This design comes from an exercise in tuning for a short achievable clock period and few clock cycles on the open sky130 flow, not from production work.
At most, simulation tests tie the RTL to the original design; equivalence was not proved.
The series may have gaps, and a smaller design here may also do less where the tests do not look.
Only the layout flow was run in run 3; the RTL was not checked for function there.
Power is estimated from default activity; no workload was simulated.

## design.v

```verilog
module mux (a,b,s,c);
    input [31:0] a,b;
    input s;
    output [31:0] c;
    assign c = (~s) ? a : b;
endmodule
module mux_3_by_1(a,b,c,s,d);
    input [31:0] a,b,c;
    input [1:0] s;
    output [31:0] d;
    assign d = (s == 2'b00) ? a : (s == 2'b01) ? b : (s == 2'b10) ? c : 32'h00000000;
endmodule
module pc_adder(a,b,c);
    input [31:0] a,b;
    output  [31:0] c;
    assign c = a + b;
endmodule
module program_counter(PC_NEXT, clk, PC, rst, EN);
    input clk, rst, EN;
    input [31:0] PC_NEXT;
    output reg [31:0] PC;
    always @(posedge clk or negedge rst) begin
        if (rst == 1'b0) begin
            PC <= 32'h00000000;
        end
        else if (EN) begin
            PC <= PC_NEXT;
        end
    end
endmodule
 module alu(A,B,ALUControl,Result,Zero,N,V,C);
      input [31:0] A,B;
      input [3:0]ALUControl;  
      output [31:0] Result;
      output Zero,N,V,C;
      wire [31:0] A_or_B;
      wire [31:0] A_and_B;
      wire [31:0] not_B;
      wire [31:0] mux_1;
      wire [31:0] sum;
      wire [31:0] mux_2;
      wire [31:0] slt;
      wire [31:0] sltu;
      wire cout;
      wire [31:0] A_xor_B;
      wire [31:0] sll;
      wire [31:0] srl;
      wire [31:0] sra;
      assign A_or_B = A | B;
      assign A_and_B = A & B;
      assign not_B = ~B;
      assign mux_1 = (ALUControl[0] == 1'b0) ? B : not_B;
      assign A_xor_B = A ^ B;
      assign sll = A << B[4:0];
      assign srl = A >> B[4:0];
      assign sra = $signed(A) >>> B[4:0];
      assign {cout,sum} = A + mux_1 + {31'b0,ALUControl[0]};
      assign slt = {31'b0, sum[31] ^ V};  
      assign sltu = {31'b0, ~cout};       
      assign mux_2 = (ALUControl[3:0] == 4'b0000) ? sum : 
                    (ALUControl[3:0] == 4'b0001) ? sum : 
                    (ALUControl[3:0] == 4'b0010) ? A_and_B :
                    (ALUControl[3:0] == 4'b0011) ? A_or_B :
                    (ALUControl[3:0] == 4'b0101) ? slt :
                    (ALUControl[3:0] == 4'b0111) ? sltu :
                    (ALUControl[3:0] == 4'b0100) ? A_xor_B : 
                    (ALUControl[3:0] == 4'b0110) ? sll :
                    (ALUControl[3:0] == 4'b1001) ? srl :
                    (ALUControl[3:0] == 4'b1010) ? sra : 32'h00000000;  
      assign Result = mux_2;               
      assign Zero = ~(|sum);  
      assign N = sum[31];  
      assign C = cout;  
      assign V = (A[31] ^ sum[31]) & (~(ALUControl[0] ^ A[31] ^ B[31]));  
  endmodule
module alu_decoder (
    input [6:0] op, 
    input [6:0] func7, 
    input [2:0] func3, 
    input [1:0] ALUOp, 
    output reg [3:0] ALUControl
);
    always @(*) begin
        case(ALUOp)
            2'b00: ALUControl = 4'b0000;   
            2'b01: ALUControl = 4'b0001;   
            default: begin   
                case(func3)
                    3'b000: ALUControl = ({ALUOp[0], func7[5]} == 2'b01) ? 4'b0001 : 4'b0000;  
                    3'b010: ALUControl = 4'b0101;   
                    3'b011: ALUControl = 4'b0111;   
                    3'b100: ALUControl = 4'b0100;   
                    3'b110: ALUControl = 4'b0011;   
                    3'b111: ALUControl = 4'b0010;   
                    3'b001: ALUControl = 4'b0110;   
                    3'b101: begin
                        if ((func7[5] == 1'b0)) 
                            ALUControl = 4'b1001;   
                        else 
                            ALUControl = 4'b1010;   
                    end
                    default: ALUControl = 4'b0000;   
                endcase
            end
        endcase
    end
endmodule
module main_decoder(op,RegWrite,MemWrite,ResultSrc, ALUSrc, ImmSrc, ALUOp,Branch,Jump,JumpR,func3,Load,Store);
    input [6:0] op;
    input [2:0] func3;
    output RegWrite,ALUSrc,MemWrite,Jump,JumpR;
    output [1:0] ImmSrc,ALUOp;
    output [1:0] ResultSrc;
    output reg [5:0] Branch;
    output reg [4:0] Load;
    output reg [2:0] Store;
    parameter BEQ  = 3'b000;
    parameter BNE  = 3'b001;
    parameter BLT  = 3'b100;
    parameter BGE  = 3'b101;
    parameter BLTU = 3'b110;
    parameter BGEU = 3'b111;
    parameter LB  = 3'b000;
    parameter LH  = 3'b001;
    parameter LW  = 3'b010;
    parameter LBU  = 3'b100;
    parameter LHU = 3'b101;
    parameter SB  = 3'b000;
    parameter SH  = 3'b001;
    parameter SW  = 3'b010;
    assign RegWrite = (op == 7'b0000011 | op == 7'b0110011 | op == 7'b0010011 | op == 7'b1101111 | op == 7'b1100111) ? 1'b1 : 1'b0;
    assign MemWrite = (op == 7'b0100011) ? 1'b1 : 1'b0;
    assign ResultSrc = (op == 7'b0000011) ? 2'b01 : (op == 7'b1101111 | op == 7'b1100111) ? 2'b10 : 2'b00;
    assign ALUSrc = (op == 7'b0000011 | op == 7'b0100011 | op == 7'b0010011 | op == 7'b1100111) ? 1'b1 : 1'b0;
    assign ImmSrc = (op == 7'b0100011) ? 2'b01 : (op == 7'b1100011) ? 2'b10 : (op == 7'b1101111) ? 2'b11 : 2'b00;
    assign ALUOp = (op == 7'b0110011) ? 2'b10 : (op == 7'b0010011) ? 2'b11 : (op == 7'b1100011) ? 2'b01 : 2'b00;
    assign Jump = (op == 7'b1101111) ? 1'b1 : 1'b0;
    assign JumpR = (op == 7'b1100111) ? 1'b1 : 1'b0;
  always @(*) begin
      Branch = 6'b000000;
      if (op == 7'b1100011) begin  
         case (func3)
              BEQ:  Branch[0] = 1'b1;   
              BNE:  Branch[1] = 1'b1;   
              BLT:  Branch[2] = 1'b1;   
              BGE:  Branch[3] = 1'b1;   
              BLTU: Branch[4] = 1'b1;   
              BGEU: Branch[5] = 1'b1;   
              default: Branch = 6'b000000;  
          endcase
      end
  end
  always @(*) begin
      Load = 5'b00000;
      if (op == 7'b0000011) begin  
         case (func3)
              LB:  Load[0] = 1'b1;   
              LH:  Load[1] = 1'b1;   
              LW:  Load[2] = 1'b1;   
              LBU: Load[3] = 1'b1;   
              LHU: Load[4] = 1'b1;   
              default: Load = 5'b00000;  
          endcase
      end
  end  
  always @(*) begin
      Store = 3'b000;
      if (op == 7'b0100011) begin  
         case (func3)
              SB:  Store[0] = 1'b1;   
              SH:  Store[1] = 1'b1;   
              SW:  Store[2] = 1'b1;   
              default: Store = 3'b000;  
          endcase
      end
  end
endmodule
module control_unit_top(op,RegWrite,MemWrite,ResultSrc,ALUSrc,Branch,ImmSrc,func3,func7,ALUControl,Jump,JumpR,Load,Store);
    input [6:0]op,func7;
    input [2:0]func3;
    output RegWrite,ALUSrc,MemWrite,Jump,JumpR;
    output [1:0]ImmSrc,ResultSrc;
    output [3:0]ALUControl;
    output [5:0] Branch;
    output [4:0] Load;
    output [2:0] Store;
    wire [1:0] ALUOp;
    main_decoder main (
                    .op(op),
                    .RegWrite(RegWrite),
                    .MemWrite(MemWrite),
                    .ResultSrc(ResultSrc),
                    .ALUSrc(ALUSrc), 
                    .ImmSrc(ImmSrc),
                    .ALUOp(ALUOp), 
                    .Branch(Branch),
                    .Jump(Jump),
                    .JumpR(JumpR),
                    .func3(func3),
                    .Load(Load),
                    .Store(Store)
    );
    alu_decoder alu(
                    .func3(func3),
                    .func7(func7),
                    .ALUOp(ALUOp),
                    .ALUControl(ALUControl),
                    .op(op)
    );
endmodule
module register_file(clk,rst,A1,A2,A3,WD3,WE3,RD1,RD2);
    input clk,rst,WE3;
    input [4:0] A1,A2,A3;
    input [31:0] WD3;
    output [31:0] RD1,RD2;
    reg [31:0] Registers [31:0];
    assign RD1 = (rst==1'b0) ? 32'd0 : (A1 == 5'h00) ? 32'd0 : (WE3 & (A1 == A3)) ? WD3 : Registers[A1];
    assign RD2 = (rst==1'b0) ? 32'd0 : (A2 == 5'h00) ? 32'd0 : (WE3 & (A2 == A3)) ? WD3 : Registers[A2];
    always @ (posedge clk)
    begin
        if(WE3 & (A3 != 5'h00))
            Registers[A3] <= WD3;
    end
endmodule
module sign_extend(In, ImmSrc, Imm_Ext);
    input [31:0] In;           
    input [1:0] ImmSrc;       
    output reg [31:0] Imm_Ext;  
    always @(*) begin
        case (ImmSrc)
            2'b00: Imm_Ext = {{20{In[31]}}, In[31:20]};                           
            2'b01: Imm_Ext = {{20{In[31]}}, In[31:25], In[11:7]};                 
            2'b10: Imm_Ext = {{20{In[31]}}, In[7], In[30:25], In[11:8], 1'b0};  
            2'b11: Imm_Ext = {{12{In[31]}},In[19:12],In[20],In[30:21],1'b0};     
            default: Imm_Ext = 32'b0;  
        endcase
    end
endmodule
module fetch_cycle(clk, rst, PCSrcE, PCTargetE, InstrD, PCD, PCPlus4D,EN1,EN2,FlushD,InstrAddr,InstrRData);
    input clk, rst,EN1,EN2,FlushD;
    input PCSrcE;
    input [31:0] PCTargetE;
    output [31:0] InstrD;
    output [31:0] PCD, PCPlus4D;
    output [31:0] InstrAddr;
    input [31:0] InstrRData;
    wire [31:0] PC_F, PCF, PCPlus4F;
    wire [31:0] InstrF;
    reg [31:0] InstrF_reg;
    reg [31:0] PCF_reg, PCPlus4F_reg;
    mux PC_mux (
        .a(PCPlus4F),
        .b(PCTargetE),
        .s(PCSrcE),
        .c(PC_F)
    );
    program_counter pc_reg(
        .PC_NEXT(PC_F),
        .clk(clk),
        .PC(PCF),
        .rst(rst),
        .EN(EN1)   
    );
    assign InstrAddr = PCF;
    assign InstrF = (rst == 1'b0) ? 32'h00000000 : InstrRData;
    pc_adder pc(
        .a(PCF),
        .b(32'h00000004),
        .c(PCPlus4F)
    );
    always @(posedge clk or negedge rst) begin
        if (rst == 1'b0) begin
            InstrF_reg <= 32'h00000000;
            PCF_reg <= 32'h00000000;
            PCPlus4F_reg <= 32'h00000000;
        end
        else if (FlushD) begin
            InstrF_reg <= 32'h00000000;
            PCF_reg <= 32'h00000000;
            PCPlus4F_reg <= 32'h00000000;
        end
        else if (EN2) begin   
            InstrF_reg <= InstrF;
            PCF_reg <= PCF;
            PCPlus4F_reg <= PCPlus4F;
        end
    end    
    assign InstrD = (rst == 1'b0) ? 32'h00000000 : InstrF_reg;
    assign PCD = (rst == 1'b0) ? 32'h00000000 : PCF_reg;
    assign PCPlus4D = (rst == 1'b0) ? 32'h00000000 : PCPlus4F_reg;
endmodule
module decode_cycle (clk,rst,RS1_D,RS2_D,InstrD,PCD,PCPlus4D,RegWriteW,RD_W,ResultW,RegWriteE,MemWriteE,ResultSrcE,ALUSrcE,Branch,ALUControlE,RD1_E,RD2_E,Imm_Ext_E,RD_E,PCE,PCPlus4E,RS1_E,RS2_E,FlushE,JumpE,JumpRE,LoadE,StoreE);
    input clk,FlushE,rst,RegWriteW;
    input [4:0] RD_W;
    input [31:0] InstrD,PCD,PCPlus4D,ResultW;
    input [4:0] RS1_D,RS2_D; 
    output RegWriteE,MemWriteE,ALUSrcE,JumpE,JumpRE;
    output [3:0] ALUControlE;
    output [1:0] ResultSrcE;
    output [5:0] Branch;
    output [4:0] LoadE;
    output [2:0] StoreE;
    output [4:0] RD_E,RS1_E,RS2_E;
    output [31:0] RD1_E,RD2_E,Imm_Ext_E;
    output [31:0] PCE,PCPlus4E;
    wire RegWriteD,MemWriteD,ALUSrcD,JumpD,JumpRD;
    wire [1:0] ImmSrcD,ResultSrcD;
    wire [3:0] ALUControlD;
    wire [31:0] RD1_D, RD2_D,Imm_Ext_D;
    wire [5:0] BranchD;
    wire [4:0] LoadD;
    wire [2:0] StoreD;
    reg RegWriteD_r,MemWriteD_r,ALUSrcD_r,JumpD_r,JumpRD_r;
    reg [3:0] ALUControlD_r;
    reg [1:0] ResultSrcD_r;
    reg [4:0] RD_r,RS1_D_r,RS2_D_r;
    reg [31:0] RD1_D_r,RD2_D_r,Imm_Ext_D_r;
    reg [31:0] PCD_r,PCPlus4D_r; 
    reg [5:0] BranchD_r;
    reg [4:0] LoadD_r;
    reg [2:0] StoreD_r;
    control_unit_top control (
                        .op(InstrD[6:0]),
                        .RegWrite(RegWriteD),
                        .MemWrite(MemWriteD),
                        .ResultSrc(ResultSrcD),
                        .ALUSrc(ALUSrcD),
                        .Branch(BranchD),
                        .ImmSrc(ImmSrcD),
                        .func3(InstrD[14:12]),
                        .func7(InstrD[31:25]),
                        .ALUControl(ALUControlD),
                        .Jump(JumpD),
                        .JumpR(JumpRD),
                        .Load(LoadD),
                        .Store(StoreD)                      
    );
    register_file register (
                        .clk(clk),
                        .rst(rst),
                        .A1(InstrD[19:15]),
                        .A2(InstrD[24:20]),
                        .A3(RD_W),
                        .WD3(ResultW),
                        .WE3(RegWriteW),
                        .RD1(RD1_D),
                        .RD2(RD2_D)
    );
    sign_extend sign(
                        .In(InstrD[31:0]),
                        .ImmSrc(ImmSrcD),
                        .Imm_Ext(Imm_Ext_D)
    );
    always @(posedge clk or negedge rst) begin
        if(rst == 1'b0) begin
                RegWriteD_r <= 1'b0;
                MemWriteD_r <= 1'b0;
                ResultSrcD_r <= 2'b00;
                ALUSrcD_r <= 1'b0;
                BranchD_r <= 6'b000000;
                ALUControlD_r <= 4'b0000;
                JumpD_r <= 1'b0;
                JumpRD_r <= 1'b0;
                RD1_D_r <= 32'h00000000;
                RD2_D_r <= 32'h00000000;
                Imm_Ext_D_r <= 32'h00000000;     
                RD_r <= 5'h00;               
                PCD_r <= 32'h00000000;
                PCPlus4D_r <= 32'h00000000;
                RS1_D_r <= 5'h00;
                RS2_D_r <= 5'h00;
                LoadD_r <= 5'b00000;
                StoreD_r <= 3'b000;
        end
        else if (FlushE) begin
                RegWriteD_r <= 1'b0;
                MemWriteD_r <= 1'b0;
                ResultSrcD_r <= 2'b00;
                ALUSrcD_r <= 1'b0;
                BranchD_r <= 6'b000000;
                ALUControlD_r <= 4'b0000;
                JumpD_r <= 1'b0;
                JumpRD_r <= 1'b0;
                RD1_D_r <= 32'h00000000;
                RD2_D_r <= 32'h00000000;
                Imm_Ext_D_r <= 32'h00000000;     
                RD_r <= 5'h00;               
                PCD_r <= 32'h00000000;
                PCPlus4D_r <= 32'h00000000;
                RS1_D_r <= 5'h00;
                RS2_D_r <= 5'h00;
                LoadD_r <= 5'b00000;
                StoreD_r <= 3'b000;
        end
        else begin
                RegWriteD_r <= RegWriteD;
                MemWriteD_r <= MemWriteD;
                ResultSrcD_r <= ResultSrcD;
                ALUSrcD_r <= ALUSrcD;
                BranchD_r <= BranchD;
                JumpD_r <= JumpD;
                JumpRD_r <= JumpRD;
                ALUControlD_r <= ALUControlD;
                RD1_D_r <= RD1_D;
                RD2_D_r <= RD2_D;
                Imm_Ext_D_r <= Imm_Ext_D;     
                RD_r <= InstrD[11:7];               
                PCD_r <= PCD;
                PCPlus4D_r <= PCPlus4D; 
                RS1_D_r <= InstrD[19:15];
                RS2_D_r <= InstrD[24:20];
                LoadD_r <= LoadD;
                StoreD_r <= StoreD;
        end
    end 
    assign RegWriteE = RegWriteD_r;
    assign MemWriteE = MemWriteD_r;
    assign ResultSrcE = ResultSrcD_r;
    assign ALUSrcE = ALUSrcD_r;
    assign Branch = BranchD_r;
    assign JumpE = JumpD_r;
    assign JumpRE = JumpRD_r;
    assign ALUControlE = ALUControlD_r;
    assign RD1_E = RD1_D_r;
    assign RD2_E = RD2_D_r;
    assign Imm_Ext_E = Imm_Ext_D_r;     
    assign RD_E = RD_r;               
    assign PCE = PCD_r;
    assign PCPlus4E = PCPlus4D_r;
    assign RS1_E = RS1_D_r;
    assign RS2_E = RS2_D_r;
    assign LoadE = LoadD_r;
    assign StoreE = StoreD_r;
endmodule
module execute_cycle(clk,rst,RegWriteE,MemWriteE,ResultSrcE,ALUSrcE,Branch,ALUControlE,RD1_E,RD2_E,Imm_Ext_E,RD_E,PCE,PCSrcE,PCPlus4E,PCTargetE,RegWriteM,MemWriteM,ResultSrcM,RD_M,WriteDataM,ALU_ResultM,ResultW,ForwardAE,ForwardBE,JumpE,JumpRE,LoadE,StoreE,LoadM,StoreM);
    input clk,rst,RegWriteE,MemWriteE,ALUSrcE,JumpE,JumpRE;
    input [3:0] ALUControlE;
    input [4:0] RD_E;
    input [31:0] RD1_E,RD2_E,Imm_Ext_E;
    input [31:0] PCE,PCPlus4E;
    input [31:0] ResultW;
    input [1:0] ForwardAE,ForwardBE,ResultSrcE;
    input [5:0] Branch;
    input [4:0] LoadE;
    input [2:0] StoreE;
    output RegWriteM,MemWriteM; 
    output [4:0] RD_M;
    output [31:0] ALU_ResultM,WriteDataM;
    output [31:0] PCTargetE;
    output [1:0] ResultSrcM;
    output [4:0] LoadM;
    output [2:0] StoreM;
    output reg PCSrcE;
    wire [31:0] Scr_A,Scr_B,Scr_B_interim;
    wire [31:0] Result_E;   
    wire [31:0] BranchTargetE;
    wire ZeroE,N,C,V;
    reg RegWriteE_r,MemWriteE_r;
    reg [1:0] ResultSrcE_r;
    reg [4:0] RD_E_r;
    reg [31:0] RD2_E_r,Result_E_r;   
    reg [4:0] LoadE_r;
    reg [2:0] StoreE_r;
    mux_3_by_1 srcA (
                .a(RD1_E),
                .b(ResultW),
                .c(ALU_ResultM),
                .s(ForwardAE),
                .d(Scr_A)
    );
    mux_3_by_1 srcB (
                .a(RD2_E),
                .b(ResultW),
                .c(ALU_ResultM),
                .s(ForwardBE),
                .d(Scr_B_interim)
    );
    mux alu_src_mux (
                .a(Scr_B_interim),
                .b(Imm_Ext_E),
                .s(ALUSrcE),
                .c(Scr_B)
    );
    alu alu (
                .A(Scr_A),
                .B(Scr_B),
                .ALUControl(ALUControlE),
                .Result(Result_E),
                .Zero(ZeroE),
                .N(N),
                .V(V),
                .C(C)
    );
    pc_adder branch_adder (
                .a(PCE),
                .b(Imm_Ext_E),
                .c(BranchTargetE)
    );
    assign PCTargetE = JumpRE ? {Result_E[31:1], 1'b0} : BranchTargetE;
    always @ (posedge clk or negedge rst) begin
        if (rst == 1'b0) begin
                RegWriteE_r <= 1'b0;
                MemWriteE_r <= 1'b0;
                ResultSrcE_r <= 2'b00;
                RD_E_r  <= 5'h00;
                RD2_E_r <= 32'h00000000;
                Result_E_r <= 32'h00000000;    
                LoadE_r <= 5'b00000;
                StoreE_r <= 3'b000;
        end
        else begin
                RegWriteE_r <= RegWriteE;
                MemWriteE_r <= MemWriteE;
                ResultSrcE_r <= ResultSrcE;
                RD_E_r  <= RD_E;
                RD2_E_r <= Scr_B_interim;
                Result_E_r <= (ResultSrcE == 2'b10) ? PCPlus4E : Result_E; 
                LoadE_r <= LoadE;
                StoreE_r <= StoreE;
        end
    end
always @(*) begin
    PCSrcE = 1'b0; 
    case (Branch)
        6'b000001:  
            if (ZeroE == 1'b1)
                PCSrcE = 1'b1;
        6'b000010:  
            if (ZeroE == 1'b0)
                PCSrcE = 1'b1;
        6'b000100:  
            if ((N ^ V) == 1'b1)  
                PCSrcE = 1'b1;
        6'b001000:  
            if ((N ^ V) == 1'b0)  
                PCSrcE = 1'b1;
        6'b010000:  
            if (C == 1'b0)  
                PCSrcE = 1'b1;
        6'b100000:  
            if (C == 1'b1) 
                PCSrcE = 1'b1;
        default: PCSrcE = 1'b0;
    endcase
    if (JumpE | JumpRE) begin
        PCSrcE = 1'b1; 
    end
end
    assign RegWriteM = RegWriteE_r;
    assign MemWriteM = MemWriteE_r;
    assign ResultSrcM = ResultSrcE_r; 
    assign RD_M  = RD_E_r;
    assign WriteDataM = RD2_E_r;
    assign ALU_ResultM = Result_E_r; 
    assign LoadM = LoadE_r;
    assign StoreM = StoreE_r;
endmodule
module memory_cycle(clk,rst,RegWriteM,MemWriteM,ResultSrcM,RD_M,ALU_ResultM,WriteDataM,LoadM,StoreM,RegWriteW,ResultSrcW,RD_W,ALU_ResultW,ReadDataW,LoadW,DataAddr,DataWData,DataWStrb,DataRData);
    input clk,rst,RegWriteM,MemWriteM;
    input [4:0] RD_M;
    input [31:0] ALU_ResultM,WriteDataM;
    input [1:0] ResultSrcM;
    input [4:0] LoadM;
    input [2:0] StoreM;
    output RegWriteW;
    output [4:0] RD_W;
    output[31:0] ALU_ResultW,ReadDataW;
    output [1:0] ResultSrcW;
    output [4:0] LoadW;
    output [31:0] DataAddr,DataWData;
    output [3:0] DataWStrb;
    input [31:0] DataRData;
    wire [31:0] ReadDataM;
    reg [3:0] StrbM;
    reg [31:0] WDataM;
    reg RegWriteM_r;
    reg [4:0] RD_M_r;
    reg [31:0] ALU_ResultM_r,ReadDataM_r;
    reg [1:0] ResultSrcM_r;
    reg [4:0] LoadM_r;
    always @(*) begin
        StrbM = 4'b0000;
        WDataM = WriteDataM;
        if (StoreM[0]) begin
            StrbM = 4'b0001 << ALU_ResultM[1:0];
            WDataM = {4{WriteDataM[7:0]}};
        end
        else if (StoreM[1]) begin
            StrbM = ALU_ResultM[1] ? 4'b1100 : 4'b0011;
            WDataM = {2{WriteDataM[15:0]}};
        end
        else if (StoreM[2]) begin
            StrbM = 4'b1111;
        end
    end
    assign DataAddr = ALU_ResultM;
    assign DataWData = WDataM;
    assign DataWStrb = MemWriteM ? StrbM : 4'b0000;
    assign ReadDataM = DataRData;
    always @ (posedge clk or negedge rst) begin
        if (rst == 1'b0) begin
            RegWriteM_r <= 1'b0;
            ResultSrcM_r <= 2'b00;
            RD_M_r <= 5'h00;
            ALU_ResultM_r <= 32'h00000000;
            ReadDataM_r <= 32'h00000000;
            LoadM_r <= 5'b00000;
        end
        else begin
            RegWriteM_r <= RegWriteM;
            ResultSrcM_r <= ResultSrcM;
            RD_M_r <= RD_M;
            ALU_ResultM_r <= ALU_ResultM;
            ReadDataM_r <= ReadDataM;
            LoadM_r <= LoadM;
        end
    end
    assign RegWriteW = RegWriteM_r;
    assign ResultSrcW = ResultSrcM_r;
    assign RD_W = RD_M_r;
    assign ALU_ResultW = ALU_ResultM_r;
    assign ReadDataW = ReadDataM_r;
    assign LoadW = LoadM_r;
endmodule
module write_cycle(clk,rst,ResultSrcW,ALU_ResultW,ReadDataW,LoadW,ResultW);
input clk,rst;
input [31:0] ALU_ResultW,ReadDataW;
input [1:0] ResultSrcW;
input [4:0] LoadW;
output [31:0] ResultW;
wire [31:0] ByteSel,HalfSel;
reg [31:0] LoadDataW;
assign ByteSel = ReadDataW >> {ALU_ResultW[1:0], 3'b000};
assign HalfSel = ReadDataW >> {ALU_ResultW[1], 4'b0000};
always @(*) begin
    case (LoadW)
        5'b00001: LoadDataW = {{24{ByteSel[7]}}, ByteSel[7:0]};    
        5'b00010: LoadDataW = {{16{HalfSel[15]}}, HalfSel[15:0]};  
        5'b01000: LoadDataW = {24'h000000, ByteSel[7:0]};          
        5'b10000: LoadDataW = {16'h0000, HalfSel[15:0]};           
        default:  LoadDataW = ReadDataW;                           
    endcase
end
mux_3_by_1 mux (
                .a(ALU_ResultW),
                .b(LoadDataW),
                .c(ALU_ResultW),
                .s(ResultSrcW),
                .d(ResultW)
);
endmodule
module hazard_unit(rst,RegWriteM,RegWriteW,RD_M,RD_W,RS1_E,RS2_E,ForwardAE,ForwardBE);
    input rst,RegWriteM,RegWriteW;
    input [4:0] RD_M,RD_W,RS1_E,RS2_E;
    output [1:0] ForwardAE,ForwardBE;
    assign ForwardAE = (rst == 1'b0) ? 2'b00 :
                       ((RegWriteM == 1) & (RD_M != 5'h00) & (RD_M == RS1_E)) ? 2'b10 : 
                       ((RegWriteW == 1) & (RD_W != 5'h00) & (RD_W == RS1_E)) ? 2'b01 : 2'b00;
    assign ForwardBE = (rst == 1'b0) ? 2'b00 :
                       ((RegWriteM == 1) & (RD_M != 5'h00) & (RD_M == RS2_E)) ? 2'b10 : 
                       ((RegWriteW == 1) & (RD_W != 5'h00) & (RD_W == RS2_E)) ? 2'b01 : 2'b00;
endmodule
 module stalls_hazard(ResultSrcE,RS1_D,RS2_D,RD_E,StallF,StallD);
    input [4:0] RD_E;
    input [4:0] RS1_D,RS2_D;
    output StallF,StallD;
    input [1:0] ResultSrcE;
    wire lwStall;
    assign lwStall = (ResultSrcE == 2'b01) & ((RS1_D == RD_E) | (RS2_D == RD_E));
    assign StallF = lwStall;
    assign StallD = lwStall;
endmodule
module branch_hazard(ResultSrcE,PCSrcE,RD_E,RS1_D,RS2_D,FlushD,FlushE);
    input [1:0] ResultSrcE;  
    input PCSrcE;    
    input [4:0] RD_E;  
    input [4:0] RS1_D, RS2_D;  
    output FlushD, FlushE;  
    wire lwStall;
    assign lwStall = (ResultSrcE == 2'b01) & ((RS1_D == RD_E) | (RS2_D == RD_E));
    assign FlushD = PCSrcE;
    assign FlushE = lwStall | PCSrcE;
endmodule    
module pipeline_top(clk,rst,imem_addr,imem_rdata,dmem_addr,dmem_wdata,dmem_wstrb,dmem_rdata);
    input clk,rst;
    output [31:0] imem_addr;
    input [31:0] imem_rdata;
    output [31:0] dmem_addr,dmem_wdata;
    output [3:0] dmem_wstrb;
    input [31:0] dmem_rdata;
    wire PCSrcE,RegWriteW,RegWriteE,ALUSrcE,MemWriteE,RegWriteM,MemWriteM,JumpE,JumpRE;
    wire [3:0] ALUControlE;
    wire [4:0] RD_E,RD_M,RD_W;
    wire [31:0] PCTargetE, InstrD,PCD,PCPlus4D,ResultW,RD1_E,RD2_E,Imm_Ext_E,PCE,PCPlus4E,WriteDataM,ALU_ResultM;
    wire [31:0] ALU_ResultW,ReadDataW;
    wire [4:0] RS1_E,RS2_E;
    wire [1:0] ForwardAE,ForwardBE,ResultSrcE,ResultSrcM,ResultSrcW;
    wire [5:0] Branch;
    wire [4:0] LoadE,LoadM,LoadW;
    wire [2:0] StoreE,StoreM;
    wire [4:0] RS1_D = InstrD[19:15];
    wire [4:0] RS2_D = InstrD[24:20];
    wire StallF,StallD,FlushE,FlushD;
    fetch_cycle fetch   (
                    .clk(clk),
                    .rst(rst),
                    .PCSrcE(PCSrcE),
                    .PCTargetE(PCTargetE),
                    .InstrD(InstrD),
                    .PCD(PCD),
                    .PCPlus4D(PCPlus4D),
                    .EN1(~StallF),
                    .EN2(~StallD),
                    .FlushD(FlushD),
                    .InstrAddr(imem_addr),
                    .InstrRData(imem_rdata)
    );
    decode_cycle decode  (
                    .clk(clk),
                    .rst(rst),
                    .InstrD(InstrD),
                    .PCD(PCD),
                    .PCPlus4D(PCPlus4D),
                    .RegWriteW(RegWriteW),
                    .RD_W(RD_W),
                    .ResultW(ResultW),
                    .RegWriteE(RegWriteE),
                    .MemWriteE(MemWriteE),
                    .ResultSrcE(ResultSrcE),
                    .ALUSrcE(ALUSrcE),
                    .Branch(Branch),
                    .ALUControlE(ALUControlE),
                    .RD1_E(RD1_E),
                    .RD2_E(RD2_E),
                    .Imm_Ext_E(Imm_Ext_E),
                    .RD_E(RD_E),
                    .PCE(PCE),
                    .PCPlus4E(PCPlus4E),
                    .RS1_E(RS1_E),
                    .RS2_E(RS2_E),
                    .RS1_D(RS1_D),
                    .RS2_D(RS2_D),
                    .FlushE(FlushE),
                    .JumpE(JumpE),
                    .JumpRE(JumpRE),
                    .LoadE(LoadE),
                    .StoreE(StoreE)
);
execute_cycle execute  (
                    .clk(clk),
                    .rst(rst),
                    .RegWriteE(RegWriteE),
                    .MemWriteE(MemWriteE),
                    .ResultSrcE(ResultSrcE),
                    .ALUSrcE(ALUSrcE),
                    .Branch(Branch),
                    .ALUControlE(ALUControlE),
                    .RD1_E(RD1_E),
                    .RD2_E(RD2_E),
                    .Imm_Ext_E(Imm_Ext_E),
                    .RD_E(RD_E),
                    .PCE(PCE),
                    .PCSrcE(PCSrcE),
                    .PCPlus4E(PCPlus4E),
                    .PCTargetE(PCTargetE),
                    .RegWriteM(RegWriteM),
                    .MemWriteM(MemWriteM),
                    .ResultSrcM(ResultSrcM),
                    .RD_M(RD_M),
                    .WriteDataM(WriteDataM),
                    .ALU_ResultM(ALU_ResultM),
                    .ResultW(ResultW),
                    .ForwardAE(ForwardAE),
                    .ForwardBE(ForwardBE),
                    .JumpE(JumpE),
                    .JumpRE(JumpRE),
                    .LoadE(LoadE),
                    .StoreE(StoreE),
                    .LoadM(LoadM),
                    .StoreM(StoreM)
);
memory_cycle memory   (
                    .clk(clk),
                    .rst(rst),
                    .RegWriteM(RegWriteM),
                    .MemWriteM(MemWriteM),
                    .ResultSrcM(ResultSrcM),
                    .RD_M(RD_M),
                    .ALU_ResultM(ALU_ResultM),
                    .WriteDataM(WriteDataM),
                    .LoadM(LoadM),
                    .StoreM(StoreM),
                    .RegWriteW(RegWriteW),
                    .ResultSrcW(ResultSrcW),
                    .RD_W(RD_W),
                    .ALU_ResultW(ALU_ResultW),
                    .ReadDataW(ReadDataW),
                    .LoadW(LoadW),
                    .DataAddr(dmem_addr),
                    .DataWData(dmem_wdata),
                    .DataWStrb(dmem_wstrb),
                    .DataRData(dmem_rdata)
);
write_cycle write   (
                    .clk(clk),
                    .rst(rst),
                    .ResultSrcW(ResultSrcW),
                    .ALU_ResultW(ALU_ResultW),
                    .ReadDataW(ReadDataW),
                    .LoadW(LoadW),
                    .ResultW(ResultW)
);
hazard_unit  Forwarding_block(
                    .rst(rst),
                    .RegWriteM(RegWriteM),
                    .RegWriteW(RegWriteW),
                    .RD_M(RD_M),
                    .RD_W(RD_W),
                    .RS1_E(RS1_E),
                    .RS2_E(RS2_E),
                    .ForwardAE(ForwardAE),
                    .ForwardBE(ForwardBE)
);
stalls_hazard stall (
                    .ResultSrcE(ResultSrcE),
                    .RS1_D(RS1_D),
                    .RS2_D(RS2_D),
                    .RD_E(RD_E),
                    .StallF(StallF),
                    .StallD(StallD)
);
branch_hazard branch(
                        .ResultSrcE(ResultSrcE),  
                        .PCSrcE(PCSrcE),  
                        .RD_E(RD_E),  
                        .RS1_D(RS1_D),
                        .RS2_D(RS2_D),  
                        .FlushD(FlushD),
                        .FlushE(FlushE)  
); 
endmodule
```

## run.sh

```bash
#!/bin/bash
# synth_recipe.tcl (not shown) runs the flow's synth.tcl, then flattens the netlist and writes it again
# the make line also repeats each setting of config.mk as NAME=value (left out here)
make -C /OpenROAD-flow-scripts/flow DESIGN_CONFIG=/design/flow/config.mk WORK_HOME=/design/flow/orfs CLKGATE_MAP_FILE= SYNTH_SCRIPT=/design/flow/synth_recipe.tcl finish
```

## constraint.sdc

```tcl
create_clock -name core_clock -period 10.0 [get_ports {clk}]
set_input_delay 2.0000 -clock core_clock [delete_from_list [all_inputs] [get_ports {clk}]]
set_output_delay 2.0000 -clock core_clock [all_outputs]
set_load 0.01 [all_outputs]
```

## config.mk

```make
export PLATFORM = sky130hd
export DESIGN_NAME = pipeline_top
export DESIGN_NICKNAME = pipeline_top
export VERILOG_FILES = /design/flow/design.v
export SDC_FILE = /design/flow/constraint.sdc
export NUM_CORES = 4
export LEC_CHECK = 0
export CAP_MARGIN = 20
export CORE_MARGIN = 2
export CORE_UTILIZATION = 40
export SLEW_MARGIN = 20
```

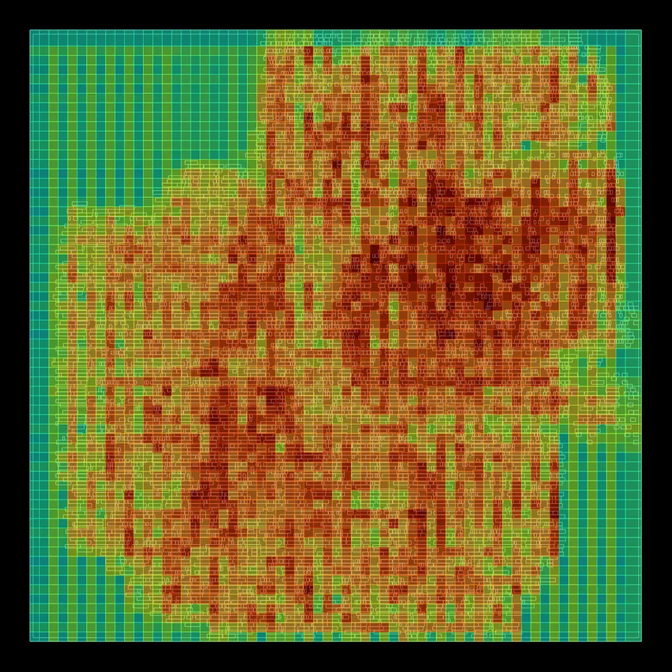
**Above:** run 1 (routing congestion map).
Most Crowded Layer GR: met2
average routed wire per standard cell: 33.2 um
gr usage total: 0.306

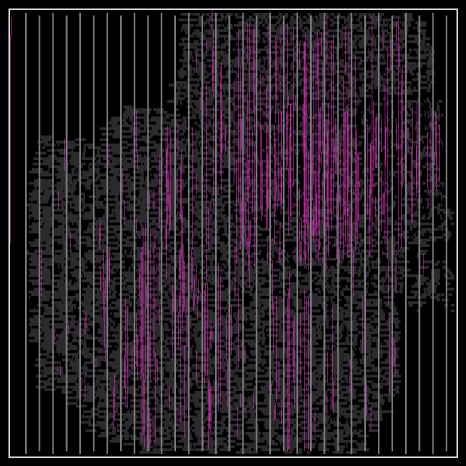
**Above:** run 1 (the metal 4 layer).
Scale: 1 px per um. Supply wires on this layer in grey. Cells faint in the background.
- main direction: vertical
- nets with wire on the layer: 207
- longest straight run: 236 um

==> run notes, run 1 <==
outcome=timing/DRC/antenna clean; hold wc startpoint=execute.LoadE_r[0]$_DFF_PN0_; DP HPWL=204 mm; crit start category=register; skew final=78.2 ps; RD Place Congestion=1.09; P_comb=3200 uW; vias per inst=6.47; number of hold buffers added after CTS=0; clk slew on worst S/H paths=60 ps; Total Die Area=199000 um^2; Largest delay share family, worst path=compound AO/OA/AOI/OAI gates; initial antenna violation count=20; htree depth=4; placeable core region=195000 um^2; Power Dens Cells=189 nW/um^2; antenna-violating nets left=0; CP Buf/Inv Count=3; Synth top cells by count=edfxtp_1 (1024), nand2_1 (617), dfrtp_1 (471); GRT overflow=0; slowest CP cell=a21boi_0; Top Consumer=sequential cells; Final Net Count=6759; main area contributors after synthesis=edfxtp_1 (39%), dfrtp_1 (15%), mux4_2 (8.2%); min-delay worst type=register to register; RR Startpoint=memory.LoadM_r[1]$_DFF_PN0_; Critical path origin=memory.LoadM_r[1]$_DFF_PN0_; CP most frequent cell=a21oi_1; routed wire length=310 mm; global-route wire length before repair=437 mm; row count=162; IO Port Bufs=165; Avg Inst Size Synth=12.0 um^2; final setup fails=0; Synth cell types=96; Max Root-Sink Buffers=3; initial core utilization=0.402; pin count of the biggest net entering global routing=150; Switch Pwr=5130 uW; CTS root buffer=clkbuf_16; RSZ-0062 raised after global routing=false; Hold WS=339 ps; post_cts resized=0; Synth area leader=edfxtp_1; sequential area share after synthesis=0.543; YS warnings=10; Power, Total=16800 uW; Comb power frac=0.191; CP cell instances=or4b_1 > a21oi_1 > a21oi_2 > a211oi_1 > clkinv_1 > a21boi_0 > inv_1 > ha_1 > nor2_1 > o31ai_1 > a21o_1 > a21oi_1 > a21oi_1 > xnor2_1 > nand3_1 > a2111oi_2 > nand4_1 > nor4_2 > and4_1 > or3_4 > buf_4 > nand2_1 > mux2_2; Layout area overhead=13.6%; count of flip-flops with a built-in enable after synthesis=1024; DR iter-0 viols=8758; setup_tns=0 ps; fin crit share=0.925; worst slew pin tran=1260 ps; seq pwr=7570 uW; clock network fraction of design power=0.359; DRC=0; via count=60.3k; Die Y=446 um
Testbench counts for the RTL of run 1, summed over its fixed seeds: cycles 32,636.
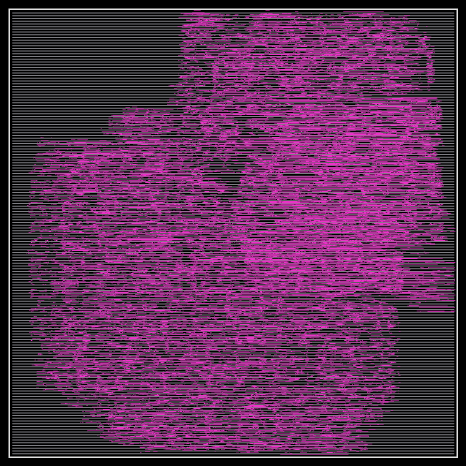
**Above:** run 1 (signal wires on met1).
Scale: 1 px per um. Supply wires on this layer in grey.
- main direction: horizontal
- share of all routed wire: 39%

==> run 1: routing by layer <==
| layer | part of all wire | GRT usage | wire, um | vias up |
|---|---|---|---|---|
| met5 | 0.00058 | 0 | 181 | - |
| met1 | 0.39 | 0.409 | 121000 | 30500 |
| li1 | - | - | - | 25300 |
| met4 | 0.065 | 0.175 | 20000 | 28 |
| met2 | 0.44 | 0.452 | 135000 | 3806 |
| met3 | 0.11 | 0.0760 | 33400 | 722 |
==> run 1: cells by family (layout without fill, tap and decap cells) <==
logic type,after synthesis,after routing,synth area share
simple gates,1641,1641,0.0952
compound gates,1724,1724,0.150
mux,711,711,0.141
fa+ha+maj,132,132,0.0212
flops,1495,1495,0.543
other cells,1,40,0.0000479
xor+xnor,149,149,0.0167
buf+inv,666,809,0.0328
==> run 1: final cells by class <==
type	count	area (um^2)	share of cell area
Sequential cell	1495	42600	0.479
Multi-Input combinational cell	4389	33800	0.380
Inverter	130	488	0.00549
Timing Repair Buffer	385	3440	0.0387
Tap cell	2624	3280	0.0369
Clock buffer	211	4430	0.0498
Clock inverter	83	871	0.00979
Antenna cell	8	20.0	0.000225
==> run 1: path summary, 6_finish.rpt <==
check                      slack (ps)                                 end  cells after the start
max in group asynchronous        5400  fetch.PCPlus4F_reg[14]$_DFFE_PN0P_                      5
setup / recovery                  750      fetch.pc_reg.PC[1]$_DFFE_PN0P_                     23
setup reg to reg                  750      fetch.pc_reg.PC[1]$_DFFE_PN0P_                     23
min in group asynchronous         980        execute.RD2_E_r[2]$_DFF_PN0_                      1
hold / removal                    340         memory.LoadM_r[0]$_DFF_PN0_                      0
hold reg to reg                   340         memory.LoadM_r[0]$_DFF_PN0_                      0
==> run 1: layout by cell type (no fill, tap or decap), types with 92 or more instances in the layout <==
cell	instances
nand3_1	118
o21ai_0	411
mux4_2	286
and2_1	97
ha_1	128
inv_1	116
o211ai_1	92
edfxtp_1	1024
mux2i_1	152
a21oi_1	434
nor2_1	432
nand2_1	606
dfrtp_1	465
a222oi_1	214
and3_1	119
buf_4	209
clkdlybuf4s50_1	164
clkbuf_16	165
mux2_2	272
==> run 1: through the flow <==
stage	utilization	worst slack, ps	cell area (um^2)	instances
after floorplan	-	1630	78400	6550
after detailed placement	0.429	799	83600	9022
after CTS	0.456	1170	88900	9316
final	0.456	753	88900	9325
after global routing	0.456	334	88900	9319
after global placement	0.429	847	83600	9020
**Run 1: gate families picked out**

Scale: 1.5 px per um.
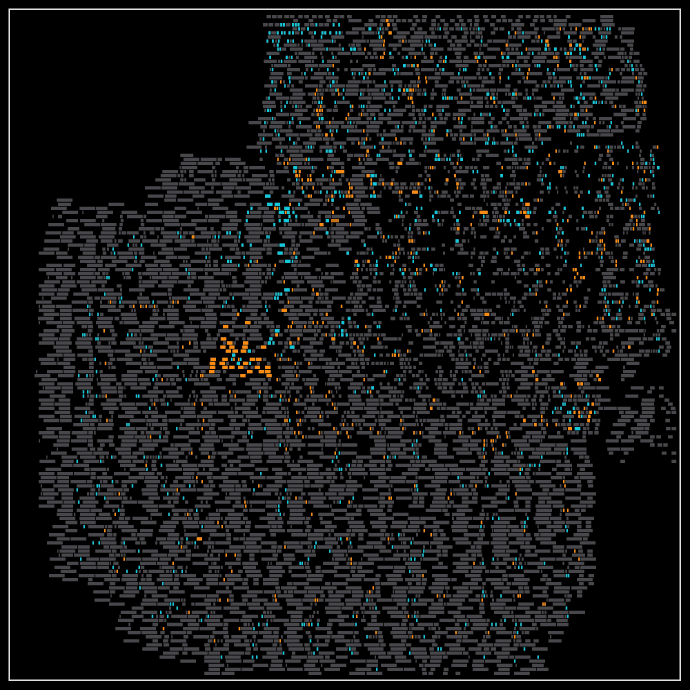

==> run 2: a larger rewrite; changed files in full <==
==> design.v <==
module pipeline_top(clk,rst,imem_addr,imem_rdata,dmem_addr,dmem_wdata,dmem_wstrb,dmem_rdata);
    input clk,rst;
    output [31:0] imem_addr;
    input [31:0] imem_rdata;
    output [31:0] dmem_addr,dmem_wdata;
    output [3:0] dmem_wstrb;
    input [31:0] dmem_rdata;
    localparam OP_R    = 7'b0110011;
    localparam OP_I    = 7'b0010011;
    localparam OP_L    = 7'b0000011;
    localparam OP_S    = 7'b0100011;
    localparam OP_B    = 7'b1100011;
    localparam OP_JAL  = 7'b1101111;
    localparam OP_JALR = 7'b1100111;
    reg [31:0] pc_f;                         
    reg [31:0] ir_d, pc_d;                   
    reg        v_d, pt_d;
    reg [31:0] a_x, b_x, sd_x;               
    reg [31:0] tgt_x, link_x;                
    reg        v_x, pt_x;
    reg        br_x, jr_x, lk_x, ld_x, st_x, wen_x, sub_x, sra_x;
    reg [2:0]  f3_x, aop_x;
    reg [4:0]  rd_x;
    reg [31:0] res_m, wdata_m;               
    reg [3:0]  wstrb_m;
    reg        wen_m, ld_m;
    reg [2:0]  f3_m;
    reg [4:0]  rd_m;
    reg [31:0] rf [0:31];                    
    wire [31:0] in_f  = imem_rdata;
    wire        f_jal = in_f[6:0] == OP_JAL;
    wire        f_bt  = (in_f[6:0] == OP_B) & (in_f[31] | (in_f[14:12] == 3'b001));
    wire        f_jr0 = (in_f[6:0] == OP_JALR) & (in_f[19:15] == 5'd0);
    wire [31:0] f_tj  = pc_f + {{12{in_f[31]}}, in_f[19:12], in_f[20], in_f[30:21], 1'b0};
    wire [31:0] f_tb  = pc_f + {{20{in_f[31]}}, in_f[7], in_f[30:25], in_f[11:8], 1'b0};
    wire [31:0] f_tr  = {{20{in_f[31]}}, in_f[31:21], 1'b0};
    wire [31:0] f_pc4 = pc_f + 32'd4;
    wire        f_pred = f_jal | f_bt | f_jr0;
    wire [31:0] f_next = f_jal ? f_tj : f_bt ? f_tb : f_jr0 ? f_tr : f_pc4;
    wire [6:0] op  = ir_d[6:0];
    wire [2:0] f3  = ir_d[14:12];
    wire [4:0] rs1 = ir_d[19:15];
    wire [4:0] rs2 = ir_d[24:20];
    wire [4:0] rd  = ir_d[11:7];
    wire d_r   = op == OP_R;
    wire d_i   = op == OP_I;
    wire d_l   = op == OP_L;
    wire d_s   = op == OP_S;
    wire d_b   = op == OP_B;
    wire d_jal = op == OP_JAL;
    wire d_jr  = op == OP_JALR;
    wire d_alu  = d_r | d_i;
    wire d_link = d_jal | d_jr;
    wire [31:0] immI = {{20{ir_d[31]}}, ir_d[31:20]};
    wire [31:0] immS = {{20{ir_d[31]}}, ir_d[31:25], ir_d[11:7]};
    wire [31:0] immB = {{20{ir_d[31]}}, ir_d[7], ir_d[30:25], ir_d[11:8], 1'b0};
    wire [31:0] r1 = (rs1 == 5'd0) ? 32'd0 : rf[rs1];
    wire [31:0] r2 = (rs2 == 5'd0) ? 32'd0 : rf[rs2];
    wire [31:0] res_x;                       
    wire [31:0] res_w;                       
    wire fx1 = wen_x & (rd_x == rs1);
    wire fx2 = wen_x & (rd_x == rs2);
    wire fm1 = wen_m & (rd_m == rs1);
    wire fm2 = wen_m & (rd_m == rs2);
    wire [31:0] o1 = fx1 ? res_x : fm1 ? res_w : r1;
    wire [31:0] o2 = fx2 ? res_x : fm2 ? res_w : r2;
    wire use1  = d_r | d_i | d_l | d_s | d_b | d_jr;
    wire use2  = d_r | d_s | d_b;
    wire stall = v_d & ld_x & ((use1 & fx1) | (use2 & fx2));
    wire [31:0] bsub = sub_x ? ~b_x : b_x;
    wire [32:0] sum  = {1'b0, a_x} + {1'b0, bsub} + {32'd0, sub_x};
    wire        ltu  = ~sum[32];
    wire        lt   = (a_x[31] ^ b_x[31]) ? a_x[31] : ~sum[32];
    wire        eq   = a_x == b_x;
    wire [31:0] sll  = a_x << b_x[4:0];
    wire [31:0] srx  = $signed({sra_x & a_x[31], a_x}) >>> b_x[4:0];
    reg  [31:0] alu;
    always @(*) begin
        case (aop_x)
            3'b000: alu = sum[31:0];
            3'b001: alu = sll;
            3'b010: alu = {31'd0, lt};
            3'b011: alu = {31'd0, ltu};
            3'b100: alu = a_x ^ b_x;
            3'b101: alu = srx;
            3'b110: alu = a_x | b_x;
            default: alu = a_x & b_x;
        endcase
    end
    assign res_x = lk_x ? link_x : alu;
    reg bt;
    always @(*) begin
        case (f3_x)
            3'b000:  bt = eq;
            3'b001:  bt = ~eq;
            3'b100:  bt = lt;
            3'b101:  bt = ~lt;
            3'b110:  bt = ltu;
            3'b111:  bt = ~ltu;
            default: bt = 1'b0;
        endcase
    end
    wire        mis   = v_x & ((br_x & (bt ^ pt_x)) | (jr_x & ~pt_x));
    wire [31:0] x_tgt = jr_x ? {sum[31:1], 1'b0} : bt ? tgt_x : link_x;
    reg [3:0]  st_strb;
    reg [31:0] st_data;
    always @(*) begin
        case (f3_x)
            3'b000: begin st_strb = 4'b0001 << sum[1:0];            st_data = {4{sd_x[7:0]}};  end
            3'b001: begin st_strb = sum[1] ? 4'b1100 : 4'b0011;     st_data = {2{sd_x[15:0]}}; end
            3'b010: begin st_strb = 4'b1111;                        st_data = sd_x;            end
            default: begin st_strb = 4'b0000;                       st_data = sd_x;            end
        endcase
    end
    wire [31:0] ldb = dmem_rdata >> {res_m[1:0], 3'b000};
    wire [31:0] ldh = dmem_rdata >> {res_m[1], 4'b0000};
    reg  [31:0] ldv;
    always @(*) begin
        case (f3_m)
            3'b000:  ldv = {{24{ldb[7]}}, ldb[7:0]};
            3'b001:  ldv = {{16{ldh[15]}}, ldh[15:0]};
            3'b100:  ldv = {24'd0, ldb[7:0]};
            3'b101:  ldv = {16'd0, ldh[15:0]};
            default: ldv = dmem_rdata;
        endcase
    end
    assign res_w = ld_m ? ldv : res_m;
    always @(posedge clk) begin
        if (wen_m)
            rf[rd_m] <= res_w;
    end
    wire go_d = v_d & ~stall & ~mis;         
    always @(posedge clk or negedge rst) begin
        if (rst == 1'b0) begin
            pc_f    <= 32'd0;
            v_d     <= 1'b0;
            v_x     <= 1'b0;
            wen_x   <= 1'b0;
            wen_m   <= 1'b0;
            wstrb_m <= 4'b0000;
        end else begin
            if (mis)
                pc_f <= x_tgt;
            else if (!stall)
                pc_f <= f_next;
            if (mis)
                v_d <= 1'b0;
            else if (!stall)
                v_d <= 1'b1;
            v_x     <= go_d;
            wen_x   <= go_d & (d_alu | d_l | d_link) & (rd != 5'd0);
            wen_m   <= wen_x;
            wstrb_m <= (v_x & st_x) ? st_strb : 4'b0000;
        end
    end
    always @(posedge clk) begin
        if (!stall) begin
            ir_d <= in_f;
            pc_d <= pc_f;
            pt_d <= f_pred;
        end
        a_x    <= o1;
        b_x    <= (d_r | d_b) ? o2 : d_s ? immS : immI;
        sd_x   <= o2;
        tgt_x  <= pc_d + immB;
        link_x <= pc_d + 32'd4;
        pt_x   <= pt_d;
        br_x   <= d_b;
        jr_x   <= d_jr;
        lk_x   <= d_link;
        ld_x   <= d_l;
        st_x   <= d_s;
        sub_x  <= d_b | (d_alu & ((f3 == 3'b010) | (f3 == 3'b011))) | (d_r & ir_d[30] & (f3 == 3'b000));
        sra_x  <= ir_d[30];
        f3_x   <= f3;
        aop_x  <= d_alu ? f3 : 3'b000;
        rd_x   <= rd;
        res_m   <= res_x;
        wdata_m <= st_data;
        ld_m    <= ld_x;
        f3_m    <= f3_x;
        rd_m    <= rd_x;
    end
    assign imem_addr  = pc_f;
    assign dmem_addr  = res_m;
    assign dmem_wdata = wdata_m;
    assign dmem_wstrb = wstrb_m;
endmodule
==> config.mk <==
export PLATFORM = sky130hd
export DESIGN_NAME = pipeline_top
export DESIGN_NICKNAME = pipeline_top
export VERILOG_FILES = /design/flow/design.v
export SDC_FILE = /design/flow/constraint.sdc
export NUM_CORES = 4
export LEC_CHECK = 0
export CAP_MARGIN = 20
export CORE_MARGIN = 2
export CORE_UTILIZATION = 40
export SETUP_SLACK_MARGIN = 5
export SLEW_MARGIN = 20
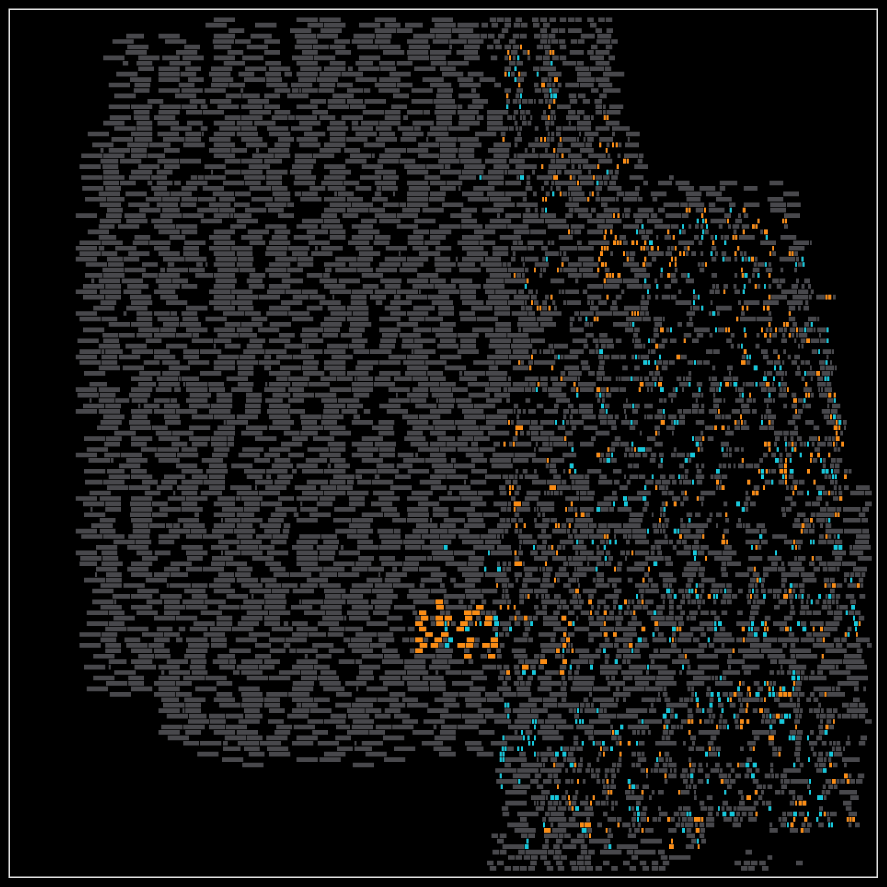
**Above:** run 2 (gate families picked out).
Scale: 2 px per um.
- cyan: NAND gates (cells 383)
- orange: NOR gates (cells 488)

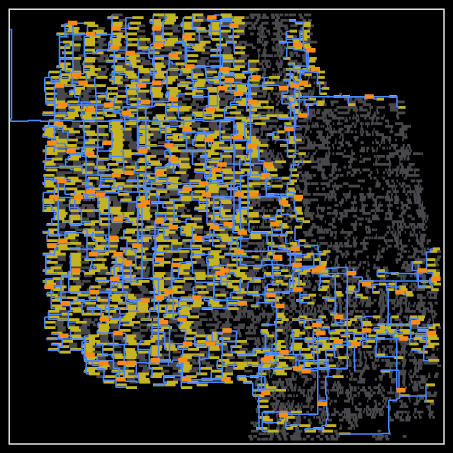
**Above:** run 2 (routed clock nets over the placement).
Scale: 1 px per um.
- orange: cells driving clock nets (count 150)
- yellow: flip-flops (count 1390)
- blue: clock wires (length 17500 um)
- routed clock nets: 151

==> run notes, run 2 <==
Critical path origin=dmem_rdata[23]; average routed wire per standard cell=33.1 um (-0.21%); Final Non-Filler Cells=7838 (-16%); Avg Inst Size Synth=14.3 um^2 (+19%); YS warnings=1 (-9); R2R depth=13 (-43%); crit start category=input port; Switch Pwr=5930 uW (+16%); Final Net Count=5489 (-19%); detailed route wirelength on metal2=125 mm (-7.8%); max layer used=met4; R2R Path End=b_x[0]$_DFF_P_; routed wire length=260 mm (-16%); vias per inst=6.38 (-1.4%); Max Root-Sink Buffers=3 (unchanged); GRT overflow=0 (unchanged); min-delay worst type=register to register; placed cell count=7555 (-16%); main area contributors after synthesis=edfxtp_1 (44%), mux4_2 (21%), dfxtp_1 (7.1%); Synth cell types=85 (-11%); outcome=timing/DRC/antenna clean; via count=50.0k (-17%); placeable core region=183000 um^2 (-6.0%); commonest cells after routing, fill and taps aside=edfxtp_1 (1089), mux4_2 (703), nor2_1 (325), a21oi_1 (262), nand2_1 (254); pin count of the biggest net entering global routing=111 (-26%); RR Startpoint=sub_x$_DFF_P_
Testbench counts for the RTL of run 2, summed over its fixed seeds: cycles 28,722.
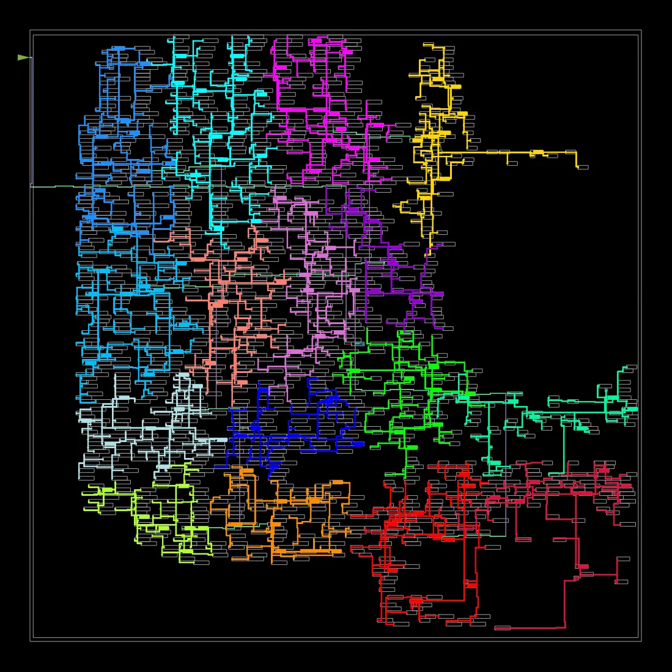
**Above:** run 2 (the clock tree on the layout).
htree depth: 4
clk sinks: 1390
Seq cells: 1390
Num CTS Buffers: 150

==> run 2: changes by cell type after synthesis, sizes merged, moves of 65 or more <==
cell,change
a21oi,-170
mux4,+417
dfrtp,-431
and3,-84
edfxtp,+65
o21ai,-215
a222oi,-208
and2,-79
nand2,-362
dfxtp,+261
mux2,-208
clkbuf,-160
nor2,-105
==> run 2: layout make-up <==
class                   count  share of cell area
flip-flops and latches   1390               0.465
inverters                 158             0.00731
diodes                      2           0.0000597
clock buffers             180              0.0476
multi-input cells        3248               0.396
clock inverters            96              0.0144
repair buffers            300              0.0330
well taps                2464              0.0368
==> run 2: metal layers <==
metal / up-vias / global-route usage
li1: 20900 / -
met1: 26000 / 0.344
met2: 2587 / 0.446
met3: 580 / 0.0528
met4: 0 / 0.160
met5: - / 0
==> run 2: repair_timing <==
item	4_1_cts	5_1_grt
resized for setup	3	25
buffers inserted	2	3
endpoints found under the hold margin	0	0
setup endpoints to repair	58	161
pin swaps	1	3
==> run 2: logic make-up after synthesis <==
kind of cell | share of synthesized area
muxes | 0.243
xor gates and xnor gates | 0.0212
adders and majority gates | 0.0301
buffers and inverters | 0.0270
DFF | 0.528
and+or+nand+nor | 0.0597
AOI/OAI and AO/OA | 0.0913
==> run 2: worst min path at each step <==
| stage | startpoint | to | slack (ps) | cells after the start |
|---|---|---|---|---|
| after floorplan | ld_x$_DFF_P_ | ld_m$_DFF_P_ | 320 | 0 |
| after global placement | pt_d$_DFFE_PN_ | pt_x$_DFF_P_ | 330 | 0 |
| after detailed placement | pc_d[0]$_DFFE_PN_ | link_x[0]$_DFF_P_ | 330 | 0 |
| after CTS | pc_d[0]$_DFFE_PN_ | link_x[0]$_DFF_P_ | 350 | 0 |
| after global routing | pc_d[0]$_DFFE_PN_ | link_x[0]$_DFF_P_ | 350 | 0 |
| final | pc_d[0]$_DFFE_PN_ | link_x[0]$_DFF_P_ | 340 | 0 |
==> run 2: power groups by stage <==
stage               clock network (uW)  registers (uW)  logic, uW
CTS                               5910            7800       4470
global route                      6140            7820       4930
detailed placement                   0            7910       4450
global placement                     0            7920       4410
finish                            5840            7810       4580
floorplan                            0            7570       2870
==> run 2: critical path, cell delays in order <==
cell             delay (ps)
clkdlybuf4s50_1         500
mux4_2                  230
nor2b_1                 310
nor3b_1                 240
buf_4                   200
a21oi_1                  50
o211ai_1               1020
o21ai_2                 330
o221ai_1                320
o21ai_0                 190
o21ai_0                 310
**Run 2: signal wires on met1**

Scale: 1 px per um. Supply wires on this layer in grey.
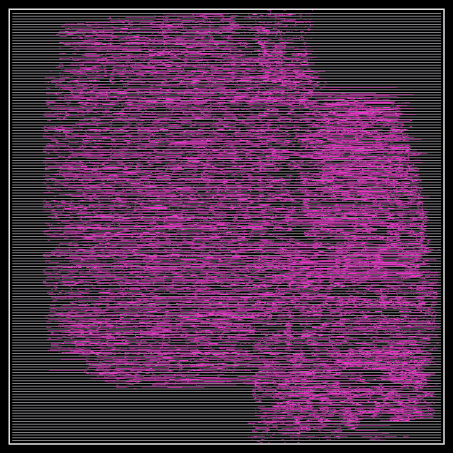

--- run 3 (changed files replaced; the others as in run 2) ---
removed: run.sh
==> design.v <==
module pipeline_top(clk,rst,imem_addr,imem_rdata,dmem_addr,dmem_wdata,dmem_wstrb,dmem_rdata);
    input clk,rst;
    output [31:0] imem_addr;
    input [31:0] imem_rdata;
    output [31:0] dmem_addr,dmem_wdata;
    output [3:0] dmem_wstrb;
    input [31:0] dmem_rdata;
    localparam OP_R    = 7'b0110011;
    localparam OP_I    = 7'b0010011;
    localparam OP_L    = 7'b0000011;
    localparam OP_S    = 7'b0100011;
    localparam OP_B    = 7'b1100011;
    localparam OP_JAL  = 7'b1101111;
    localparam OP_JALR = 7'b1100111;
    reg [31:0] pc_f;                         
    reg [31:0] ir_d, pc_d;                   
    reg [31:0] s1_d, s2_d;                   
    reg        v_d, pt_d;
    reg [31:0] a_x, b_x, sd_x;               
    reg [4:0]  sh_x;                         
    reg [31:0] ca_x, cb_x;                   
    reg [31:0] alt_x, link_x;                
    reg        brv_x, brlt_x, k_x, mjr_x, jr_x, lk_x, ld_x, st_x, wen_x, sub_x, sra_x;
    reg [2:0]  f3_x, aop_x;
    reg [4:0]  rd_x;
    reg [31:0] res_m, wdata_m;               
    reg [3:0]  wstrb_m;
    reg        wen_m, ld_m;
    reg [3:0]  b0_m, sg_m;                   
    reg        b1l_m, b1h_m, b1e_m, b2w_m, b2e_m;
    reg [4:0]  rd_m;
    reg [31:0] rf [0:31];                    
    wire [31:0] in_f  = imem_rdata;
    wire        f_jal = in_f[6:0] == OP_JAL;
    wire        f_bt  = (in_f[6:0] == OP_B) & (in_f[31] | (in_f[14:12] == 3'b001)) &
                        (in_f[14] | ~in_f[13]);
    wire        f_jr0 = (in_f[6:0] == OP_JALR) & (in_f[19:15] == 5'd0);
    wire [31:0] f_tj  = pc_f + {{12{in_f[31]}}, in_f[19:12], in_f[20], in_f[30:21], 1'b0};
    wire [31:0] f_tb  = pc_f + {{20{in_f[31]}}, in_f[7], in_f[30:25], in_f[11:8], 1'b0};
    wire [31:0] f_tr  = {{20{in_f[31]}}, in_f[31:21], 1'b0};
    wire [31:0] f_pc4 = pc_f + 32'd4;
    wire        f_pred = f_jal | f_bt | f_jr0;
    wire [31:0] f_next = f_jal ? f_tj : f_bt ? f_tb : f_jr0 ? f_tr : f_pc4;
    wire [31:0] f_s1  = 32'd1 << in_f[19:15];
    wire [31:0] f_s2  = 32'd1 << in_f[24:20];
    wire [6:0] op  = ir_d[6:0];
    wire [2:0] f3  = ir_d[14:12];
    wire [4:0] rs1 = ir_d[19:15];
    wire [4:0] rs2 = ir_d[24:20];
    wire [4:0] rd  = ir_d[11:7];
    wire d_r   = op == OP_R;
    wire d_i   = op == OP_I;
    wire d_l   = op == OP_L;
    wire d_s   = op == OP_S;
    wire d_b   = op == OP_B;
    wire d_jal = op == OP_JAL;
    wire d_jr  = op == OP_JALR;
    wire d_alu  = d_r | d_i;
    wire d_link = d_jal | d_jr;
    wire [31:0] immI = {{20{ir_d[31]}}, ir_d[31:20]};
    wire [31:0] immS = {{20{ir_d[31]}}, ir_d[31:25], ir_d[11:7]};
    wire [31:0] immB = {{20{ir_d[31]}}, ir_d[7], ir_d[30:25], ir_d[11:8], 1'b0};
    reg [31:0] r1, r2;
    integer i;
    always @(*) begin
        r1 = 32'd0;
        r2 = 32'd0;
        for (i = 1; i < 32; i = i + 1) begin
            r1 = r1 | ({32{s1_d[i]}} & rf[i]);
            r2 = r2 | ({32{s2_d[i]}} & rf[i]);
        end
    end
    wire [31:0] res_x;                       
    wire [31:0] res_w;                       
    wire fx1 = wen_x & (rd_x == rs1);
    wire fx2 = wen_x & (rd_x == rs2);
    wire fm1 = wen_m & (rd_m == rs1);
    wire fm2 = wen_m & (rd_m == rs2);
    wire [31:0] o1 = fx1 ? res_x : fm1 ? res_w : r1;
    wire [31:0] o2 = fx2 ? res_x : fm2 ? res_w : r2;
    wire use1  = d_r | d_i | d_l | d_s | d_b | d_jr;
    wire use2  = d_r | d_s | d_b;
    wire stall = v_d & ld_x & ((use1 & fx1) | (use2 & fx2));
    wire [31:0] bsub = sub_x ? ~b_x : b_x;
    wire [32:0] sum  = {1'b0, a_x} + {1'b0, bsub} + {32'd0, sub_x};
    wire        ltu  = ~sum[32];
    wire        lt   = (a_x[31] ^ b_x[31]) ? a_x[31] : ~sum[32];
    wire [31:0] sll  = a_x << sh_x;
    wire [31:0] srx  = $signed({sra_x & a_x[31], a_x}) >>> sh_x;
    reg  [31:0] alu;
    always @(*) begin
        case (aop_x)
            3'b000: alu = sum[31:0];
            3'b001: alu = sll;
            3'b010: alu = {31'd0, lt};
            3'b011: alu = {31'd0, ltu};
            3'b100: alu = a_x ^ b_x;
            3'b101: alu = srx;
            3'b110: alu = a_x | b_x;
            default: alu = a_x & b_x;
        endcase
    end
    assign res_x = lk_x ? link_x : alu;
    wire        c_eq  = ca_x == cb_x;
    wire        c_lt  = ca_x < cb_x;
    wire        mis   = mjr_x | (brv_x & ((brlt_x ? c_lt : c_eq) ^ k_x));
    wire [31:0] x_tgt = jr_x ? {sum[31:1], 1'b0} : alt_x;
    reg [3:0]  st_strb;
    reg [31:0] st_data;
    always @(*) begin
        case (f3_x)
            3'b000: begin st_strb = 4'b0001 << sum[1:0];            st_data = {4{sd_x[7:0]}};  end
            3'b001: begin st_strb = sum[1] ? 4'b1100 : 4'b0011;     st_data = {2{sd_x[15:0]}}; end
            3'b010: begin st_strb = 4'b1111;                        st_data = sd_x;            end
            default: begin st_strb = 4'b0000;                       st_data = sd_x;            end
        endcase
    end
    wire       lb   = ~f3_x[1] & ~f3_x[0] & ~(f3_x == 3'b110);    
    wire       lh   = ~f3_x[1] &  f3_x[0] & ~(f3_x == 3'b111);    
    wire       lsgn = ~f3_x[2];
    wire [3:0] a1h  = 4'b0001 << sum[1:0];
    wire [3:0] l_b0 = ~ld_x ? 4'b0000 : lb ? a1h : lh ? (sum[1] ? 4'b0100 : 4'b0001) : 4'b0001;
    wire [3:0] l_sg = (ld_x & lsgn & lb) ? a1h : (ld_x & lsgn & lh) ? (sum[1] ? 4'b1000 : 4'b0010) : 4'b0000;
    wire [7:0] in0 = dmem_rdata[7:0];
    wire [7:0] in1 = dmem_rdata[15:8];
    wire [7:0] in2 = dmem_rdata[23:16];
    wire [7:0] in3 = dmem_rdata[31:24];
    wire       sgn = |(sg_m & {in3[7], in2[7], in1[7], in0[7]});
    wire       rr  = ~ld_m;
    wire [7:0] w0  = ({8{b0_m[0]}} & in0) | ({8{b0_m[1]}} & in1) | ({8{b0_m[2]}} & in2) |
                     ({8{b0_m[3]}} & in3) | ({8{rr}} & res_m[7:0]);
    wire [7:0] w1  = ({8{b1l_m}} & in1) | ({8{b1h_m}} & in3) | ({8{b1e_m}} & {8{sgn}}) |
                     ({8{rr}} & res_m[15:8]);
    wire [15:0] w2 = ({16{b2w_m}} & dmem_rdata[31:16]) | ({16{b2e_m}} & {16{sgn}}) |
                     ({16{rr}} & res_m[31:16]);
    assign res_w = {w2, w1, w0};
    always @(posedge clk) begin
        if (wen_m)
            rf[rd_m] <= res_w;
    end
    wire go_d = v_d & ~stall & ~mis;         
    wire sgnb = d_b & f3[2] & ~f3[1];        
    always @(posedge clk or negedge rst) begin
        if (rst == 1'b0) begin
            pc_f    <= 32'd0;
            v_d     <= 1'b0;
            wen_x   <= 1'b0;
            brv_x   <= 1'b0;
            mjr_x   <= 1'b0;
            st_x    <= 1'b0;
            wen_m   <= 1'b0;
            wstrb_m <= 4'b0000;
        end else begin
            if (mis)
                pc_f <= x_tgt;
            else if (!stall)
                pc_f <= f_next;
            if (mis)
                v_d <= 1'b0;
            else if (!stall)
                v_d <= 1'b1;
            wen_x   <= go_d & (d_alu | d_l | d_link) & (rd != 5'd0);
            brv_x   <= go_d & d_b & (f3[2] | ~f3[1]);
            mjr_x   <= go_d & d_jr & ~pt_d;
            st_x    <= go_d & d_s;
            wen_m   <= wen_x;
            wstrb_m <= st_x ? st_strb : 4'b0000;
        end
    end
    always @(posedge clk) begin
        if (!stall) begin
            ir_d <= in_f;
            pc_d <= pc_f;
            pt_d <= f_pred;
            s1_d <= f_s1;
            s2_d <= f_s2;
        end
        a_x    <= o1;
        b_x    <= (d_r | d_b) ? o2 : d_s ? immS : immI;
        sh_x   <= d_r ? o2[4:0] : d_i ? immI[4:0] : 5'd0;
        sd_x   <= o2;
        ca_x   <= {o1[31] ^ sgnb, o1[30:0]};
        cb_x   <= {o2[31] ^ sgnb, o2[30:0]};
        alt_x  <= pt_d ? (pc_d + 32'd4) : (pc_d + immB);
        link_x <= pc_d + 32'd4;
        brlt_x <= f3[2];
        k_x    <= f3[0] ^ pt_d;
        jr_x   <= d_jr;
        lk_x   <= d_link;
        ld_x   <= go_d & d_l;
        sub_x  <= d_b | (d_alu & ((f3 == 3'b010) | (f3 == 3'b011))) | (d_r & ir_d[30] & (f3 == 3'b000));
        sra_x  <= ir_d[30];
        f3_x   <= f3;
        aop_x  <= d_alu ? f3 : 3'b000;
        rd_x   <= rd;
        res_m   <= res_x;
        wdata_m <= st_data;
        ld_m    <= ld_x;
        b0_m    <= l_b0;
        sg_m    <= l_sg;
        b1l_m   <= ld_x & ~lb & ~(lh & sum[1]);
        b1h_m   <= ld_x & lh & sum[1];
        b1e_m   <= ld_x & lb;
        b2w_m   <= ld_x & ~lb & ~lh;
        b2e_m   <= ld_x & (lb | lh);
        rd_m    <= rd_x;
    end
    assign imem_addr  = pc_f;
    assign dmem_addr  = res_m;
    assign dmem_wdata = wdata_m;
    assign dmem_wstrb = wstrb_m;
endmodule
==> flow/run.sh <==
#!/bin/bash
set -euo pipefail
sed -i '/^export SETUP_SLACK_MARGIN/d' config.mk
echo "export SETUP_SLACK_MARGIN = 6.5" >> config.mk
bash standard.sh > flow.log 2>&1
==> standard.sh <==
#!/bin/bash
# synth_recipe.tcl (not shown) runs the flow's synth.tcl, then flattens the netlist and writes it again
# the make line also repeats each setting of config.mk as NAME=value (left out here)
make -C /OpenROAD-flow-scripts/flow DESIGN_CONFIG=/design/flow/config.mk WORK_HOME=/design/flow/orfs CLKGATE_MAP_FILE= SYNTH_SCRIPT=/design/flow/synth_recipe.tcl "${@:-finish}"
==> config.mk <==
export PLATFORM = sky130hd
export DESIGN_NAME = pipeline_top
export DESIGN_NICKNAME = pipeline_top
export VERILOG_FILES = /design/flow/design.v
export SDC_FILE = /design/flow/constraint.sdc
export NUM_CORES = 4
export LEC_CHECK = 0
export CAP_MARGIN = 20
export CORE_MARGIN = 2
export CORE_UTILIZATION = 40
export SLEW_MARGIN = 20
export SETUP_SLACK_MARGIN = 6.5
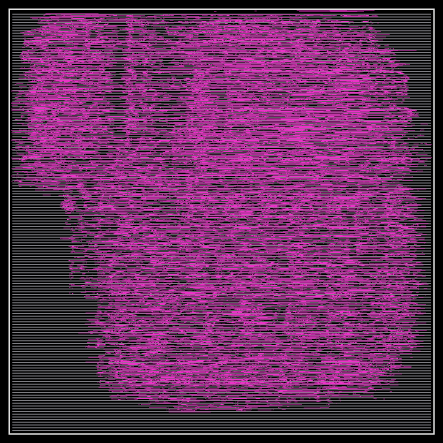
**Above:** run 3 (signal wires on met1).
Scale: 1 px per um. Supply wires on this layer in grey.
- wire length on this layer: 133 mm
- share of all routed wire: 37%
- nets with wire on the layer: 6226

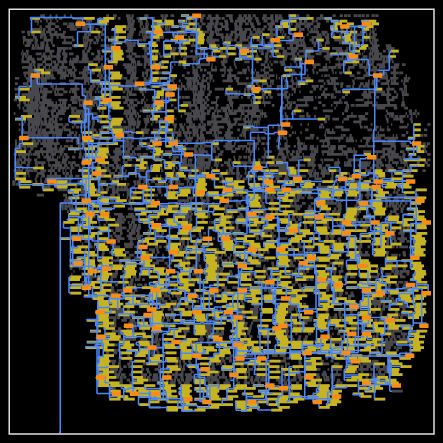
**Above:** run 3 (routed clock nets over the placement).
Scale: 1 px per um.
- orange: cells driving clock nets (count 154)
- blue: clock wires (length 17800 um)
- yellow: flip-flops (count 1427)
- flops lie: spread over the die
- routed clock nets: 155

==> run notes, run 3 <==
htree depth=4 (unchanged); Clk. pwr=6000 uW (+3%); placed cell count=8195 (+8.5%); Final Net Count=6564 (+20%); vias per inst=7.34 (+15%); via count=64.1k (+28%); slowest CP cell=clkdlybuf4s50_1; P_comb=6260 uW (+37%); pin count of the biggest net entering global routing=80 (-28%); main area contributors after synthesis=edfxtp_1 (48%), dfxtp_1 (7.6%), a22oi_1 (4.3%); Num CTS Buffers=154 (+2.7%); YS warnings=1 (unchanged); clk sinks=1427 (+2.7%); placeable core region=174000 um^2 (-4.8%); commonest cells after routing, fill and taps aside=edfxtp_1 (1119), a22oi_1 (401), buf_4 (401), nor2_1 (299), nand2_1 (292); outcome=timing/DRC/antenna clean; seq pwr=7870 uW (+0.8%); Max Root-Sink Buffers=3 (unchanged); Critical Path Max Stage Delay=770 ps (-250 ps); Final Non-Filler Cells=8745 (+12%); min-delay worst type=register to register; Synth cell types=95 (+12%); Switch Pwr=6950 uW (+17%); routed wire length=365 mm (+40%); GRT overflow=0 (unchanged)
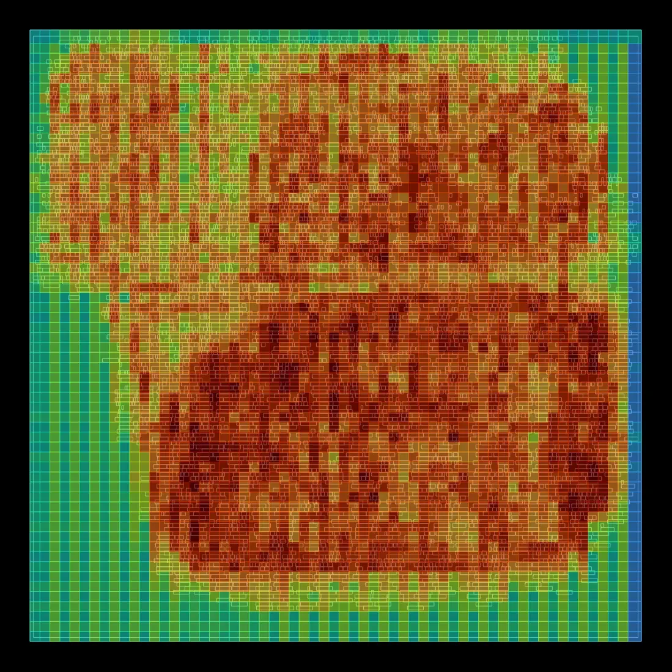
**Above:** run 3 (routing congestion map).
post-layout util: 0.494
Most Crowded Layer GR: met1
met1 GRT Util: 0.531

[run 3: kinds of logic after synthesis]
| logic type | Yosys count | share of synthesized area |
|---|---|---|
| buffers and inverters | 606 | 0.0332 |
| adders and majority gates | 206 | 0.0371 |
| and+or+nand+nor | 1312 | 0.0899 |
| muxes | 173 | 0.0374 |
| DFF | 1427 | 0.569 |
| AOI/OAI and AO/OA | 1977 | 0.209 |
| xor gates and xnor gates | 195 | 0.0243 |
[run 3: layout make-up]
class / instances / area share
Multi-Input combinational cell: 3868 / 0.365
Tap cell: 2325 / 0.0338
Sequential cell: 1427 / 0.466
Timing Repair Buffer: 643 / 0.0656
Clock inverter: 87 / 0.0133
Clock buffer: 190 / 0.0475
Antenna cell: 7 / 0.000204
Inverter: 198 / 0.00890
[run 3: worst max-delay path: cells and delay by family]
| kind | cells | cell delay (ps) |
|---|---|---|
| simple gates | 1 | 240 |
| compound gates | 3 | 1090 |
| mux | 1 | 180 |
| buf+inv | 2 | 1010 |
[run 3: what timing repair did]
item,CTS,global route
setup buffers,165,88
cloned,7,6
pin swaps,148,144
setup endpoints to repair,479,198
resized for setup,773,277
[run 3: worst paths after layout]
kind                                              from                   end  slack (ps)  cells past startpoint
worst max-delay path                    dmem_rdata[28]       b_x[12]$_DFF_P_        6130                      7
worst min-delay path                 pc_d[0]$_DFFE_PN_     link_x[0]$_DFF_P_         350                      0
worst max register to register  s2_d[15]$_SDFFCE_PP0N_       b_x[24]$_DFF_P_        6240                      8
worst min register to register       pc_d[0]$_DFFE_PN_     link_x[0]$_DFF_P_         350                      0
max in group asynchronous                          rst  pc_f[13]$_DFFE_PN0P_        8190                      2
min in group asynchronous                          rst  wstrb_m[1]$_DFF_PN0_        1280                      2
[run 3: routing by layer]
| metal | vias up | GRT usage | routed length [um] |
|---|---|---|---|
| met1 | 31400 | 0.531 | 133000 |
| met3 | 1625 | 0.150 | 61600 |
| li1 | 24500 | - | - |
| met2 | 6626 | 0.519 | 141000 |
| met4 | 24 | 0.221 | 28200 |
| met5 | - | 0.00161 | 194 |
[run 3: stage by stage]
stage | hold WS [ps] | power, uW
finish | 348 | 20100
global route | 360 | 20600
CTS | 348 | 19400
detailed placement | 334 | 12800
global placement | 326 | 12800
floorplan | 323 | 10600
**Run 3: the metal 4 layer**

Scale: 1.5 px per um. Supply wires on this layer in grey. Cells faint in the background.
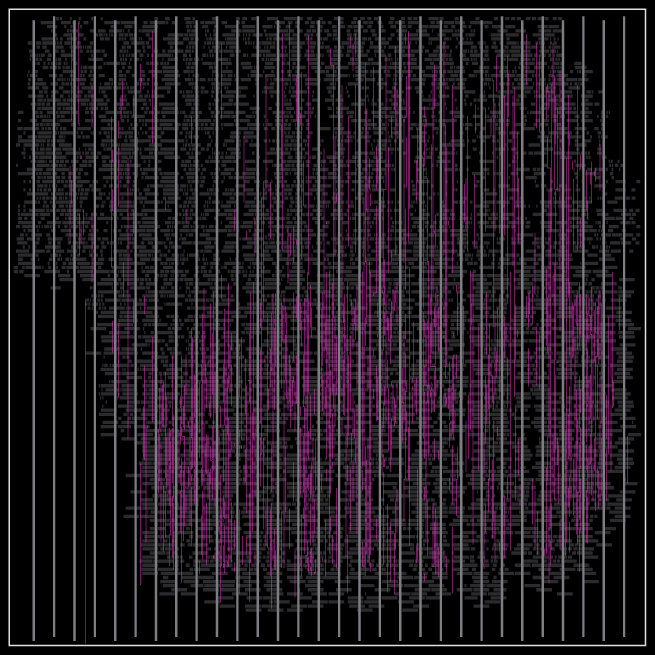

==> run 4, diff against run 3 <==
--- a/design.v
+++ b/design.v
@@ -1,2 +1,30 @@
+module ks_add #(parameter W = 32) (a, b, ci, s, co);
+    input  [W-1:0] a, b;
+    input          ci;
+    output [W-1:0] s;
+    output         co;
+    localparam L = (W + 1 <= 2) ? 1 : (W + 1 <= 4) ? 2 : (W + 1 <= 8) ? 3 :
+                   (W + 1 <= 16) ? 4 : (W + 1 <= 32) ? 5 : (W + 1 <= 64) ? 6 : 7;
+    wire [W:0] g [0:L];
+    wire [W:0] p [0:L];
+    assign g[0] = {a & b, ci};
+    assign p[0] = {a ^ b, 1'b0};
+    genvar l, j;
+    generate
+        for (l = 0; l < L; l = l + 1) begin : lvl
+            for (j = 0; j <= W; j = j + 1) begin : pos
+                if (j >= (1 << l)) begin : comb
+                    assign g[l+1][j] = g[l][j] | (p[l][j] & g[l][j-(1<<l)]);
+                    assign p[l+1][j] = p[l][j] & p[l][j-(1<<l)];
+                end else begin : pass
+                    assign g[l+1][j] = g[l][j];
+                    assign p[l+1][j] = p[l][j];
+                end
+            end
+        end
+    endgenerate
+    assign s  = p[0][W:1] ^ g[L][W-1:0];
+    assign co = g[L][W];
+endmodule
 module pipeline_top(clk,rst,imem_addr,imem_rdata,dmem_addr,dmem_wdata,dmem_wstrb,dmem_rdata);
     input clk,rst;
@@ -16,11 +44,14 @@
     reg [31:0] ir_d, pc_d;                   
     reg [31:0] s1_d, s2_d;                   
-    reg        v_d, pt_d;
+    reg        v_d, pt_d, far_d;
+    reg        fs_d, fc_d, fj_d;                
+    reg [6:0]  fj7_d;                           
     reg [31:0] a_x, b_x, sd_x;               
     reg [4:0]  sh_x;                         
     reg [31:0] ca_x, cb_x;                   
     reg [31:0] alt_x, link_x;                
-    reg        brv_x, brlt_x, k_x, mjr_x, jr_x, lk_x, ld_x, st_x, wen_x, sub_x, sra_x;
-    reg [2:0]  f3_x, aop_x;
+    reg        brv_x, brlt_x, k_x, mjr_x, jr_x, ld_x, st_x, wen_x, sub_x, sra_x;
+    reg [2:0]  f3_x;
+    reg [8:0]  rs_x;                         
     reg [4:0]  rd_x;
     reg [31:0] res_m, wdata_m;               
@@ -36,9 +67,17 @@
                         (in_f[14] | ~in_f[13]);
     wire        f_jr0 = (in_f[6:0] == OP_JALR) & (in_f[19:15] == 5'd0);
-    wire [31:0] f_tj  = pc_f + {{12{in_f[31]}}, in_f[19:12], in_f[20], in_f[30:21], 1'b0};
-    wire [31:0] f_tb  = pc_f + {{20{in_f[31]}}, in_f[7], in_f[30:25], in_f[11:8], 1'b0};
+    wire [13:0] tjl, tbl;
+    ks_add #(13) f_addj (.a(pc_f[12:0]), .b({in_f[12], in_f[20], in_f[30:21], 1'b0}), .ci(1'b0),
+                         .s(tjl[12:0]), .co(tjl[13]));
+    ks_add #(13) f_addb (.a(pc_f[12:0]), .b({in_f[31], in_f[7], in_f[30:25], in_f[11:8], 1'b0}), .ci(1'b0),
+                         .s(tbl[12:0]), .co(tbl[13]));
+    wire [31:0] f_tj  = {pc_f[31:13], tjl[12:0]};
+    wire [31:0] f_tb  = {pc_f[31:13], tbl[12:0]};
+    wire        f_jok = in_f[31] ? ((in_f[19:13] == 7'h7f) & tjl[13]) : ((in_f[19:13] == 7'h00) & ~tjl[13]);
+    wire        f_bok = tbl[13] == in_f[31];
     wire [31:0] f_tr  = {{20{in_f[31]}}, in_f[31:21], 1'b0};
     wire [31:0] f_pc4 = pc_f + 32'd4;
     wire        f_pred = f_jal | f_bt | f_jr0;
+    wire        f_far  = (f_jal & ~f_jok) | (f_bt & ~f_bok);
     wire [31:0] f_next = f_jal ? f_tj : f_bt ? f_tb : f_jr0 ? f_tr : f_pc4;
     wire [31:0] f_s1  = 32'd1 << in_f[19:15];
@@ -82,26 +121,24 @@
     wire use2  = d_r | d_s | d_b;
     wire stall = v_d & ld_x & ((use1 & fx1) | (use2 & fx2));
-    wire [31:0] bsub = sub_x ? ~b_x : b_x;
-    wire [32:0] sum  = {1'b0, a_x} + {1'b0, bsub} + {32'd0, sub_x};
+    wire [32:0] sum;
+    ks_add #(32) x_add (.a(a_x), .b(b_x), .ci(sub_x), .s(sum[31:0]), .co(sum[32]));
     wire        ltu  = ~sum[32];
-    wire        lt   = (a_x[31] ^ b_x[31]) ? a_x[31] : ~sum[32];
+    wire        lt   = (a_x[31] == b_x[31]) ? a_x[31] : ~sum[32];
     wire [31:0] sll  = a_x << sh_x;
     wire [31:0] srx  = $signed({sra_x & a_x[31], a_x}) >>> sh_x;
-    reg  [31:0] alu;
-    always @(*) begin
-        case (aop_x)
-            3'b000: alu = sum[31:0];
-            3'b001: alu = sll;
-            3'b010: alu = {31'd0, lt};
-            3'b011: alu = {31'd0, ltu};
-            3'b100: alu = a_x ^ b_x;
-            3'b101: alu = srx;
-            3'b110: alu = a_x | b_x;
-            default: alu = a_x & b_x;
-        endcase
-    end
-    assign res_x = lk_x ? link_x : alu;
+    assign res_x = ({32{rs_x[0]}} & sum[31:0]) |
+                   ({32{rs_x[1]}} & sll) |
+                   ({32{rs_x[2]}} & {31'd0, lt}) |
+                   ({32{rs_x[3]}} & {31'd0, ltu}) |
+                   ({32{rs_x[4]}} & (a_x ^ b_x)) |
+                   ({32{rs_x[5]}} & srx) |
+                   ({32{rs_x[6]}} & (a_x | b_x)) |
+                   ({32{rs_x[7]}} & (a_x & b_x)) |
+                   ({32{rs_x[8]}} & link_x);
     wire        c_eq  = ca_x == cb_x;
-    wire        c_lt  = ca_x < cb_x;
+    wire [31:0] c_dif;
+    wire        c_ge;
+    ks_add #(32) x_cmp (.a(ca_x), .b(~cb_x), .ci(1'b1), .s(c_dif), .co(c_ge));
+    wire        c_lt  = ~c_ge;
     wire        mis   = mjr_x | (brv_x & ((brlt_x ? c_lt : c_eq) ^ k_x));
     wire [31:0] x_tgt = jr_x ? {sum[31:1], 1'b0} : alt_x;
@@ -140,5 +177,10 @@
     end
     wire go_d = v_d & ~stall & ~mis;         
+    wire        redir   = go_d & far_d;
+    wire [18:0] far_ext = fj_d ? {{12{fs_d}}, fj7_d} : {19{fs_d}};
+    wire [18:0] far_hi  = pc_f[31:13] + far_ext + {18'd0, fc_d};
+    wire [31:0] far_tgt = {far_hi, pc_f[12:0]};
     wire sgnb = d_b & f3[2] & ~f3[1];        
+    wire d_sub = (d_alu & ((f3 == 3'b010) | (f3 == 3'b011))) | (d_r & ir_d[30] & (f3 == 3'b000));
     always @(posedge clk or negedge rst) begin
         if (rst == 1'b0) begin
@@ -154,7 +196,9 @@
             if (mis)
                 pc_f <= x_tgt;
+            else if (redir)
+                pc_f <= far_tgt;
             else if (!stall)
                 pc_f <= f_next;
-            if (mis)
+            if (mis | redir)
                 v_d <= 1'b0;
             else if (!stall)
@@ -173,9 +217,14 @@
             pc_d <= pc_f;
             pt_d <= f_pred;
+            far_d <= f_far;
+            fs_d  <= in_f[31];
+            fc_d  <= f_jal ? tjl[13] : tbl[13];
+            fj_d  <= f_jal;
+            fj7_d <= in_f[19:13];
             s1_d <= f_s1;
             s2_d <= f_s2;
         end
         a_x    <= o1;
-        b_x    <= (d_r | d_b) ? o2 : d_s ? immS : immI;
+        b_x    <= {32{d_sub}} ^ (d_r ? o2 : d_s ? immS : immI);
         sh_x   <= d_r ? o2[4:0] : d_i ? immI[4:0] : 5'd0;
         sd_x   <= o2;
@@ -187,10 +236,9 @@
         k_x    <= f3[0] ^ pt_d;
         jr_x   <= d_jr;
-        lk_x   <= d_link;
+        rs_x   <= d_link ? 9'b100000000 : ~d_alu ? 9'b000000001 : (9'b000000001 << f3);
         ld_x   <= go_d & d_l;
-        sub_x  <= d_b | (d_alu & ((f3 == 3'b010) | (f3 == 3'b011))) | (d_r & ir_d[30] & (f3 == 3'b000));
+        sub_x  <= d_sub;
         sra_x  <= ir_d[30];
         f3_x   <= f3;
-        aop_x  <= d_alu ? f3 : 3'b000;
         rd_x   <= rd;
         res_m   <= res_x;
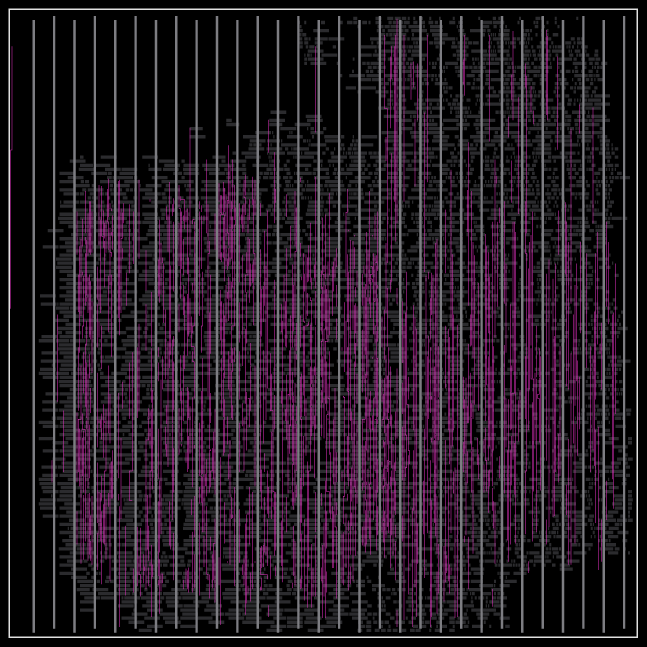
**Above:** run 4 (the metal 4 layer).
Scale: 1.5 px per um. Supply wires on this layer in grey. Cells faint in the background.
- longest straight run: 207 um
- share of all routed wire: 9.8%
- wire length on this layer: 34.0 mm
- nets with wire on the layer: 404

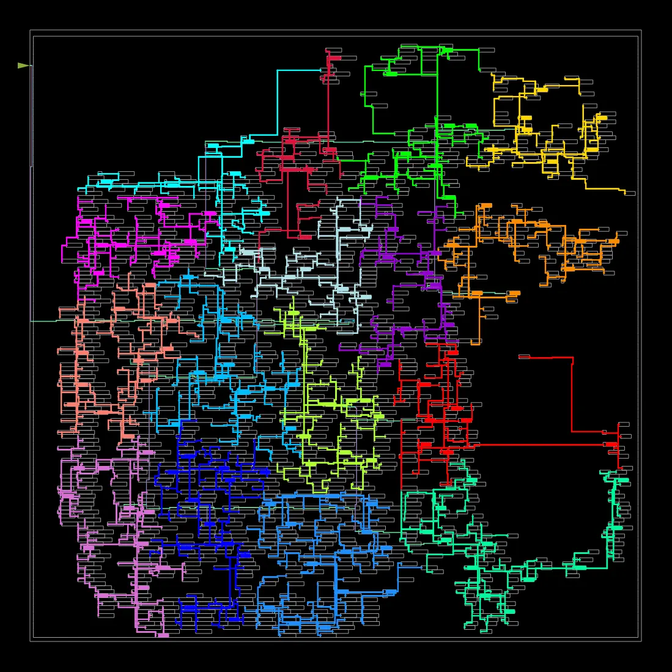
**Above:** run 4 (the clock tree on the layout).
clk sinks: 1435
Seq cells: 1435
CTS root buffer: clkbuf_16
Num CTS Buffers: 154

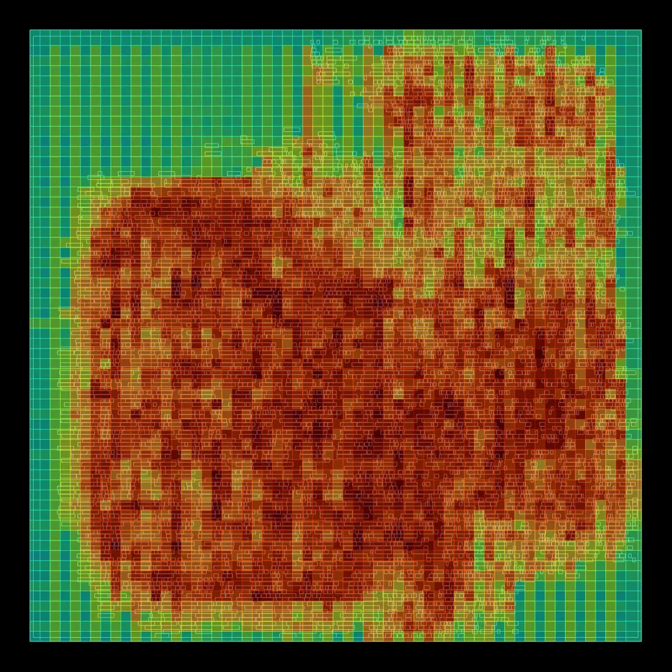
**Above:** run 4 (routing congestion map).
average routed wire per standard cell: 42.2 um
post-layout util: 0.481
gr usage total: 0.383
Most Crowded Layer GR: met2

==> run notes, run 4 <==
outcome=timing/DRC/antenna clean; met2 usage in global routing=0.561 (+0.0416); DR iter-0 viols=12.5k; Critical Path Max Stage Delay=860 ps (+90 ps); min-delay worst type=register to register; R2R depth=10 (+2); routed wire length=348 mm (-4.6%); YS warnings=3 (+2); pin count of the biggest net entering global routing=70 (-13%); GRT overflow=0 (unchanged); CP Buf/Inv Count=1 (-1); Syn Inst Count=5565; met3 usage=0.165 (+0.0154); hold wc startpoint=pc_d[0]$_DFFE_PN_; slowest CP cell=edfxtp_1; cell depth of the worst hold path=0 (unchanged); Final Net Count=6110 (-6.9%); Critical path origin=s2_d[24]$_SDFFCE_PN0N_; placeable core region=170000 um^2 (-2.6%); commonest cells after routing, fill and taps aside=edfxtp_1 (1122), a22oi_1 (401), buf_4 (328), a221oi_1 (280), nand2_1 (271); Synth cell types=89 (-6.3%); RR Startpoint=s2_d[24]$_SDFFCE_PN0N_; Crit path depth=10 (+3); main area contributors after synthesis=edfxtp_1 (49%), dfxtp_1 (7.9%), a22oi_1 (4.4%); met1 GRT Util=0.443 (-0.0878)
Testbench counts for the RTL of run 4, summed over its fixed seeds: cycles 28,722.
-- run 4: path summary, 6_finish.rpt --
check                                             to  slack (ps)
max in group asynchronous       pc_f[27]$_DFFE_PN0P_        8100
worst min register to register     link_x[0]$_DFF_P_         370
min in group asynchronous       pc_f[17]$_DFFE_PN0P_        1330
worst min-delay path               link_x[0]$_DFF_P_         370
worst max-delay path                 b_x[11]$_DFF_P_        6230
worst max register to register       b_x[11]$_DFF_P_        6230
-- run 4: cell families (layout without fill, tap and decap cells) --
family	count (synthesis)	count (layout)	synth area share
AOI/OAI and AO/OA	1887	1893	0.206
DFF	1435	1435	0.587
and+or+nand+nor	1145	1155	0.0805
buffers and inverters	553	979	0.0314
muxes	190	190	0.0398
xor gates and xnor gates	186	186	0.0238
adders and majority gates	169	169	0.0315
other	0	15	0
-- run 4: metal layers --
layer,share of wire,vias up
met5,0.0016,-
met4,0.098,26
met3,0.16,1908
met2,0.42,6138
met1,0.32,29500
li1,-,23200
-- run 4: worst reg2reg max path: cells and delay by family (launching register included) --
kind            cells  cell delay [ps]
buf+inv             1              550
simple gates        3             1140
xor+xnor            1              140
compound gates      5             1050
flops               1              860
-- run 4: stage by stage --
step	std cells	setup slack [ps]	hold slack [ps]	total power, uW	area, um^2
2_1_floorplan	5565	6070	323	10200	69000
3_5_place_dp	7768	4740	341	12300	73600
5_1_grt	8225	6320	385	19400	81500
6_report	8240	6230	372	19000	81600
3_3_place_gp	7768	4800	328	12300	73600
4_1_cts	8169	6400	380	18500	80700
-- run 4: final cells by class --
cell class                 count  area [um^2]  share of cell area
sequential                  1435        40400               0.495
multi-input combinational   3593        28100               0.344
clock buffer                 196         4270              0.0524
timing repair buffer         517         4270              0.0523
tap                         2218         2780              0.0340
clock inverter                92         1050              0.0129
inverter                     173          676             0.00828
antenna                       15         37.5            0.000460
timing repair inverter         1         5.00           0.0000614
-- run 4: power by group --
| group | internal (uW) | total, uW | switching (uW) |
|---|---|---|---|
| registers | 7410 | 7950 | 538 |
| clock network | 3430 | 6020 | 2590 |
| logic | 1760 | 4980 | 3220 |
-- run 4: what timing repair did --
| item | 4_1_cts | 5_1_grt |
|---|---|---|
| cloned | 12 | 8 |
| endpoints found under the setup margin | 671 | 125 |
| gates resized for setup | 570 | 154 |
| buffers inserted | 101 | 48 |
| pin swaps | 53 | 58 |

separate check: timing with driven ports:
The results above use ideal ports. As a check the final layouts listed here were re-extracted and re-timed, cells and wires unchanged.
Step 1: set_driving_cell puts a clkbuf_16 on clk and a buf_2 on each other input, an assumption about the parent block.
Step 2, shift: input delay + t, output delay - t, t = (earliest + latest rising clock arrival at the registers) / 2. This alone moves slack from input paths to output paths.
a / b / c = ideal / step 1 / step 2; a / b = the first two.
| run | t (ns) | setup slack, ns | worst hold slack (ns) | worst register clock-pin slew, ns |
|---|---|---|---|---|
| run 1 | 0.901 | 0.753 / 0.753 / 0.363 | 0.339 / 0.339 / 0.339 | 0.08 / 0.08 |
| run 2 | 0.887 | 4.956 / 5.004 / 4.117 | 0.344 / 0.344 / 0.344 | 0.07 / 0.07 |
| run 3 | 0.897 | 6.128 / 6.072 / 5.288 | 0.348 / 0.348 / 0.348 | 0.07 / 0.07 |
| run 4 | 0.917 | 6.230 / 6.230 / 5.589 | 0.372 / 0.372 / 0.372 | 0.07 / 0.07 |
After both steps setup and hold are still met in every run listed. For run 3, which loses most, drivers alone change the setup slack by -0.056 ns; drivers and shift together by -0.840 ns.
